Context: an optimization exercise on an open-source flow, tuned for small area, a short achievable clock period and few clock cycles. The choices shown serve that exercise and are no tape-out recipe.
Function was checked by simulation only, so behaviour that the tests miss may differ from the original.
Not every run is shown, and edits may drop behaviour that the tests do not exercise.
Power figures rest on the tool's default switching activity, not on a simulated workload.

<file path="flow/config.mk">
export PLATFORM = sky130hd
export DESIGN_NAME = rv32
export DESIGN_NICKNAME = rv32
export VERILOG_FILES = /design/flow/design.v
export SDC_FILE = /design/flow/constraint.sdc
export NUM_CORES = 4
export LEC_CHECK = 0
export CAP_MARGIN = 20
export CORE_MARGIN = 2
export CORE_UTILIZATION = 35
export SLEW_MARGIN = 20
</file>
<file path="flow/constraint.sdc">
create_clock -name core_clock -period 14.5 [get_ports {clk}]
set_input_delay 2.9000 -clock core_clock [delete_from_list [all_inputs] [get_ports {clk}]]
set_output_delay 2.9000 -clock core_clock [all_outputs]
set_load 0.01 [all_outputs]
</file>
<file path="flow/design.v">
module rv32 (clk,clrn,pc,inst,m_addr,d_f_mem,d_t_mem,write,
                                 io_rdn,io_wrn,rvram,wvram,read);
    input         clk, clrn;                                  
    input  [31:0] inst;                                       
    input  [31:0] d_f_mem;                                    
    output [31:0] pc;                                         
    output [31:0] m_addr;                                     
    output [31:0] d_t_mem;                                    
    output  [3:0] write;                                      
    output        read;                                       
    output  [3:0] wvram;                                      
    output        rvram;                                      
    output   reg  io_wrn;                                     
    output   reg  io_rdn;                                     
    reg           wreg;                                       
    reg     [3:0] wmem;                                       
    reg           rmem;                                       
    reg    [31:0] alu_out;                                    
    reg    [31:0] mem_out;                                    
    reg    [31:0] m_addr;                                     
    reg    [31:0] next_pc;                                    
    reg    [31:0] d_t_mem;
    wire   [31:0] pc_plus_4 = pc + 4;                         
    wire    [6:0] opcode = inst[6:0];   
    wire    [2:0] func3  = inst[14:12]; 
    wire    [6:0] func7  = inst[31:25]; 
    wire    [4:0] rd     = inst[11:7];  
    wire    [4:0] rs     = inst[19:15];  
    wire    [4:0] rt     = inst[24:20];  
    wire    [4:0] shamt  = inst[24:20];  
    wire          sign   = inst[31];
    wire   [11:0] imm    = inst[31:20];
    wire   [31:0] broffset  = {{19{sign}},inst[31],inst[7],inst[30:25],inst[11:8],1'b0};    
    wire   [31:0] simm      = {{20{sign}},inst[31:20]};                                     
    wire   [31:0] stimm     = {{20{sign}},inst[31:25],inst[11:7]};                          
    wire   [31:0] uimm      = {inst[31:12],12'h0};                                          
    wire   [31:0] jaloffset = {{11{sign}},inst[31],inst[19:12],inst[20],inst[30:21],1'b0};  
    wire i_auipc = (opcode == 7'b0010111);
    wire i_lui   = (opcode == 7'b0110111);
    wire i_jal   = (opcode == 7'b1101111);
    wire i_jalr  = (opcode == 7'b1100111) & (func3 == 3'b000);
    wire i_beq   = (opcode == 7'b1100011) & (func3 == 3'b000);
    wire i_bne   = (opcode == 7'b1100011) & (func3 == 3'b001);
    wire i_blt   = (opcode == 7'b1100011) & (func3 == 3'b100);
    wire i_bge   = (opcode == 7'b1100011) & (func3 == 3'b101);
    wire i_bltu  = (opcode == 7'b1100011) & (func3 == 3'b110);
    wire i_bgeu  = (opcode == 7'b1100011) & (func3 == 3'b111);
    wire i_lb    = (opcode == 7'b0000011) & (func3 == 3'b000);
    wire i_lh    = (opcode == 7'b0000011) & (func3 == 3'b001);
    wire i_lw    = (opcode == 7'b0000011) & (func3 == 3'b010);
    wire i_lbu   = (opcode == 7'b0000011) & (func3 == 3'b100);
    wire i_lhu   = (opcode == 7'b0000011) & (func3 == 3'b101);
    wire i_sb    = (opcode == 7'b0100011) & (func3 == 3'b000);
    wire i_sh    = (opcode == 7'b0100011) & (func3 == 3'b001);
    wire i_sw    = (opcode == 7'b0100011) & (func3 == 3'b010);
    wire i_addi  = (opcode == 7'b0010011) & (func3 == 3'b000);
    wire i_slti  = (opcode == 7'b0010011) & (func3 == 3'b010);
    wire i_sltiu = (opcode == 7'b0010011) & (func3 == 3'b011);
    wire i_xori  = (opcode == 7'b0010011) & (func3 == 3'b100);
    wire i_ori   = (opcode == 7'b0010011) & (func3 == 3'b110);
    wire i_andi  = (opcode == 7'b0010011) & (func3 == 3'b111);
    wire i_csrrw = (opcode == 7'b1110011) & (func3 == 3'b001);  
    wire i_slli  = (opcode == 7'b0010011) & (func3 == 3'b001) & (func7 == 7'b0000000);
    wire i_srli  = (opcode == 7'b0010011) & (func3 == 3'b101) & (func7 == 7'b0000000);
    wire i_srai  = (opcode == 7'b0010011) & (func3 == 3'b101) & (func7 == 7'b0100000);
    wire i_add   = (opcode == 7'b0110011) & (func3 == 3'b000) & (func7 == 7'b0000000);
    wire i_sub   = (opcode == 7'b0110011) & (func3 == 3'b000) & (func7 == 7'b0100000);
    wire i_sll   = (opcode == 7'b0110011) & (func3 == 3'b001) & (func7 == 7'b0000000);
    wire i_slt   = (opcode == 7'b0110011) & (func3 == 3'b010) & (func7 == 7'b0000000);
    wire i_sltu  = (opcode == 7'b0110011) & (func3 == 3'b011) & (func7 == 7'b0000000);
    wire i_xor   = (opcode == 7'b0110011) & (func3 == 3'b100) & (func7 == 7'b0000000);
    wire i_srl   = (opcode == 7'b0110011) & (func3 == 3'b101) & (func7 == 7'b0000000);
    wire i_sra   = (opcode == 7'b0110011) & (func3 == 3'b101) & (func7 == 7'b0100000);
    wire i_or    = (opcode == 7'b0110011) & (func3 == 3'b110) & (func7 == 7'b0000000);
    wire i_and   = (opcode == 7'b0110011) & (func3 == 3'b111) & (func7 == 7'b0000000);
    reg    [31:0]  pc;
    always @ (posedge clk or negedge clrn) begin
        if (!clrn) pc <= 0;
        else       pc <= next_pc;
    end
    wire        i_load = i_lw | i_lb | i_lbu | i_lh | i_lhu | i_csrrw;
    wire [31:0] data_2_rf = i_load ? mem_out : alu_out;
    reg    [31:0] regfile [1:31];                           
    wire   [31:0] a = (rs==0) ? 0 : regfile[rs];            
    wire   [31:0] b = (rt==0) ? 0 : regfile[rt];            
    always @ (posedge clk) begin
        if (wreg && (rd != 0)) begin
            regfile[rd] <= data_2_rf;                       
        end
    end
    wire  vr_space =                                        
          alu_out[31] &  
          alu_out[30] &  
         ~alu_out[29];   
    assign write   =    wmem & {4{~vr_space}};              
    assign read    =    rmem &    ~vr_space;                
    assign wvram   =    wmem & {4{vr_space}};               
    assign rvram   =    rmem & vr_space;                    
    always @(*) begin                                       
        alu_out = 0;                                        
        mem_out = 0;                                        
        m_addr  = 0;                                        
        wreg    = 0;                                        
        wmem    = 4'b0000;                                  
        rmem    = 0;                                        
        io_rdn  = 1;
        io_wrn  = 1;
        d_t_mem = b;
        next_pc = pc_plus_4;
        case (1'b1)
            i_add: begin                                    
                alu_out = a + b;
                wreg    = 1; end
            i_sub: begin                                    
                alu_out = a - b;
                wreg    = 1; end
            i_and: begin                                    
                alu_out = a & b;
                wreg    = 1; end
            i_or: begin                                     
                alu_out = a | b;
                wreg    = 1; end
            i_xor: begin                                    
                alu_out = a ^ b;
                wreg    = 1; end
            i_sll: begin                                    
                alu_out = a << b[4:0];
                wreg    = 1; end
            i_srl: begin                                    
                alu_out = a >> b[4:0];
                wreg    = 1; end
            i_sra: begin                                    
                alu_out = $signed(a) >>> b[4:0];
                wreg    = 1; end
            i_slli: begin                                   
                alu_out = a << shamt;
                wreg    = 1; end
            i_srli: begin                                   
                alu_out = a >> shamt;
                wreg    = 1; end
            i_srai: begin                                   
                alu_out = $signed(a) >>> shamt;
                wreg    = 1; end
            i_slt: begin                                    
                if ($signed(a) < $signed(b)) 
                  alu_out = 1;
                wreg    = 1; end
            i_sltu: begin                                   
                if ({1'b0,a} < {1'b0,b}) 
                  alu_out = 1;
                wreg    = 1; end
            i_addi: begin                                   
                alu_out = a + simm;
                wreg    = 1; end
            i_andi: begin                                   
                alu_out = a & simm;
                wreg    = 1; end
            i_ori: begin                                    
                alu_out = a | simm;
                wreg    = 1; end
            i_xori: begin                                   
                alu_out = a ^ simm;
                wreg    = 1; end
            i_slti: begin                                   
                if ($signed(a) < $signed(simm)) 
                  alu_out = 1;
                wreg    = 1; end
            i_sltiu: begin                                  
                if ({1'b0,a} < {1'b0,simm}) 
                  alu_out = 1;
                wreg    = 1; end
            i_lw: begin                                     
                alu_out = a + simm;
                m_addr  = {alu_out[31:2],2'b00};            
                rmem    = 1;
                mem_out = d_f_mem;
                wreg    = 1; end
            i_lbu: begin                                    
                alu_out = a + simm;
                m_addr  = alu_out;
                rmem    = 1;
                case(m_addr[1:0])
                  2'b00: mem_out = {24'h0,d_f_mem[ 7: 0]};
                  2'b01: mem_out = {24'h0,d_f_mem[15: 8]};
                  2'b10: mem_out = {24'h0,d_f_mem[23:16]};
                  2'b11: mem_out = {24'h0,d_f_mem[31:24]};
                endcase
                wreg    = 1; end
            i_lb: begin                                     
                alu_out = a + simm;
                m_addr  = alu_out;
                rmem    = 1;
                case(m_addr[1:0])
                  2'b00: mem_out = {{24{d_f_mem[ 7]}},d_f_mem[ 7: 0]};
                  2'b01: mem_out = {{24{d_f_mem[15]}},d_f_mem[15: 8]};
                  2'b10: mem_out = {{24{d_f_mem[23]}},d_f_mem[23:16]};
                  2'b11: mem_out = {{24{d_f_mem[31]}},d_f_mem[31:24]};
                endcase
                wreg    = 1; end
            i_lhu: begin                                    
                alu_out = a + simm;
                m_addr  = {alu_out[31:1],1'b0};             
                rmem    = 1;
                       case(m_addr[1])
                  1'b0: mem_out = {16'h0,d_f_mem[15: 0]};
                  1'b1: mem_out = {16'h0,d_f_mem[31:16]};
                endcase
                wreg    = 1; end
            i_lh: begin                                     
                alu_out = a + simm;
                m_addr  = {alu_out[31:1],1'b0};             
                rmem    = 1;
                case(m_addr[1])
                  1'b0: mem_out = {{16{d_f_mem[15]}},d_f_mem[15: 0]};
                  1'b1: mem_out = {{16{d_f_mem[31]}},d_f_mem[31:16]};
                endcase
                wreg    = 1; end
            i_sb: begin                                     
                alu_out = a + stimm;
                m_addr  = alu_out;
                wmem    = 4'b0001 << alu_out[1:0];
                d_t_mem = {4{b[7:0]}}; end
            i_sh: begin                                     
                alu_out = a + stimm;
                m_addr  = {alu_out[31:1],1'b0};             
                wmem    = 4'b0011 << {alu_out[1],1'b0};
                d_t_mem = {2{b[15:0]}}; end
            i_sw: begin                                     
                alu_out = a + stimm;
                m_addr  = {alu_out[31:2],2'b00};            
                wmem    = 4'b1111; end
            i_beq: begin                                    
                if (a == b) 
                  next_pc = pc + broffset; end
            i_bne: begin                                    
                if (a != b) 
                  next_pc = pc + broffset; end
            i_blt: begin                                    
                if ($signed(a) < $signed(b)) 
                  next_pc = pc + broffset; end
            i_bge: begin                                    
                if ($signed(a) >= $signed(b)) 
                  next_pc = pc + broffset; end
            i_bltu: begin                                   
                if ({1'b0,a} < {1'b0,b}) 
                  next_pc = pc + broffset; end
            i_bgeu: begin                                   
                if ({1'b0,a} >= {1'b0,b}) 
                  next_pc = pc + broffset; end
            i_auipc: begin                                  
                alu_out = pc + uimm;
                wreg    = 1; end
            i_lui: begin                                    
                alu_out = uimm;
                wreg    = 1; end
            i_jal: begin                                    
                alu_out = pc_plus_4;
                wreg    = 1;
                next_pc = pc + jaloffset; end
            i_jalr: begin                                   
                alu_out = pc_plus_4;
                wreg    = 1;
                next_pc = (a + simm) & 32'hfffffffe; end
            i_csrrw: begin                                  
                m_addr  = {20'h0,imm};
                if (rd != 0) begin
                    io_rdn  = 0;  
                    mem_out = d_f_mem;
                    wreg    = 1;
                end
                if (rs != 0) begin
                    io_wrn  = 0;  
                    d_t_mem = a;
                end
            end
            default: ;
        endcase
    end
endmodule
</file>
<file path="flow/run.sh">
#!/bin/bash
# synth_recipe.tcl (not shown) runs the flow's synth.tcl, then flattens the netlist and writes it again
# the make line also repeats each setting of config.mk as NAME=value (left out here)
make -C /OpenROAD-flow-scripts/flow DESIGN_CONFIG=/design/flow/config.mk WORK_HOME=/design/flow/orfs CLKGATE_MAP_FILE= SYNTH_SCRIPT=/design/flow/synth_recipe.tcl finish
</file>
==> summary.txt, run 1 <==
Run status
  • Status: finished clean

Routing
  • Metal1 wirelength: 169.9 mm
  • Metal2 WL: between 150 and 200 mm
  • Wire length on met3: roughly 50 mm
  • Via Count: just over 70k
  • Initial DRT Pass Iterations: 9
  • WL final: 448.7 mm

Final layout
  • Multi-Input Combinational: roughly 5.4k
  • Top Registers: regfile: 992 flops, pc: 31 flops
  • Fin cells: 10.29k
  • Non-clk buf share: 6.539%
  • Share of cells above drive strength 1: 16.73%
  • Multi-input logic area: around 42000 um2
  • Most frequent cells in the layout: 992 x edfxtp_1, 609 x a21oi_1, 542 x nand2_1
  • Clock buf count: 125
  • # diodes: 28
  • Fraction of area in multi-input gates: 48.97%
  • Max reg flops: around 990

Clock network
  • CTS Buffer Depth: 3
  • Worst-Skew Late Latency: ~0.78 ns
  • Cells resized by post-CTS repair: 0

Synthesis
  • Top post-synthesis cells by count: 992 x edfxtp_1, 625 x a21oi_1, 544 x nand2_1, 544 x nor2_1, 472 x mux2i_1
  • Library cells used by synthesis: 106
  • Syn Area/Cell: between 10 and 15 um2
  • Synth Area in XOR/XNOR: ~2.0%
  • Seq/Total Area, Yosys: 40.56%
  • Yosys reg bits: 1023
  • Yosys warning count: 1
  • Largest cells by area after synthesis: edfxtp_1 40%, mux4_2 10%, mux2i_1 6.3%
  • Synth Area in Compound Gates: roughly a fifth
  • Post-synth EDFFs: between 900 and 1k
  • Ys flop type: edfxtp_1
  • Syn_nets: 7449
  • Area share of the largest cell type after synthesis: approximately two fifths

Worst setup path
  • R2R cell count: 20
  • RR Startpoint: regfile[21][2]
  • Cell-by-cell listing of the critical path: clkbuf_8 -> nand3b_2 -> buf_4 -> o221ai_1 -> nor4_1 -> nor3_1 -> nand2_1 -> ha_1 -> nand4_1 -> nor4_1 -> a21boi_0 -> or3_1 -> and3_1 -> o21ai_0 -> o2111a_1 -> nor3_1 -> buf_4 -> or2_1 -> nand3_1 -> buf_4 -> nor4_2 -> buf_4 -> nor2_1 -> clkdlybuf4s50_1
  • CP endpoint kind: output pin
  • FF-to-FF setup slack: 5.96 ns
  • Slowest CP cell: ha_1
  • CP peak stage delay: 0.79 ns

Power and ir drop
  • Top Consumer: combinational cells
  • Combinational share of power: approximately two fifths
  • Sequential power: roughly 3.5 mW
  • Pwr dens: between 100 and 150 nW/um2
  • NetSw: 4.103 mW
  • Power Total: 10.35 mW

Global routing
  • First-pass GRT wire length: 597.5 mm
  • GRT Total Usage: about two fifths

Die
  • Die Span X: ~470 um
  • Starting Density: 35.14%

Placement
  • DP Worst Slack: approximately 0.67 ns

Timing
  • Slew @ Worst Pin: roughly 1.3 ns
  • Hold WS: approximately 0.75 ns

Run
  • Max Cap Viol: 0
Testbench counts for the RTL of run 1, summed over its fixed seeds: cycles 41,292.
==> run_1/congestion.png <==
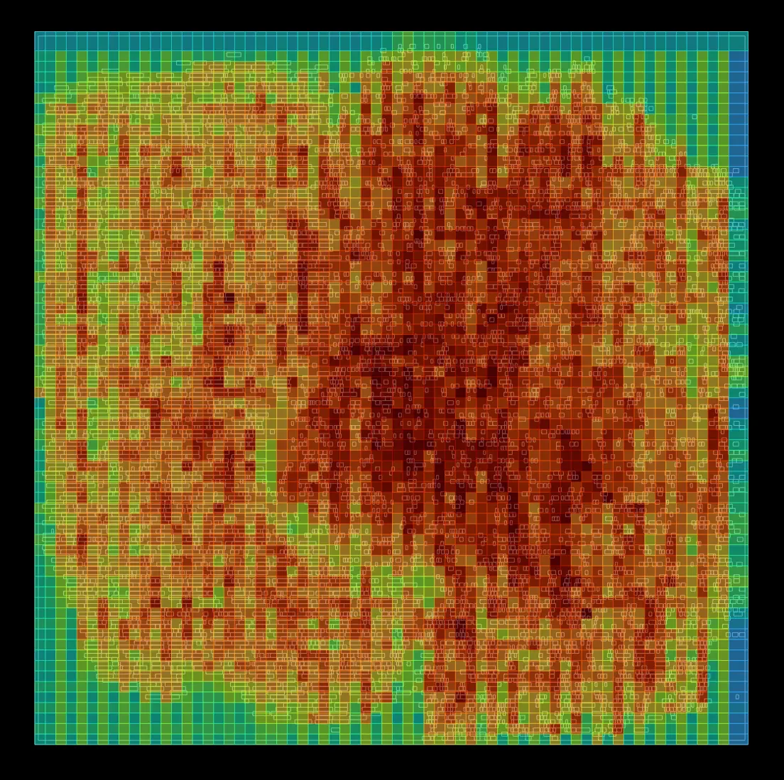
final core occ: 40.31%
grt peak-use layer: met2
met2 Use GR: 59.09%
wire per inst: 43.61 um
met1 Resource Use GR: 50.41%

==> run_1/placement_by_type.png <==
The bar under the picture is 100 um long.
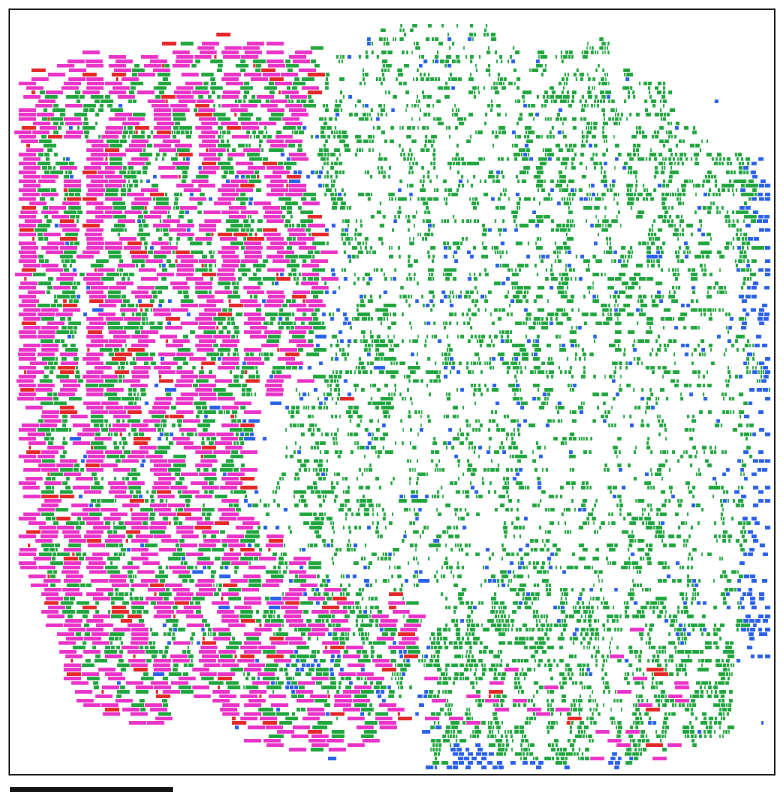
| color | class | cells | share of their area |
|---|---|---|---|
| red | clock drivers and dummy loads | 201 | 4.4% |
| magenta | flops | 1023 | 37% |
| blue | other buffers and delay cells | 665 | 6.8% |
| green | combinational and other logic | 5534 | 52% |

==> run_1/sizes.png <==
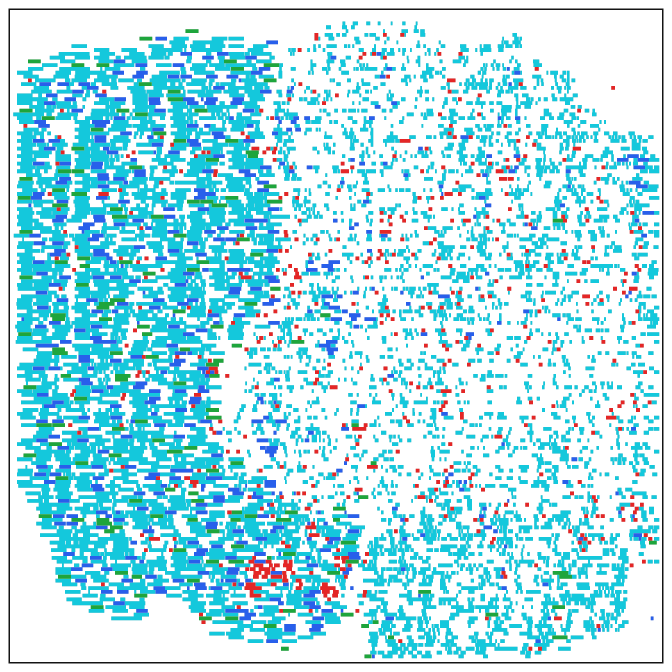
| color | size | cells | most used |
|---|---|---|---|
| blue | _2 cells | 548 | mux4_2 |
| red | _3 and _4 cells | 537 | buf_4 |
| green | _6 and larger | 157 | clkbuf_16 |
| cyan | _0 and _1 cells | 6181 | edfxtp_1 |

--- run 2 (changed files replaced; the others as in run 1) ---
==> flow/design.v <==
module rv32 (clk,clrn,pc,inst,m_addr,d_f_mem,d_t_mem,write,
                                 io_rdn,io_wrn,rvram,wvram,read);
    input         clk, clrn;                                  
    input  [31:0] inst;                                       
    input  [31:0] d_f_mem;                                    
    output [31:0] pc;                                         
    output [31:0] m_addr;                                     
    output [31:0] d_t_mem;                                    
    output  [3:0] write;                                      
    output        read;                                       
    output  [3:0] wvram;                                      
    output        rvram;                                      
    output        io_wrn;                                     
    output        io_rdn;                                     
    reg    [31:0] pc;                                         
    reg    [31:0] ir, ir_pc;                                  
    reg           ir_v;
    reg    [31:0] ex_a, ex_b, ex_i;                           
    reg     [4:0] ex_rd;
    reg           ex_wen, ex_ld, ex_st, ex_br, ex_jalr, ex_csr, ex_iow;
    reg           ex_fam, ex_faw, ex_fbm, ex_fbw;             
    reg           ex_useimm, ex_sub, ex_pred;
    reg           ex_add, ex_slt, ex_sll, ex_sr, ex_xor, ex_or, ex_and, ex_passi, ex_link;
    reg     [2:0] ex_f3;
    reg    [31:0] m_addr, d_t_mem;                            
    reg     [3:0] write, wvram;
    reg           read, rvram, io_wrn, io_rdn;
    reg     [4:0] m_rd;
    reg           m_wen, m_ld;
    reg     [2:0] m_f3;
    reg    [31:0] w_data;                                     
    reg     [4:0] w_rd;
    reg           w_wen, w_ld;
    reg     [2:0] w_f3;
    reg     [1:0] w_a;
    reg    [31:0] w_ldv;
    always @(*) begin
        case (w_f3[1:0])
            2'b00: begin                                        
                case (w_a)
                    2'b00: w_ldv[7:0] = w_data[ 7: 0];
                    2'b01: w_ldv[7:0] = w_data[15: 8];
                    2'b10: w_ldv[7:0] = w_data[23:16];
                    default: w_ldv[7:0] = w_data[31:24];
                endcase
                w_ldv[31:8] = {24{~w_f3[2] & w_ldv[7]}};
            end
            2'b01: begin                                        
                w_ldv[15:0] = w_a[1] ? w_data[31:16] : w_data[15:0];
                w_ldv[31:16] = {16{~w_f3[2] & w_ldv[15]}};
            end
            default: w_ldv = w_data;                            
        endcase
    end
    wire   [31:0] w_val = w_ld ? w_ldv : w_data;
    reg    [31:0] regfile [1:31];
    always @ (posedge clk) begin
        if (w_wen) regfile[w_rd] <= w_val;
    end
    wire    [6:0] opcode = ir[6:0];
    wire    [2:0] func3  = ir[14:12];
    wire    [4:0] rd     = ir[11:7];
    wire    [4:0] rs     = ir[19:15];
    wire    [4:0] rt     = ir[24:20];
    wire          sign   = ir[31];
    wire   [31:0] broffset  = {{19{sign}},ir[31],ir[7],ir[30:25],ir[11:8],1'b0};
    wire   [31:0] simm      = {{20{sign}},ir[31:20]};
    wire   [31:0] stimm     = {{20{sign}},ir[31:25],ir[11:7]};
    wire   [31:0] uimm      = {ir[31:12],12'h0};
    wire   [31:0] jaloffset = {{11{sign}},ir[31],ir[19:12],ir[20],ir[30:21],1'b0};
    wire d_lui   = (opcode == 7'b0110111);
    wire d_auipc = (opcode == 7'b0010111);
    wire d_jal   = (opcode == 7'b1101111);
    wire d_jalr  = (opcode == 7'b1100111);
    wire d_br    = (opcode == 7'b1100011);
    wire d_ld    = (opcode == 7'b0000011);
    wire d_st    = (opcode == 7'b0100011);
    wire d_opi   = (opcode == 7'b0010011);
    wire d_opr   = (opcode == 7'b0110011);
    wire d_csr   = (opcode == 7'b1110011) & (func3 == 3'b001);
    wire d_alu   = d_opi | d_opr;
    wire d_use1  = ~(d_lui | d_auipc | d_jal);
    wire d_use2  = d_opr | d_st | d_br;
    wire d_wr    = (d_lui | d_auipc | d_jal | d_jalr | d_ld | d_alu | d_csr) & (rd != 5'd0);
    wire d_rdm   = d_ld | d_csr;                                
    wire   [31:0] rf_a = (rs == 5'd0) ? 32'd0 : regfile[rs];
    wire   [31:0] rf_b = (rt == 5'd0) ? 32'd0 : regfile[rt];
    wire   [31:0] id_a = (w_wen && (w_rd == rs)) ? w_val : rf_a;
    wire   [31:0] id_b = (w_wen && (w_rd == rt)) ? w_val : rf_b;
    wire hz1 = d_use1 & (rs != 5'd0) & ((ex_ld & ex_wen & (ex_rd == rs)) | (m_ld & m_wen & (m_rd == rs)));
    wire hz2 = d_use2 & (rt != 5'd0) & ((ex_ld & ex_wen & (ex_rd == rt)) | (m_ld & m_wen & (m_rd == rt)));
    wire stall = ir_v & (hz1 | hz2);
    wire          d_pred   = d_br & sign;
    wire   [31:0] id_tgt   = ir_pc + (d_jal ? jaloffset : broffset);
    wire   [31:0] id_pc4   = ir_pc + 32'd4;
    wire   [31:0] fa = ex_fam ? m_addr : ex_faw ? w_data : ex_a;
    wire   [31:0] fb = ex_fbm ? m_addr : ex_fbw ? w_data : ex_b;
    wire   [31:0] op2 = ex_useimm ? ex_i : fb;
    wire   [32:0] sum = {1'b0, fa} + {1'b0, op2 ^ {32{ex_sub}}} + {32'd0, ex_sub};
    wire          ltu = ~sum[32];                               
    wire          lts = (fa[31] ^ op2[31]) ? fa[31] : sum[31];
    wire          lt  = ex_f3[0] ? ltu : lts;
    wire          eq  = (fa == fb);
    reg           cond;
    always @(*) begin
        case (ex_f3)
            3'b000: cond = eq;
            3'b001: cond = ~eq;
            3'b100: cond = lts;
            3'b101: cond = ~lts;
            3'b110: cond = ltu;
            default: cond = ~ltu;
        endcase
    end
    wire   [31:0] shl = fa << op2[4:0];
    wire   [31:0] shr = $signed({ex_f3[2] & ex_i[10] & fa[31], fa}) >>> op2[4:0];
    wire   [31:0] res = ({32{ex_add}}   & sum[31:0])
                      | ({32{ex_slt}}   & {31'd0, lt})
                      | ({32{ex_sll}}   & shl)
                      | ({32{ex_sr}}    & shr)
                      | ({32{ex_xor}}   & (fa ^ op2))
                      | ({32{ex_or}}    & (fa | op2))
                      | ({32{ex_and}}   & (fa & op2))
                      | ({32{ex_passi}} & ex_i)
                      | ({32{ex_link}}  & ex_b);
    wire ex_redirect = (ex_br & (cond ^ ex_pred)) | ex_jalr;
    wire [31:0] ex_tgt = ex_jalr ? {sum[31:1], 1'b0} : ex_i;
    wire vr_space = sum[31] & sum[30] & ~sum[29];
    reg   [3:0] be;
    always @(*) begin
        case (ex_f3[1:0])
            2'b00:   be = 4'b0001 << sum[1:0];
            2'b01:   be = sum[1] ? 4'b1100 : 4'b0011;
            default: be = 4'b1111;
        endcase
    end
    reg  [31:0] st_data;
    always @(*) begin
        case (ex_f3[1:0])
            2'b00:   st_data = {4{fb[7:0]}};
            2'b01:   st_data = {2{fb[15:0]}};
            default: st_data = fb;
        endcase
    end
    wire id_go   = ir_v & ~stall & ~ex_redirect;                
    wire id_jump = id_go & (d_jal | d_pred);
    always @ (posedge clk or negedge clrn) begin
        if (!clrn) begin
            pc      <= 0;
            ir_v    <= 0;
            ex_wen  <= 0; ex_ld <= 0; ex_st <= 0; ex_br <= 0; ex_jalr <= 0;
            ex_csr  <= 0; ex_iow <= 0;
            write   <= 0; wvram <= 0; read <= 0; rvram <= 0;
            io_wrn  <= 1; io_rdn <= 1;
            m_wen   <= 0; m_ld <= 0;
            w_wen   <= 0; w_ld <= 0;
        end else begin
            if (ex_redirect)      pc <= ex_tgt;
            else if (stall)       pc <= pc;
            else if (id_jump)     pc <= id_tgt;
            else                  pc <= pc + 32'd4;
            if (ex_redirect | id_jump) ir_v <= 0;
            else if (!stall)           ir_v <= 1;
            ex_wen  <= id_go & d_wr;
            ex_ld   <= id_go & d_rdm;
            ex_st   <= id_go & d_st;
            ex_br   <= id_go & d_br;
            ex_jalr <= id_go & d_jalr;
            ex_csr  <= id_go & d_csr;
            ex_iow  <= id_go & d_csr & (rs != 5'd0);
            write   <= {4{ex_st & ~vr_space}} & be;
            wvram   <= {4{ex_st &  vr_space}} & be;
            read    <= ex_ld & ~ex_csr & ~vr_space;
            rvram   <= ex_ld & ~ex_csr &  vr_space;
            io_rdn  <= ~(ex_csr & ex_wen);
            io_wrn  <= ~ex_iow;
            m_wen   <= ex_wen;
            m_ld    <= ex_ld;
            w_wen   <= m_wen;
            w_ld    <= m_ld;
        end
    end
    always @ (posedge clk) begin
        if (!stall) begin
            ir    <= inst;
            ir_pc <= pc;
        end
        ex_a      <= d_auipc ? ir_pc : id_a;
        ex_b      <= (d_jal | d_jalr) ? id_pc4 : id_b;
        ex_i      <= d_br  ? (d_pred ? id_pc4 : id_tgt) :
                     d_st  ? stimm :
                     (d_lui | d_auipc) ? uimm :
                     d_csr ? {20'd0, ir[31:20]} : simm;
        ex_rd     <= rd;
        ex_f3     <= d_csr ? 3'b010 : func3;
        ex_pred   <= d_pred;
        ex_fam    <= d_use1 & (rs != 5'd0) & ex_wen & (ex_rd == rs);
        ex_faw    <= d_use1 & (rs != 5'd0) & m_wen  & (m_rd  == rs);
        ex_fbm    <= d_use2 & (rt != 5'd0) & ex_wen & (ex_rd == rt);
        ex_fbw    <= d_use2 & (rt != 5'd0) & m_wen  & (m_rd  == rt);
        ex_useimm <= ~(d_opr | d_br);
        ex_sub    <= (d_opr & ir[30] & (func3 == 3'b000)) | d_br |
                     (d_alu & (func3[2:1] == 2'b01));
        ex_add    <= ((d_alu & (func3 == 3'b000)) | d_auipc | d_ld | d_st);
        ex_slt    <= d_alu & (func3[2:1] == 2'b01);
        ex_sll    <= d_alu & (func3 == 3'b001);
        ex_sr     <= d_alu & (func3 == 3'b101);
        ex_xor    <= d_alu & (func3 == 3'b100);
        ex_or     <= d_alu & (func3 == 3'b110);
        ex_and    <= d_alu & (func3 == 3'b111);
        ex_passi  <= d_lui | d_csr;
        ex_link   <= d_jal | d_jalr;
        m_addr    <= res;
        d_t_mem   <= ex_csr ? fa : st_data;
        m_rd      <= ex_rd;
        m_f3      <= ex_f3;
        w_data    <= m_ld ? d_f_mem : m_addr;
        w_rd      <= m_rd;
        w_f3      <= m_f3;
        w_a       <= m_addr[1:0];
    end
endmodule
==> run_2/layer_met3.png <==
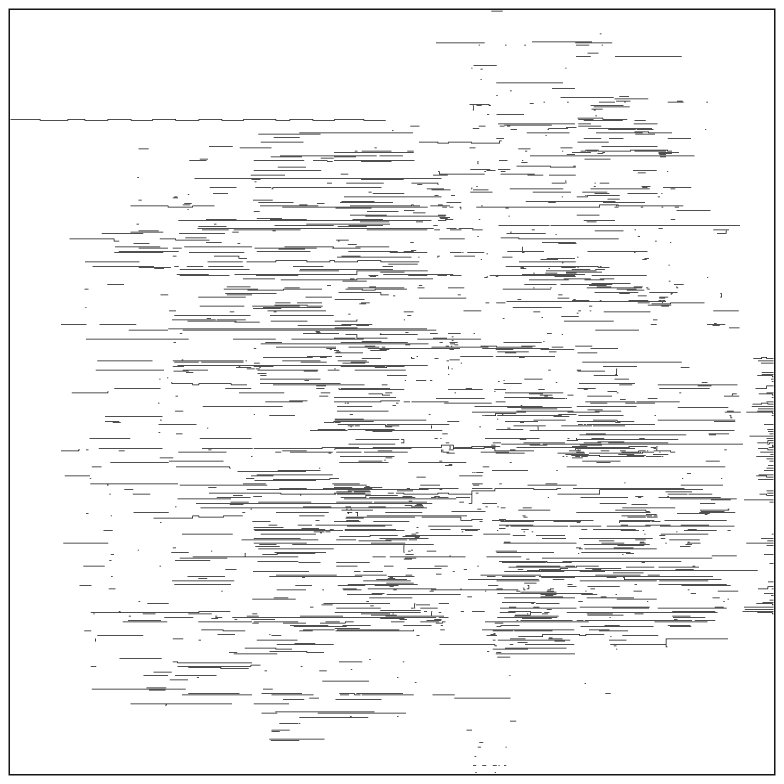
main direction: horizontal
longest straight run: 154 um
wire length on this layer: 25.3 mm
nets with wire on the layer: 766

==> run_2/placement_by_type.png <==
The bar under the picture is 100 um long.
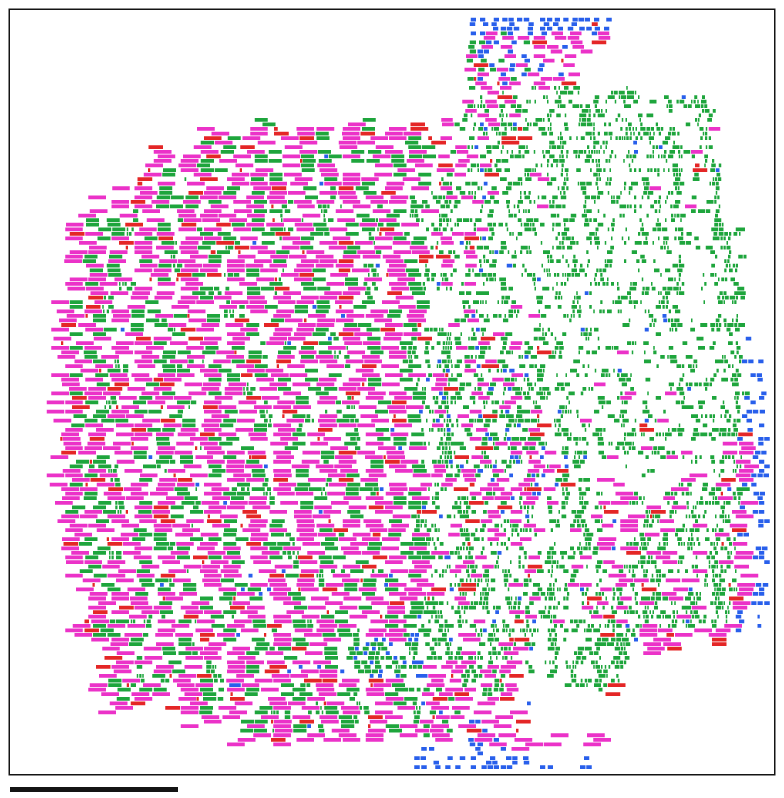
| color | class | cells | share of their area |
|---|---|---|---|
| green | combinational and other logic | 3488 | 41% |
| blue | other buffers and delay cells | 325 | 3.7% |
| red | clock drivers and dummy loads | 282 | 6.5% |
| magenta | flops | 1356 | 49% |

==> run_2/congestion.png <==
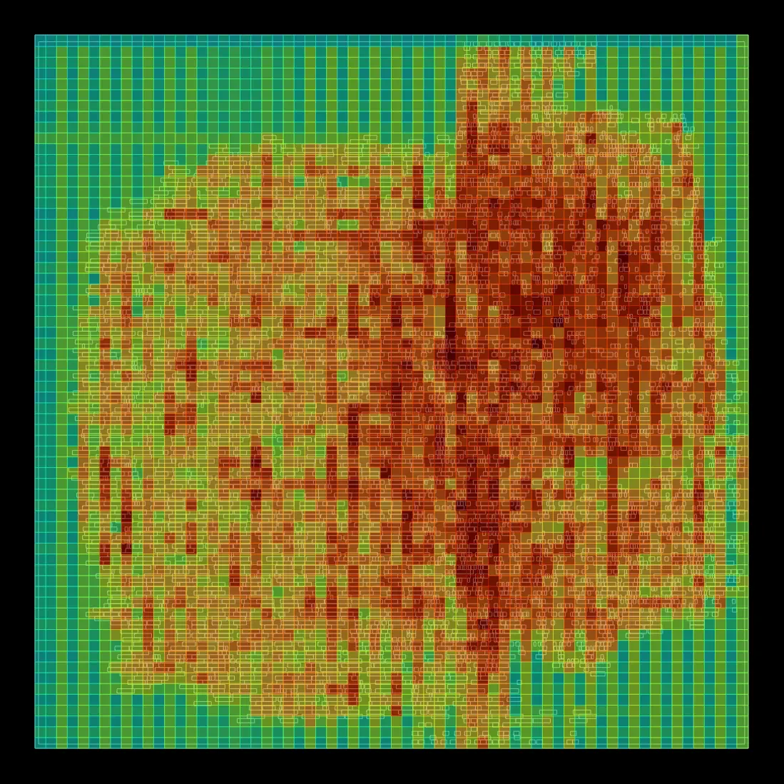
met3 usage: 5.841%
final core occ: 40.36%
met1 Resource Use GR: 34.14%
GRT Total Usage: 27.26%
wire per inst: 35.54 um

==> run 2 against run 1 <==
Global-route usage decreased by 13 points. Final cell count shrank 21%. Clock skew shrank 0.029 ns. Sequential power increased by 37%. Setup slack improved by 6.9 ns. Clock power increased by 38%.
==> summary.txt, run 2 <==
Run status
  • Status: finished clean

Synthesis
  • Yosys warning count: 1 (unchanged)
  • Library cells used by synthesis: 95 (-10%)
  • Synth Area in XOR/XNOR: 2.365% (+0.34 points)
  • Area share of the largest cell type after synthesis: 44.37% (+4.8 points)
  • Largest cells by area after synthesis: edfxtp_1 44%, mux4_2 17%, dfxtp_1 6.8%
  • Ys flop type: edfxtp_1
  • Post-synth EDFFs: 1056 (+6.5%)
  • Synth Area in Compound Gates: 9.417% (-10 points)
  • Yosys reg bits: 1356 (+33%)
  • Seq/Total Area, Yosys: 53.17% (+13 points)
  • Top post-synthesis cells by count: 1056 x edfxtp_1, 553 x mux4_2, 376 x nor2_1

Routing
  • WL final: 288.9 mm (-36%)
  • Initial DRT Pass Iterations: 6 (-3)
  • Metal2 WL: 131.4 mm (-31%)

Power and ir drop
  • NetSw: 3.542 mW (-14%)
  • Top Consumer: registers
  • Combinational share of power: 20.5% (-18 points)
  • Pwr dens: 133.9 nW/um2 (+12%)
  • Sequential power: 4.76 mW (+37%)

Final layout
  • # diodes: 7 (-75%)
  • Fraction of area in multi-input gates: 38.95% (-10 points)
  • Most frequent cells in the layout: 1056 x edfxtp_1, 553 x mux4_2, 344 x nor2_1
  • Clock buf count: 191 (+53%)
  • Share of cells above drive strength 1: 21.15% (+4.4 points)
  • Final Instance Area: slightly above 80000 um2
  • Fin cells: 8130 (-21%)
  • Non-clk buf share: 3.559% (-3.0 points)
  • Multi-Input Combinational: 3356 (-38%)
  • Multi-input logic area: 31840 um2 (-25%)

Timing
  • Hold violation total from the final report: 0
  • Slew @ Worst Pin: 1.277 ns (-0.06184 ns)

Worst setup path
  • RR Startpoint: ex_fbw
  • FF-to-FF setup slack: 7.26 ns (+1.30 ns)
  • CP endpoint kind: flip-flop
  • R2R cell count: 21 (+5.0%)
  • CP peak stage delay: 0.72 ns (-0.07 ns)

Clock network
  • Worst-Skew Late Latency: 0.83 ns (+0.05 ns)
  • Post-CTS Setup Bufs: 0
  • Cells resized by post-CTS repair: 0 (unchanged)

Placement
  • DP Worst Slack: 7.394 ns (+6.721 ns)

Die
  • Starting Density: 35.29% (+0.14 points)
  • Die Span X: 455.9 um (-2.6%)

Global routing
  • First-pass GRT wire length: 397.8 mm (-33%)
  • Met2 Use GR: 42.44% (-17 points)
  • Grt peak-use layer: met2

Run
  • Max Cap Viol: 0 (unchanged)
Testbench counts for the RTL of run 2, summed over its fixed seeds: cycles 50,141.
## Run 3: files that changed since run 2, shown whole
removed: flow/run.sh
==> flow/design.v <==
module rv32 (clk,clrn,pc,inst,m_addr,d_f_mem,d_t_mem,write,
                                 io_rdn,io_wrn,rvram,wvram,read);
    input         clk, clrn;                                  
    input  [31:0] inst;                                       
    input  [31:0] d_f_mem;                                    
    output [31:0] pc;                                         
    output [31:0] m_addr;                                     
    output [31:0] d_t_mem;                                    
    output  [3:0] write;                                      
    output        read;                                       
    output  [3:0] wvram;                                      
    output        rvram;                                      
    output        io_wrn;                                     
    output        io_rdn;                                     
    reg    [31:0] pc;                                         
    reg    [31:0] ex_a, ex_b, ex_i;                           
    reg    [31:0] ex_c;                                       
    reg           ex_fc;
    reg     [4:0] ex_rd;
    reg           ex_wen, ex_ld, ex_st, ex_jalr, ex_csr, ex_iow;
    reg     [5:0] ex_rb;                                    
    reg           ex_fa, ex_fb;                               
    reg           ex_sub;
    reg           ex_si, ex_smp, ex_smn, ex_sbp, ex_sbn;      
    reg           ex_add, ex_slt, ex_sll, ex_sr, ex_xor, ex_or, ex_and, ex_passi, ex_link;
    reg     [2:0] ex_f3;
    reg    [31:0] m_addr, d_t_mem;                            
    reg     [3:0] write, wvram;
    reg           read, rvram, io_wrn, io_rdn;
    reg     [4:0] m_rd;
    reg           m_wen, m_ld;
    reg     [2:0] m_f3;
    reg    [31:0] w_val;                                      
    reg     [4:0] w_rd;
    reg           w_wen;
    reg    [31:0] m_ldv;
    always @(*) begin
        case (m_f3[1:0])
            2'b00: begin                                        
                case (m_addr[1:0])
                    2'b00: m_ldv[7:0] = d_f_mem[ 7: 0];
                    2'b01: m_ldv[7:0] = d_f_mem[15: 8];
                    2'b10: m_ldv[7:0] = d_f_mem[23:16];
                    default: m_ldv[7:0] = d_f_mem[31:24];
                endcase
                m_ldv[31:8] = {24{~m_f3[2] & m_ldv[7]}};
            end
            2'b01: begin                                        
                m_ldv[15:0] = m_addr[1] ? d_f_mem[31:16] : d_f_mem[15:0];
                m_ldv[31:16] = {16{~m_f3[2] & m_ldv[15]}};
            end
            default: m_ldv = d_f_mem;                           
        endcase
    end
    wire   [31:0] m_val = m_ld ? m_ldv : m_addr;
    reg    [31:0] regfile [1:31];
    always @ (posedge clk) begin
        if (w_wen) regfile[w_rd] <= w_val;
    end
    wire    [6:0] opcode = inst[6:0];
    wire    [2:0] func3  = inst[14:12];
    wire    [4:0] rd     = inst[11:7];
    wire    [4:0] rs     = inst[19:15];
    wire    [4:0] rt     = inst[24:20];
    wire          sign   = inst[31];
    wire   [31:0] broffset  = {{19{sign}},inst[31],inst[7],inst[30:25],inst[11:8],1'b0};
    wire   [31:0] simm      = {{20{sign}},inst[31:20]};
    wire   [31:0] stimm     = {{20{sign}},inst[31:25],inst[11:7]};
    wire   [31:0] uimm      = {inst[31:12],12'h0};
    wire   [31:0] jaloffset = {{11{sign}},inst[31],inst[19:12],inst[20],inst[30:21],1'b0};
    wire d_lui   = (opcode == 7'b0110111);
    wire d_auipc = (opcode == 7'b0010111);
    wire d_jal   = (opcode == 7'b1101111);
    wire d_jalr  = (opcode == 7'b1100111);
    wire d_br    = (opcode == 7'b1100011);
    wire d_ld    = (opcode == 7'b0000011);
    wire d_st    = (opcode == 7'b0100011);
    wire d_opi   = (opcode == 7'b0010011);
    wire d_opr   = (opcode == 7'b0110011);
    wire d_csr   = (opcode == 7'b1110011) & (func3 == 3'b001);
    wire d_alu   = d_opi | d_opr;
    wire d_use1  = ~(d_lui | d_auipc | d_jal);
    wire d_use2  = d_opr | d_st | d_br;
    wire d_wr    = (d_lui | d_auipc | d_jal | d_jalr | d_ld | d_alu | d_csr) & (rd != 5'd0);
    wire d_rdm   = d_ld | d_csr;                                
    reg    [31:0] rf_a, rf_b;
    integer k;
    always @(*) begin
        rf_a = 32'd0;
        rf_b = 32'd0;
        for (k = 1; k < 32; k = k + 1) begin
            rf_a = rf_a | ({32{rs == k}} & regfile[k]);
            rf_b = rf_b | ({32{rt == k}} & regfile[k]);
        end
    end
    wire   [31:0] fd_a = (m_wen && (m_rd == rs)) ? m_val : (w_wen && (w_rd == rs)) ? w_val : rf_a;
    wire   [31:0] fd_b = (m_wen && (m_rd == rt)) ? m_val : (w_wen && (w_rd == rt)) ? w_val : rf_b;
    wire hz1 = d_use1 & ex_ld & ex_wen & (ex_rd == rs);
    wire hz2 = d_use2 & ex_ld & ex_wen & (ex_rd == rt);
    wire stall = hz1 | hz2;
    wire   [14:0] lo_b     = {1'b0, pc[13:0]} + {1'b0, broffset[13:0]};
    wire   [14:0] lo_j     = {1'b0, pc[13:0]} + {1'b0, jaloffset[13:0]};
    wire          dz_b     = (lo_b[14] == sign);
    wire          dz_j     = lo_j[14] ? (&{inst[31], inst[19:14]}) : ~(|{inst[31], inst[19:14]});
    wire          d_pred   = d_br & sign & dz_b;
    wire          fd_jump  = (d_jal & dz_j) | d_pred;
    wire   [13:0] fd_tgt   = ({14{d_jal}} & lo_j[13:0]) | ({14{~d_jal}} & lo_b[13:0]);
    wire   [31:0] pc4      = pc + 32'd4;
    wire   [31:0] fa = ex_fa ? m_addr : ex_a;
    wire   [31:0] fb = ex_fb ? m_addr : ex_b;
    wire   [31:0] op2 = ({32{ex_si}}  & ex_i)   |
                        ({32{ex_smp}} & m_addr) | ({32{ex_smn}} & ~m_addr) |
                        ({32{ex_sbp}} & ex_b)   | ({32{ex_sbn}} & ~ex_b);
    wire   [33:0] sum_c = {1'b0, fa, 1'b1} + {1'b0, op2, ex_sub};
    wire   [32:0] sum = sum_c[33:1];
    wire          ltu = ~sum[32];                               
    wire          lts = (fa[31] ^ ~op2[31]) ? fa[31] : sum[31];
    wire          lt  = ex_f3[0] ? ltu : lts;
    wire   [31:0] fc   = ex_fc ? m_addr : ex_c;
    wire          eq   = (fc == fb);
    wire          bltu = fc < fb;
    wire          blts = (fc[31] ^ fb[31]) ? fc[31] : bltu;
    wire    [4:0] shamt = ex_si ? ex_i[4:0] : fb[4:0];
    wire   [31:0] shl = fa << shamt;
    wire   [31:0] shr = $signed({ex_f3[2] & ex_i[10] & fa[31], fa}) >>> shamt;
    wire   [31:0] res = ({32{ex_add}}   & sum[31:0])
                      | ({32{ex_slt}}   & {31'd0, lt})
                      | ({32{ex_sll}}   & shl)
                      | ({32{ex_sr}}    & shr)
                      | ({32{ex_xor}}   & (fa ^ op2))
                      | ({32{ex_or}}    & (fa | op2))
                      | ({32{ex_and}}   & (fa & op2))
                      | ({32{ex_passi}} & ex_i)
                      | ({32{ex_link}}  & ex_b);
    wire ex_redirect = (ex_rb[0] & eq)   | (ex_rb[1] & ~eq)  |
                       (ex_rb[2] & blts) | (ex_rb[3] & ~blts) |
                       (ex_rb[4] & bltu) | (ex_rb[5] & ~bltu) | ex_jalr;
    wire [31:0] ex_tgt = {sum[31:1], 1'b0};
    wire vr_space = sum[31] & sum[30] & ~sum[29];
    reg   [3:0] be;
    always @(*) begin
        case (ex_f3[1:0])
            2'b00:   be = 4'b0001 << sum[1:0];
            2'b01:   be = sum[1] ? 4'b1100 : 4'b0011;
            default: be = 4'b1111;
        endcase
    end
    reg  [31:0] st_data;
    always @(*) begin
        case (ex_f3[1:0])
            2'b00:   st_data = {4{fb[7:0]}};
            2'b01:   st_data = {2{fb[15:0]}};
            default: st_data = fb;
        endcase
    end
    wire fwd_b   = d_use2 & (rt != 5'd0) & ex_wen & (ex_rd == rt);
    wire d_sub   = (d_opr & inst[30] & (func3 == 3'b000)) | (d_alu & (func3[2:1] == 2'b01));
    wire fd_go   = ~stall & ~ex_redirect;                       
    always @ (posedge clk or negedge clrn) begin
        if (!clrn) begin
            pc      <= 0;
            ex_wen  <= 0; ex_ld <= 0; ex_st <= 0; ex_rb <= 0; ex_jalr <= 0;
            ex_csr  <= 0; ex_iow <= 0;
            write   <= 0; wvram <= 0; read <= 0; rvram <= 0;
            io_wrn  <= 1; io_rdn <= 1;
            m_wen   <= 0; m_ld <= 0;
            w_wen   <= 0;
        end else begin
            if (ex_redirect)      pc <= ex_tgt;
            else if (stall)       pc <= pc;
            else if (fd_jump)     pc <= {pc[31:14], fd_tgt};
            else                  pc <= pc4;
            ex_wen  <= fd_go & d_wr;
            ex_ld   <= fd_go & d_rdm;
            ex_st   <= fd_go & d_st;
            ex_rb   <= {6{fd_go & d_br}} & (
                       (func3 == 3'b000) ? (d_pred ? 6'b000010 : 6'b000001) :
                       (func3 == 3'b001) ? (d_pred ? 6'b000001 : 6'b000010) :
                       (func3 == 3'b100) ? (d_pred ? 6'b001000 : 6'b000100) :
                       (func3 == 3'b101) ? (d_pred ? 6'b000100 : 6'b001000) :
                       (func3 == 3'b110) ? (d_pred ? 6'b100000 : 6'b010000) :
                       (func3 == 3'b111) ? (d_pred ? 6'b010000 : 6'b100000) : 6'b000000);
            ex_jalr <= fd_go & (d_jalr | (d_jal & ~dz_j));
            ex_csr  <= fd_go & d_csr;
            ex_iow  <= fd_go & d_csr & (rs != 5'd0);
            write   <= {4{ex_st & ~vr_space}} & be;
            wvram   <= {4{ex_st &  vr_space}} & be;
            read    <= ex_ld & ~ex_csr & ~vr_space;
            rvram   <= ex_ld & ~ex_csr &  vr_space;
            io_rdn  <= ~(ex_csr & ex_wen);
            io_wrn  <= ~ex_iow;
            m_wen   <= ex_wen;
            m_ld    <= ex_ld;
            w_wen   <= m_wen;
        end
    end
    always @ (posedge clk) begin
        ex_a      <= (d_auipc | d_jal | d_br) ? pc : fd_a;
        ex_c      <= fd_a;
        ex_fc     <= d_br & (rs != 5'd0) & ex_wen & (ex_rd == rs);
        ex_b      <= (d_jal | d_jalr) ? pc4 : fd_b;
        ex_i      <= d_br  ? (d_pred ? 32'd4 : broffset) :
                     d_jal ? jaloffset :
                     d_st  ? stimm :
                     (d_lui | d_auipc) ? uimm :
                     d_csr ? {20'd0, inst[31:20]} :
                     (d_opi & (func3[2:1] == 2'b01)) ? ~simm : simm;
        ex_rd     <= rd;
        ex_f3     <= d_csr ? 3'b010 : func3;
        ex_fa     <= d_use1 & ~d_br & (rs != 5'd0) & ex_wen & (ex_rd == rs);
        ex_fb     <= fwd_b;
        ex_sub    <= d_sub;
        ex_si     <= ~d_opr;
        ex_smp    <= d_opr &  fwd_b & ~d_sub;
        ex_smn    <= d_opr &  fwd_b &  d_sub;
        ex_sbp    <= d_opr & ~fwd_b & ~d_sub;
        ex_sbn    <= d_opr & ~fwd_b &  d_sub;
        ex_add    <= ((d_alu & (func3 == 3'b000)) | d_auipc | d_ld | d_st);
        ex_slt    <= d_alu & (func3[2:1] == 2'b01);
        ex_sll    <= d_alu & (func3 == 3'b001);
        ex_sr     <= d_alu & (func3 == 3'b101);
        ex_xor    <= d_alu & (func3 == 3'b100);
        ex_or     <= d_alu & (func3 == 3'b110);
        ex_and    <= d_alu & (func3 == 3'b111);
        ex_passi  <= d_lui | d_csr;
        ex_link   <= d_jal | d_jalr;
        m_addr    <= res;
        d_t_mem   <= ex_csr ? fa : st_data;
        m_rd      <= ex_rd;
        m_f3      <= ex_f3;
        w_val     <= m_val;
        w_rd      <= m_rd;
    end
endmodule
==> flow/flow/run.sh <==
#!/bin/bash
set -uo pipefail
M=$(cat flow/margin.txt)
B="BUFFER_PORTS_ARGS=-buffer_cell sky130_fd_sc_hd__buf_4"
bash standard.sh synth > synth.log 2>&1 || exit 1
for step in floorplan place cts; do
  bash standard.sh SETUP_SLACK_MARGIN=$M "$B" $step > $step.log 2>&1 || exit 1
done
for step in route finish; do
  bash standard.sh SETUP_SLACK_MARGIN=0 "$B" $step > $step.log 2>&1 || exit 1
done
==> flow/flow/margin.txt <==
10.2
==> flow/standard.sh <==
#!/bin/bash
# synth_recipe.tcl (not shown) runs the flow's synth.tcl, then flattens the netlist and writes it again
# the make line also repeats each setting of config.mk as NAME=value (left out here)
make -C /OpenROAD-flow-scripts/flow DESIGN_CONFIG=/design/flow/config.mk WORK_HOME=/design/flow/orfs CLKGATE_MAP_FILE= SYNTH_SCRIPT=/design/flow/synth_recipe.tcl "${@:-finish}"
==> flow/config.mk <==
export PLATFORM = sky130hd
export DESIGN_NAME = rv32
export DESIGN_NICKNAME = rv32
export VERILOG_FILES = /design/flow/design.v
export SDC_FILE = /design/flow/constraint.sdc
export NUM_CORES = 4
export LEC_CHECK = 0
export CAP_MARGIN = 20
export CELL_PAD_IN_SITES_DETAIL_PLACEMENT = 1
export CORE_MARGIN = 2
export CORE_UTILIZATION = 35
export SLEW_MARGIN = 20
export TNS_END_PERCENT = 5
==> run_3/placement_by_type.png <==
The bar under the picture is 100 um long.
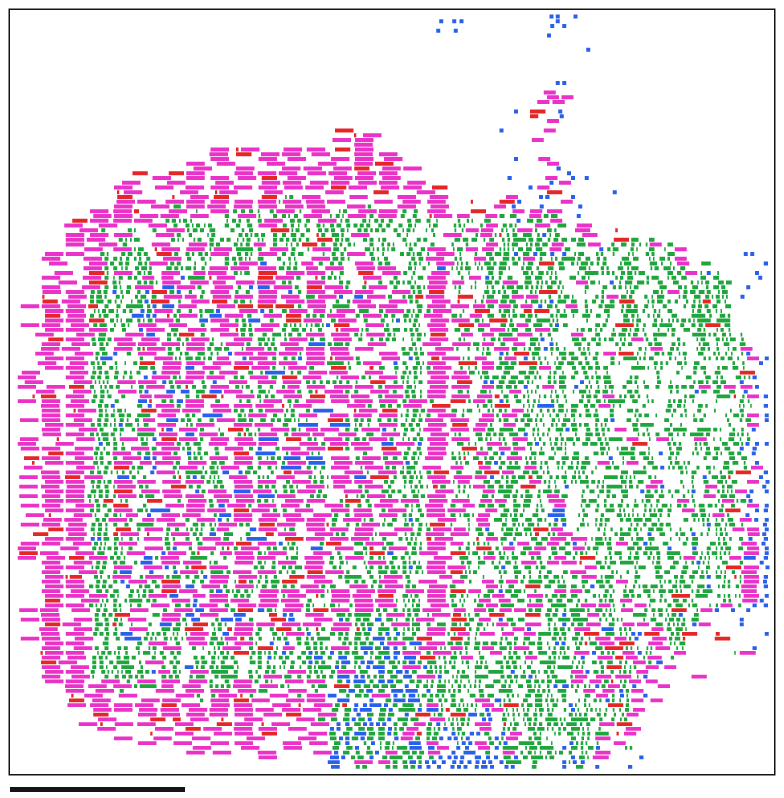
| color | class | cells | share of their area |
|---|---|---|---|
| green | combinational and other logic | 4149 | 39% |
| magenta | flops | 1314 | 48% |
| blue | other buffers and delay cells | 490 | 6.5% |
| red | clock drivers and dummy loads | 266 | 6.6% |

==> run_3/congestion.png <==
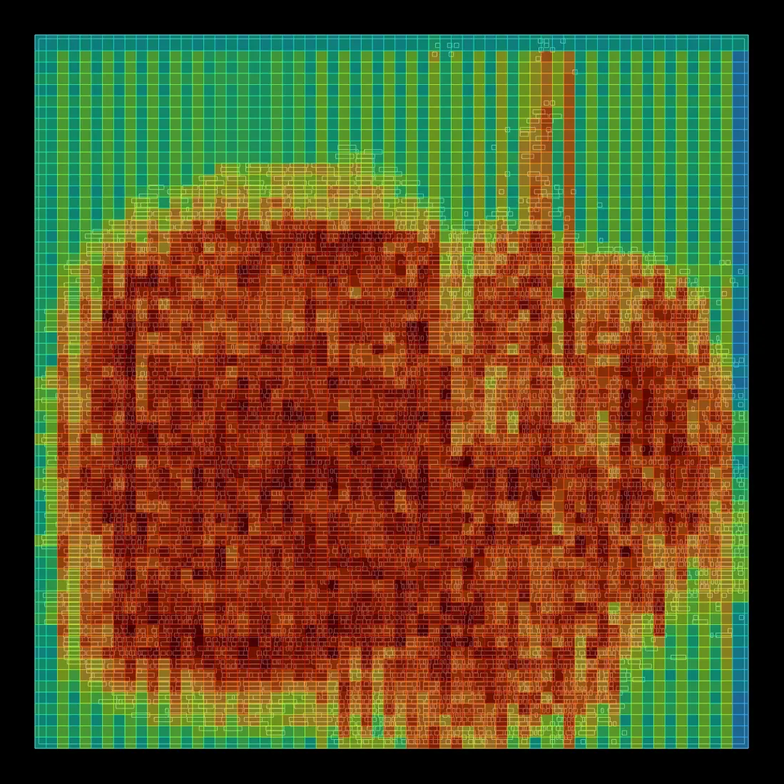
met2 Use GR: 53.78%
GRT Total Usage: 38.46%

==> run_3/sizes.png <==
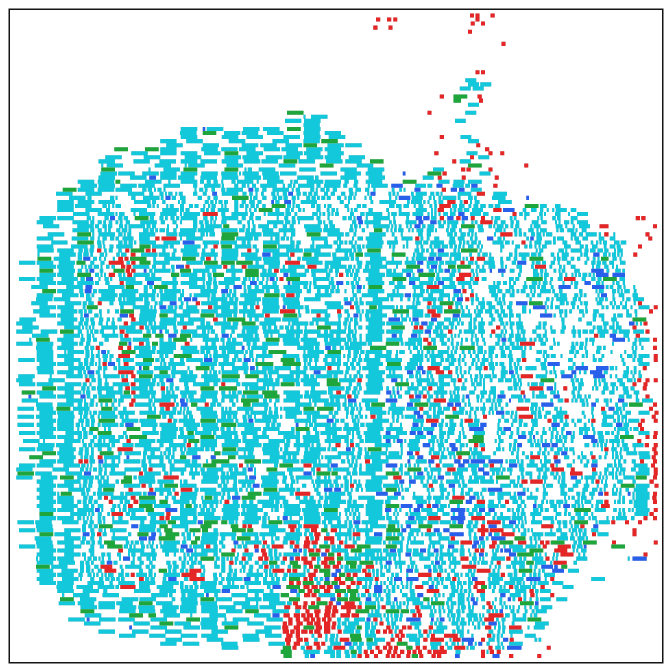
| color | size | cells | most used |
|---|---|---|---|
| red | _3 and _4 cells | 586 | buf_4 |
| green | _6 and larger | 309 | clkbuf_16 |
| blue | _2 cells | 334 | mux2_2 |
| cyan | _0 and _1 cells | 4990 | edfxtp_1 |

==> run 3 against run 2 <==
Still clean on timing, DRC and antenna. Sequential share of layout area fell by 0.45 points. Sequential power fell by 7.1%. Setup slack improved by 2.1 ns. Synthesized cell count rose by 13%. Register-to-register slack improved by 2.4 ns. Critical path depth fell by 14. Combinational power fell by 13%. Clock power barely moved. Synthesized area fell by 8.0%. Routed wire length rose by 32%. Critical endpoint is now ex_b[25]. Largest cell class unchanged.
==> summary.txt, run 3 <==
Global routing
  • Met1 Resource Use GR: 43.61% (+9.5 points)
  • First-pass GRT wire length: 513.5 mm (+29%)
  • Met3 usage: 18.59% (+13 points)
  • Grt peak-use layer: met2

Synthesis
  • Post-synth EDFFs: 992 (-6.1%)
  • Synth Area in Compound Gates: 19.06% (+9.6 points)
  • Yosys reg bits: 1314 (-3.1%)
  • Seq/Total Area, Yosys: 55.54% (+2.4 points)
  • Library cells used by synthesis: 92 (-3.2%)
  • Synth Area in XOR/XNOR: 1.505% (-0.86 points)
  • Largest cells by area after synthesis: edfxtp_1 45%, a22oi_1 9.5%, dfxtp_1 8.0%
  • Area share of the largest cell type after synthesis: 45.29% (+0.92 points)
  • Ys flop type: edfxtp_1

Power and ir drop
  • NetSw: 3.237 mW (-8.6%)
  • Pwr dens: 129.9 nW/um2 (-3.0%)
  • Sequential power: 4.42 mW (-7.1%)
  • Top Consumer: registers

Final layout
  • Clock buf count: 188 (-1.6%)
  • Non-clk buf share: 6.243% (+2.7 points)
  • Final core occ: 42.39% (+2.0 points)
  • Share of cells above drive strength 1: 19.76% (-1.4 points)
  • Most frequent cells in the layout: 992 x edfxtp_1, 824 x a22oi_1, 582 x nand2_1
  • Fraction of area in multi-input gates: 36.78% (-2.2 points)
  • # diodes: 33 (+26)
  • Final Instance Area: 79360 um2 (-2.9%)
  • Seq area share: a little under half
  • Fin cells: 8747 (+7.6%)
  • Multi-Input Combinational: 4034 (+20%)

Worst setup path
  • CP endpoint kind: flip-flop
  • RR Startpoint: ex_b[14]
  • R2R cell count: 15 (-29%)
  • CP peak stage delay: 0.71 ns (about the same)

Timing
  • Slew @ Worst Pin: 1.394 ns (+0.1162 ns)
  • Hold WS: around 0.37 ns
  • Final worst path period share: between 30% and 40%

Run
  • Max Cap Viol: 0 (unchanged)

Routing
  • Initial DRT Pass Iterations: 13 (+7)
  • WL final: 380.6 mm (+32%)
  • Metal2 WL: 150.8 mm (+15%)
  • Wire per inst: 43.51 um (+22%)
  • Routed vias/inst: approximately 7.4

Clock network
  • Post-CTS Setup Bufs: 114 (+114)
  • CTS tree: built
  • Cells resized by post-CTS repair: 533 (+533)
  • CTS Buffer Depth: 3
  • Worst-Skew Late Latency: 0.85 ns (+0.02 ns)

Run status
  • Status: finished clean

Die
  • Die Span X: 437.5 um (-4.0%)

Placement
  • Port bufs: 173
Testbench counts for the RTL of run 3, summed over its fixed seeds: cycles 44,528.
--- run 4 (diff from run 3) ---
==> flow/flow/run.sh (replaced) <==
#!/bin/bash
set -uo pipefail
M=$(cat flow/margin.txt)
MR=$(cat flow/margin_route.txt)
B="BUFFER_PORTS_ARGS=-buffer_cell sky130_fd_sc_hd__buf_4"
bash standard.sh synth > synth.log 2>&1 || exit 1
for step in floorplan place cts; do
  bash standard.sh SETUP_SLACK_MARGIN=$M "$B" $step > $step.log 2>&1 || exit 1
done
for step in route finish; do
  bash standard.sh SETUP_SLACK_MARGIN=$MR "$B" $step > $step.log 2>&1 || exit 1
done
==> flow/flow/margin_route.txt (new file) <==
9.7
==> run_4/congestion.png <==
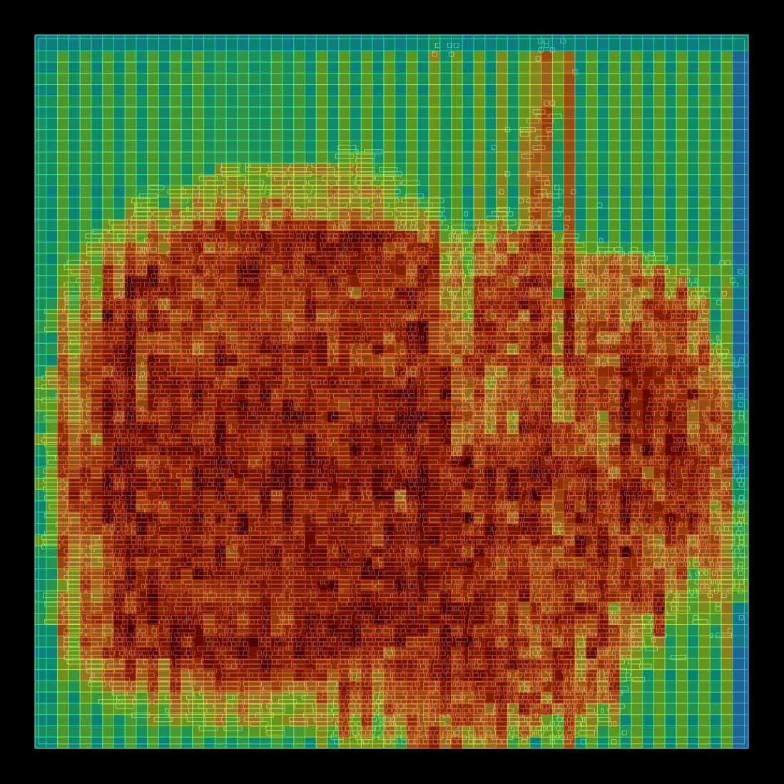
met3 usage: 18.59%
wire per inst: 43.51 um
met1 Resource Use GR: 43.61%

==> run_4/layer_met3.png <==
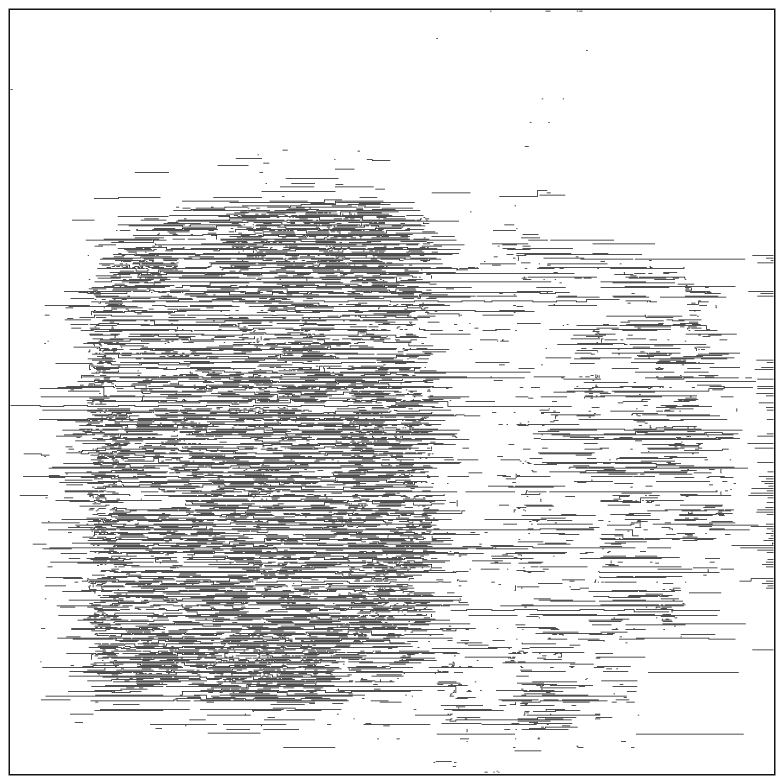
main direction: horizontal
nets with wire on the layer: 1541
longest straight run: 221 um
share of all routed wire: 16%

==> run_4/sizes.png <==
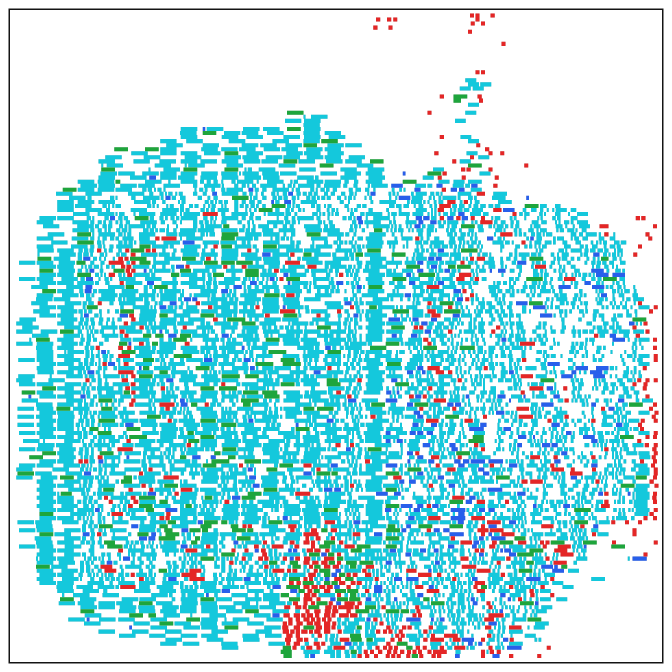
| color | size | cells | most used |
|---|---|---|---|
| blue | _2 cells | 333 | mux2_2 |
| cyan | _0 and _1 cells | 4989 | edfxtp_1 |
| red | _3 and _4 cells | 589 | buf_4 |
| green | _6 and larger | 310 | clkbuf_16 |

==> run 4 against run 3 <==
Largest power group unchanged. Synthesized area did not move. Utilization about the same. Synthesized cell count is the same. Clock skew shrank 0.00071 ns. Die area did not move. Still clean. Setup slack improved by 0.059 ns. Global-route usage did not move.
==> summary.txt, run 4 <==
Run status
  • Status: finished clean

Synthesis
  • Ys flop type: edfxtp_1
  • Library cells used by synthesis: 92 (unchanged)
  • Synth Area in Compound Gates: 19.06% (unchanged)
  • Seq/Total Area, Yosys: 55.54% (unchanged)
  • Largest cells by area after synthesis: edfxtp_1 45%, a22oi_1 9.5%, dfxtp_1 8.0%
  • Yosys reg bits: 1314 (unchanged)
  • Area share of the largest cell type after synthesis: 45.29% (unchanged)
  • Synth Area in XOR/XNOR: 1.505% (unchanged)
  • Post-synth EDFFs: 992 (unchanged)

Worst setup path
  • CP peak stage delay: 0.63 ns (-0.08 ns)
  • Crit path DAT: 5.86 ns
  • RR Startpoint: ex_b[14]
  • CP endpoint kind: flip-flop
  • Cell-by-cell listing of the critical path: buf_8 -> or3_1 -> nor2_4 -> buf_6 -> a22oi_1 -> nand3_1 -> nor2_1 -> a31oi_1 -> mux2i_1 -> o21ai_0
  • R2R cell count: 15 (unchanged)
  • Critical path type: input pin to flip-flop

Die
  • Die Ht: approximately 440 um
  • Die Span X: 437.5 um (unchanged)

Final layout
  • Share of cells above drive strength 1: 19.80% (+0.042 points)
  • Fin cells: 8751 (+0.046%)
  • FILL cells: approximately 20k
  • # diodes: 35 (+6.1%)
  • Non-clk buf share: 6.274% (+0.030 points)
  • Clock buf count: 188 (unchanged)
  • Multi-Input Combinational: 4034 (unchanged)
  • Most frequent cells in the layout: 992 x edfxtp_1, 824 x a22oi_1, 582 x nand2_1
  • P&R area growth vs syn: 20.74%
  • Fraction of area in multi-input gates: 36.78% (about the same)
  • Final core occ: 42.42% (about the same)
  • Seq area share: 46.07% (about the same)
  • Final Instance Area: 79420 um2 (about the same)
  • Max reg flops: between 900 and 1k

Clock network
  • H-tree levels: 4
  • Worst-Skew Late Latency: 0.85 ns (about the same)
  • CTS Buffer Depth: 3 (unchanged)
  • Cells resized by post-CTS repair: 533 (unchanged)
  • Post-CTS Setup Bufs: 114 (unchanged)
  • CTS tree: built

Power and ir drop
  • Sequential power: 4.42 mW (about the same)
  • NetSw: 3.234 mW (about the same)
  • Pwr dens: 129.8 nW/um2 (about the same)
  • Top Consumer: registers
  • Power Total: 10.31 mW

Global routing
  • GRT Total Usage: 38.46% (unchanged)
  • Grt peak-use layer: met2
  • Antenna violations before repair: 37
  • First-pass GRT wire length: 513.5 mm (unchanged)

Placement
  • Port bufs: 173 (unchanged)
  • DP Worst Slack: 7.903 ns

Run
  • Max Cap Viol: 0 (unchanged)

Routing
  • DR top layer: met5
  • Antenna Nets Post-Route: 0
  • Routed vias/inst: 7.402 (+0.26%)
  • WL final: 380.8 mm (about the same)
  • Metal2 WL: 151.7 mm (+0.60%)
  • Initial DRT Pass Iterations: 13 (unchanged)

Timing
  • Final worst path period share: 35.37% (-0.41 points)
  • Hold WS: 0.3661 ns (-0.0002380 ns)
  • Slew @ Worst Pin: 1.305 ns (-0.08882 ns)
--- run 5 (diff from run 4) ---
==> flow/run.sh (new file) <==
#!/bin/bash
# synth_recipe.tcl (not shown) runs the flow's synth.tcl, then flattens the netlist and writes it again
# the make line also repeats each setting of config.mk as NAME=value (left out here)
make -C /OpenROAD-flow-scripts/flow DESIGN_CONFIG=/design/flow/config.mk WORK_HOME=/design/flow/orfs CLKGATE_MAP_FILE= SYNTH_SCRIPT=/design/flow/synth_recipe.tcl finish
--- a/flow/config.mk
+++ b/flow/config.mk
@@ -7,7 +7,5 @@
 export LEC_CHECK = 0
 export CAP_MARGIN = 20
-export CELL_PAD_IN_SITES_DETAIL_PLACEMENT = 1
 export CORE_MARGIN = 2
 export CORE_UTILIZATION = 35
 export SLEW_MARGIN = 20
-export TNS_END_PERCENT = 5
removed: flow/flow/run.sh
removed: flow/flow/margin.txt
removed: flow/flow/margin_route.txt
removed: flow/standard.sh
==> run_5/placement_by_type.png <==
The bar under the picture is 100 um long.
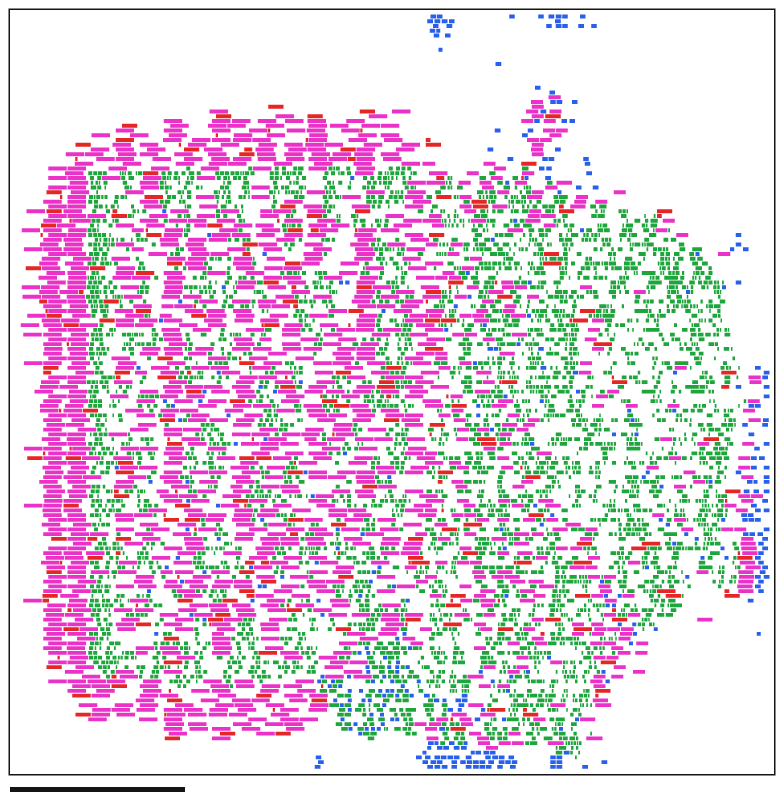
| color | class | cells | share of their area |
|---|---|---|---|
| magenta | flops | 1314 | 50% |
| green | combinational and other logic | 4147 | 39% |
| blue | other buffers and delay cells | 372 | 4.4% |
| red | clock drivers and dummy loads | 260 | 6.6% |

==> run_5/sizes.png <==
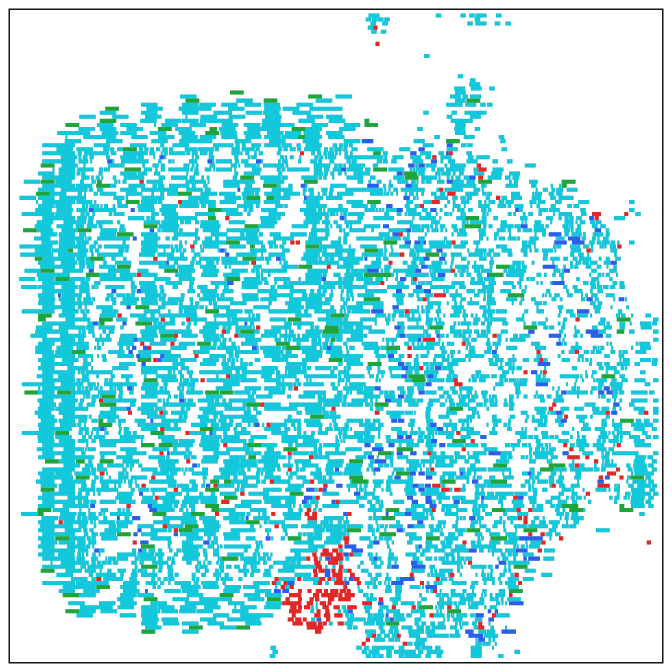
| color | size | cells | most used |
|---|---|---|---|
| green | _6 and larger | 187 | clkbuf_16 |
| cyan | _0 and _1 cells | 5373 | edfxtp_1 |
| blue | _2 cells | 252 | mux2_2 |
| red | _3 and _4 cells | 281 | buf_4 |

==> run_5/layer_met3.png <==
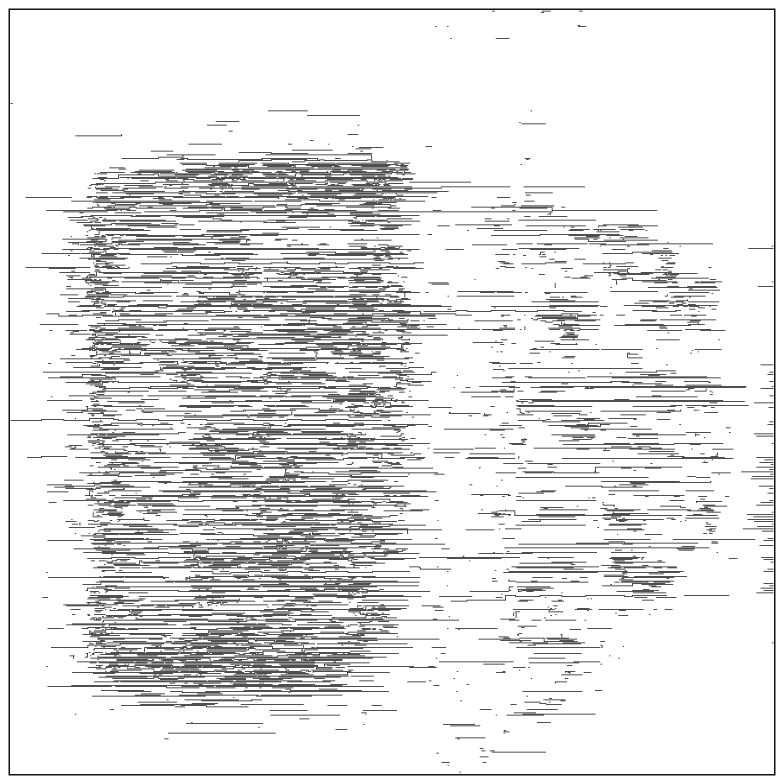
wire length on this layer: 52.4 mm
nets with wire on the layer: 1273
longest straight run: 190 um
main direction: horizontal
share of all routed wire: 15%

==> run 5 against run 4 <==
Still clean on timing, DRC and antenna. Combinational power is 9% lower. Flip-flop and latch count stayed put. Setup slack worse by 2.0 ns. Hold slack worse by 0.0065 ns. Critical path depth is 1 higher. Count of clock-buffer cells in the layout is 8 lower. Synthesized area stayed put. Non-clock buffer count is 120 lower. Largest cell class unchanged. Largest power group unchanged.
==> summary.txt, run 5 <==
Run status
  • Status: finished clean

Worst setup path
  • Critical path type: input pin to flip-flop
  • CP peak stage delay: 1.01 ns (+0.38 ns)
  • RR Startpoint: ex_fa
  • CP endpoint kind: flip-flop
  • Cell-by-cell listing of the critical path: clkdlybuf4s50_1 -> nor3b_2 -> buf_4 -> and2_2 -> buf_4 -> a22oi_1 -> nand3_1 -> nor4_1 -> a31o_2 -> o21ai_0 -> mux2_2
  • Crit path DAT: 7.88 ns (+2.02 ns)

Placement
  • DP Worst Slack: 6.874 ns (-1.029 ns)
  • Port bufs: 173 (unchanged)

Power and ir drop
  • Power Total: 9.974 mW (-3.3%)
  • Pwr dens: 131.7 nW/um2 (+1.5%)
  • Top Consumer: registers
  • Sequential power: 4.40 mW (about the same)

Final layout
  • Final Instance Area: 75720 um2 (-4.7%)
  • Share of cells above drive strength 1: 11.82% (-8.0 points)
  • Most frequent cells in the layout: 992 x edfxtp_1, 831 x a22oi_1, 583 x nand2_1
  • Clock buf count: 180 (-4.3%)
  • Non-clk buf share: 4.256% (-2.0 points)
  • Final core occ: 40.45% (-2.0 points)
  • Fin cells: 8607 (-1.6%)
  • Seq area share: 48.27% (+2.2 points)
  • Fraction of area in multi-input gates: 36.35% (-0.43 points)
  • Max reg flops: 992 (unchanged)

Routing
  • WL final: 347.6 mm (-8.7%)
  • Metal2 WL: 145.4 mm (-4.1%)
  • Wire per inst: 40.38 um (-7.2%)
  • Antenna Nets Post-Route: 0 (unchanged)
  • DR top layer: met5

Clock network
  • CTS Buffer Depth: 3 (unchanged)
  • Post-CTS Setup Bufs: 0 (-100%)
  • CTS tree: built
  • Cells resized by post-CTS repair: 0 (-100%)

Run
  • Max Cap Viol: 0 (unchanged)

Die
  • Die Ht: 437.5 um (unchanged)

Synthesis
  • Ys flop type: edfxtp_1
  • Yosys reg bits: 1314 (unchanged)
  • Library cells used by synthesis: 92 (unchanged)
  • Seq/Total Area, Yosys: 55.54% (unchanged)
  • Synth Area in Compound Gates: 19.06% (unchanged)
  • Largest cells by area after synthesis: edfxtp_1 45%, a22oi_1 9.5%, dfxtp_1 8.0%
  • Post-synth EDFFs: 992 (unchanged)

Timing
  • Final worst path period share: 49.18% (+14 points)
  • Slew @ Worst Pin: 1.202 ns (-0.1030 ns)

Global routing
  • Met3 usage: 13.25% (-5.3 points)
  • Met1 Resource Use GR: 41.35% (-2.3 points)
  • GRT Total Usage: 34.92% (-3.5 points)
  • Antenna violations before repair: 22 (-41%)
--- run 6 (diff from run 5) ---
--- a/flow/design.v
+++ b/flow/design.v
@@ -31,7 +31,4 @@
     reg           m_wen, m_ld;
     reg     [2:0] m_f3;
-    reg    [31:0] w_val;                                      
-    reg     [4:0] w_rd;
-    reg           w_wen;
     reg    [31:0] m_ldv;
     always @(*) begin
@@ -56,5 +53,5 @@
     reg    [31:0] regfile [1:31];
     always @ (posedge clk) begin
-        if (w_wen) regfile[w_rd] <= w_val;
+        if (m_wen) regfile[m_rd] <= m_val;
     end
     wire    [6:0] opcode = inst[6:0];
@@ -94,6 +91,6 @@
         end
     end
-    wire   [31:0] fd_a = (m_wen && (m_rd == rs)) ? m_val : (w_wen && (w_rd == rs)) ? w_val : rf_a;
-    wire   [31:0] fd_b = (m_wen && (m_rd == rt)) ? m_val : (w_wen && (w_rd == rt)) ? w_val : rf_b;
+    wire   [31:0] fd_a = (m_wen && (m_rd == rs)) ? m_val : rf_a;
+    wire   [31:0] fd_b = (m_wen && (m_rd == rt)) ? m_val : rf_b;
     wire hz1 = d_use1 & ex_ld & ex_wen & (ex_rd == rs);
     wire hz2 = d_use2 & ex_ld & ex_wen & (ex_rd == rt);
@@ -165,5 +162,4 @@
             io_wrn  <= 1; io_rdn <= 1;
             m_wen   <= 0; m_ld <= 0;
-            w_wen   <= 0;
         end else begin
             if (ex_redirect)      pc <= ex_tgt;
@@ -192,5 +188,4 @@
             m_wen   <= ex_wen;
             m_ld    <= ex_ld;
-            w_wen   <= m_wen;
         end
     end
@@ -229,6 +224,4 @@
         m_rd      <= ex_rd;
         m_f3      <= ex_f3;
-        w_val     <= m_val;
-        w_rd      <= m_rd;
     end
 endmodule
==> flow/flow/run.sh (new file) <==
#!/bin/bash
set -uo pipefail
M=$(cat flow/margin.txt)
MR=$(cat flow/margin_route.txt)
B="BUFFER_PORTS_ARGS=-buffer_cell sky130_fd_sc_hd__buf_4"
bash standard.sh synth > synth.log 2>&1 || exit 1
for step in floorplan place cts; do
  bash standard.sh SETUP_SLACK_MARGIN=$M "$B" $step > $step.log 2>&1 || exit 1
done
for step in route finish; do
  bash standard.sh SETUP_SLACK_MARGIN=$MR "$B" $step > $step.log 2>&1 || exit 1
done
==> flow/flow/margin.txt (new file) <==
10.2
==> flow/flow/margin_route.txt (new file) <==
9.7
==> flow/standard.sh (new file) <==
#!/bin/bash
# synth_recipe.tcl (not shown) runs the flow's synth.tcl, then flattens the netlist and writes it again
# the make line also repeats each setting of config.mk as NAME=value (left out here)
make -C /OpenROAD-flow-scripts/flow DESIGN_CONFIG=/design/flow/config.mk WORK_HOME=/design/flow/orfs CLKGATE_MAP_FILE= SYNTH_SCRIPT=/design/flow/synth_recipe.tcl "${@:-finish}"
--- a/flow/config.mk
+++ b/flow/config.mk
@@ -7,5 +7,7 @@
 export LEC_CHECK = 0
 export CAP_MARGIN = 20
+export CELL_PAD_IN_SITES_DETAIL_PLACEMENT = 1
 export CORE_MARGIN = 2
 export CORE_UTILIZATION = 35
 export SLEW_MARGIN = 20
+export TNS_END_PERCENT = 5
removed: flow/run.sh
==> run_6/layer_met3.png <==
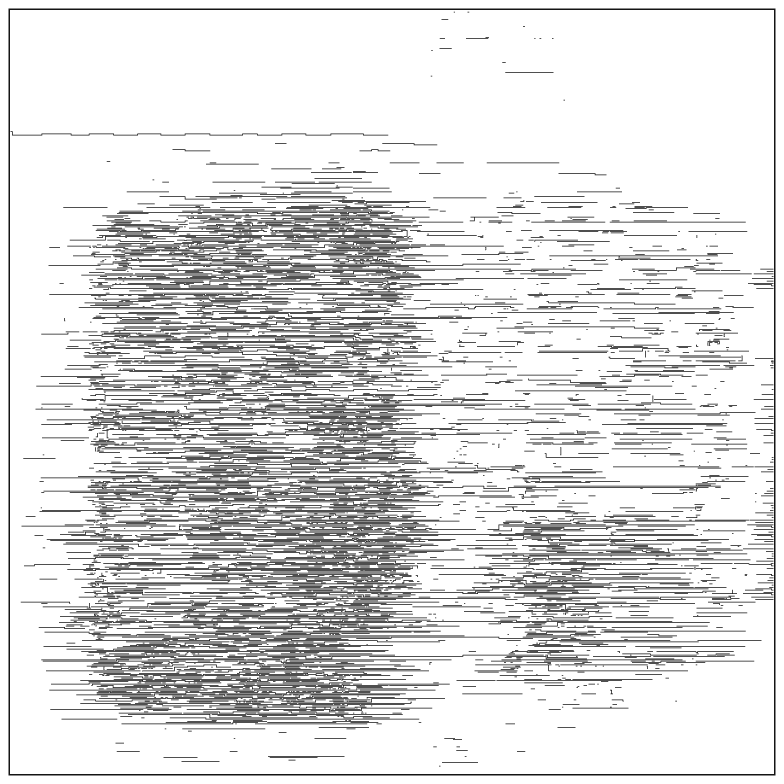
longest straight run: 179 um
main direction: horizontal

==> run_6/congestion.png <==
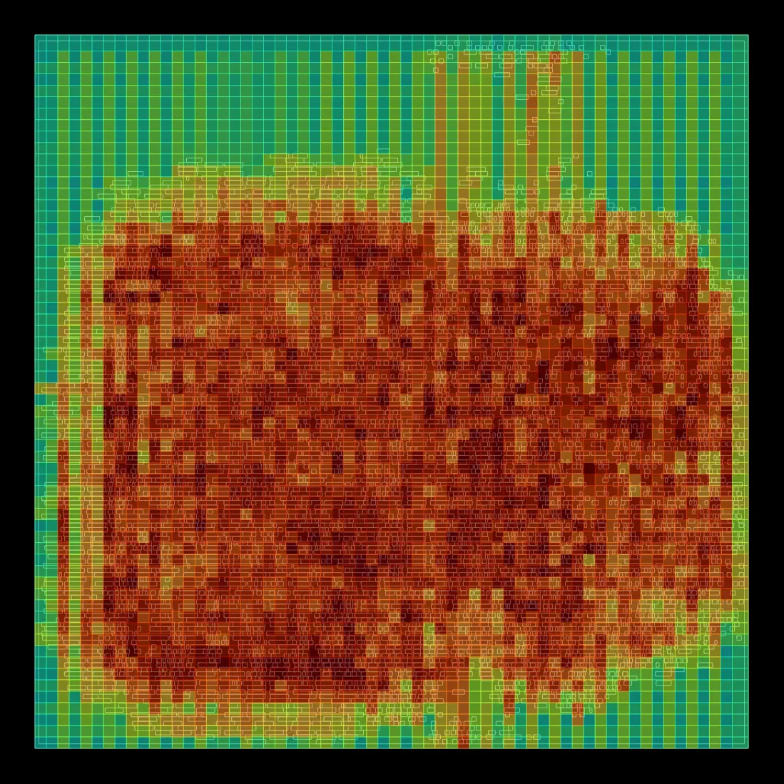
GRT Total Usage: 40.14%
final core occ: 42.98%
met3 usage: 19.83%
met2 Use GR: 56.08%
wire per inst: 45.69 um

==> run_6/sizes.png <==
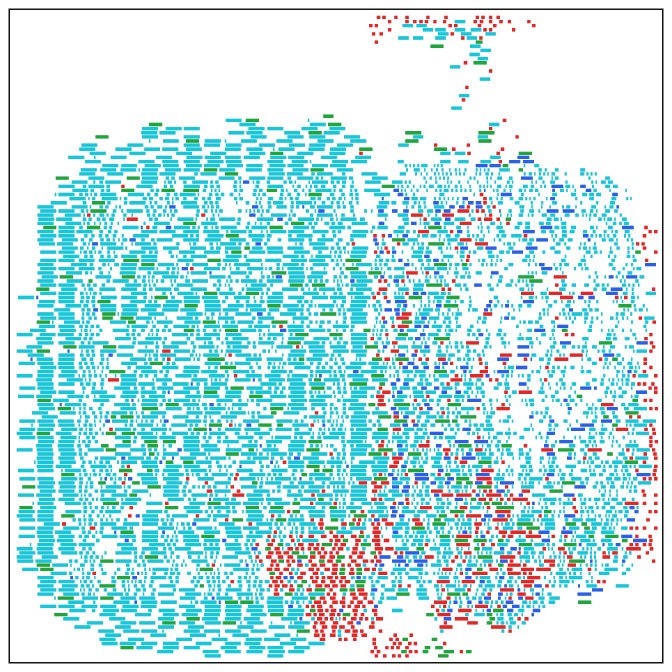
| color | size | cells | most used |
|---|---|---|---|
| red | _3 and _4 cells | 692 | buf_4 |
| green | _6 and larger | 304 | clkbuf_16 |
| cyan | _0 and _1 cells | 4701 | edfxtp_1 |
| blue | _2 cells | 333 | mux2_2 |

==> run 6 against run 5 <==
Synthesized area down 3.2%. Setup slack better by 2.3 ns. Flip-flop and latch count down 38. Largest power group unchanged. Still clean. Fmax grew 48%.
==> summary.txt, run 6 <==
Run status
  • Status: finished clean

Timing
  • Slew @ Worst Pin: 1.236 ns (+0.03466 ns)
  • Final worst path period share: 33.33% (-16 points)

Routing
  • Metal1 wirelength: between 100 and 150 mm
  • WL final: 384.9 mm (+11%)
  • DR top layer: met5
  • Metal2 WL: 152.4 mm (+4.8%)

Final layout
  • Fin cells: 8424 (-2.1%)
  • P&R area growth vs syn: 21.96%
  • Max reg flops: 992 (unchanged)
  • Seq area share: 46.19% (-2.1 points)
  • Sequential cells: about 1.3k
  • Share of cells above drive strength 1: 22.04% (+10 points)
  • Inverters: about 110
  • Final Instance Area: 77680 um2 (+2.6%)
  • Fraction of area in multi-input gates: 36.52% (+0.17 points)
  • Non-clk buf share: 6.494% (+2.2 points)
  • Clock buf count: 172 (-4.4%)

Power and ir drop
  • Power Total: 10.72 mW (+7.5%)
  • Pwr dens: 138.0 nW/um2 (+4.8%)
  • Sequential power: 4.29 mW (-2%)

Synthesis
  • Largest cells by area after synthesis: edfxtp_1 47%, a22oi_1 10%, dfxtp_1 7.1%
  • Ys flop type: edfxtp_1
  • Post-synth EDFFs: 992 (unchanged)
  • Yosys reg bits: 1276 (-2.9%)
  • Seq/Total Area, Yosys: 56.16% (+0.62 points)
  • Library cells used by synthesis: 98 (+6.5%)
  • Synth Area in Compound Gates: 19.93% (+0.87 points)

Run
  • Max Cap Viol: 0 (unchanged)

Worst setup path
  • Cell-by-cell listing of the critical path: buf_4 -> or2_4 -> buf_4 -> nor2_4 -> buf_4 -> a222oi_1 -> nand4_1 -> nor3_4 -> a21oi_1 -> mux2_2
  • Crit path DAT: 5.54 ns (-2.34 ns)
  • CP peak stage delay: 0.43 ns (-0.58 ns)
  • Critical path type: input pin to flip-flop
  • CP endpoint kind: flip-flop
  • RR Startpoint: ex_fb

Clock network
  • CTS Buffer Depth: 3 (unchanged)
  • CTS tree: built

Placement
  • Post-Place Cell Area: roughly 70000 um2
  • Port bufs: 173 (unchanged)

Global routing
  • Antenna violations before repair: 34 (+55%)
  • Met1 Resource Use GR: 45.20% (+3.9 points)

Die
  • Die Ht: 430.6 um (-1.6%)
Testbench counts for the RTL of run 6, summed over its fixed seeds: cycles 44,528.

-- afterwards: timing with drivers on the ports --
The results above use ideal ports. As a check the final layouts listed here were re-extracted and re-timed, cells and wires unchanged. Step 1, drivers: a clkbuf_16 drives clk and a buf_2 each remaining input, both assumed. Step 2 times the ports against the registers' clock, not the clock port: input delays grow and output delays shrink by t, the midpoint of the rising clock arrivals with the driver on. a / b / c = ideal ports / drivers / drivers and shift; a / b = the first two.
run | t (ns) | slack for setup (ns) | worst setup path after step 2
run 1 | 0.822 | 0.316 / 0.234 / 0.234 | input to output
run 2 | 0.885 | 7.256 / 7.256 / 7.256 | register to register
run 3 | 0.899 | 9.313 / 9.366 / 8.467 | input to register
run 4 | 0.899 | 9.371 / 9.404 / 8.505 | input to register
run 5 | 0.885 | 7.368 / 7.427 / 6.543 | input to register
run 6 | 0.912 | 9.668 / 9.726 / 8.814 | input to register
After both steps every run listed still meets setup and hold. The setup slack of run 4, which loses most, moves by +0.033 ns with the drivers and by -0.866 ns with both steps.
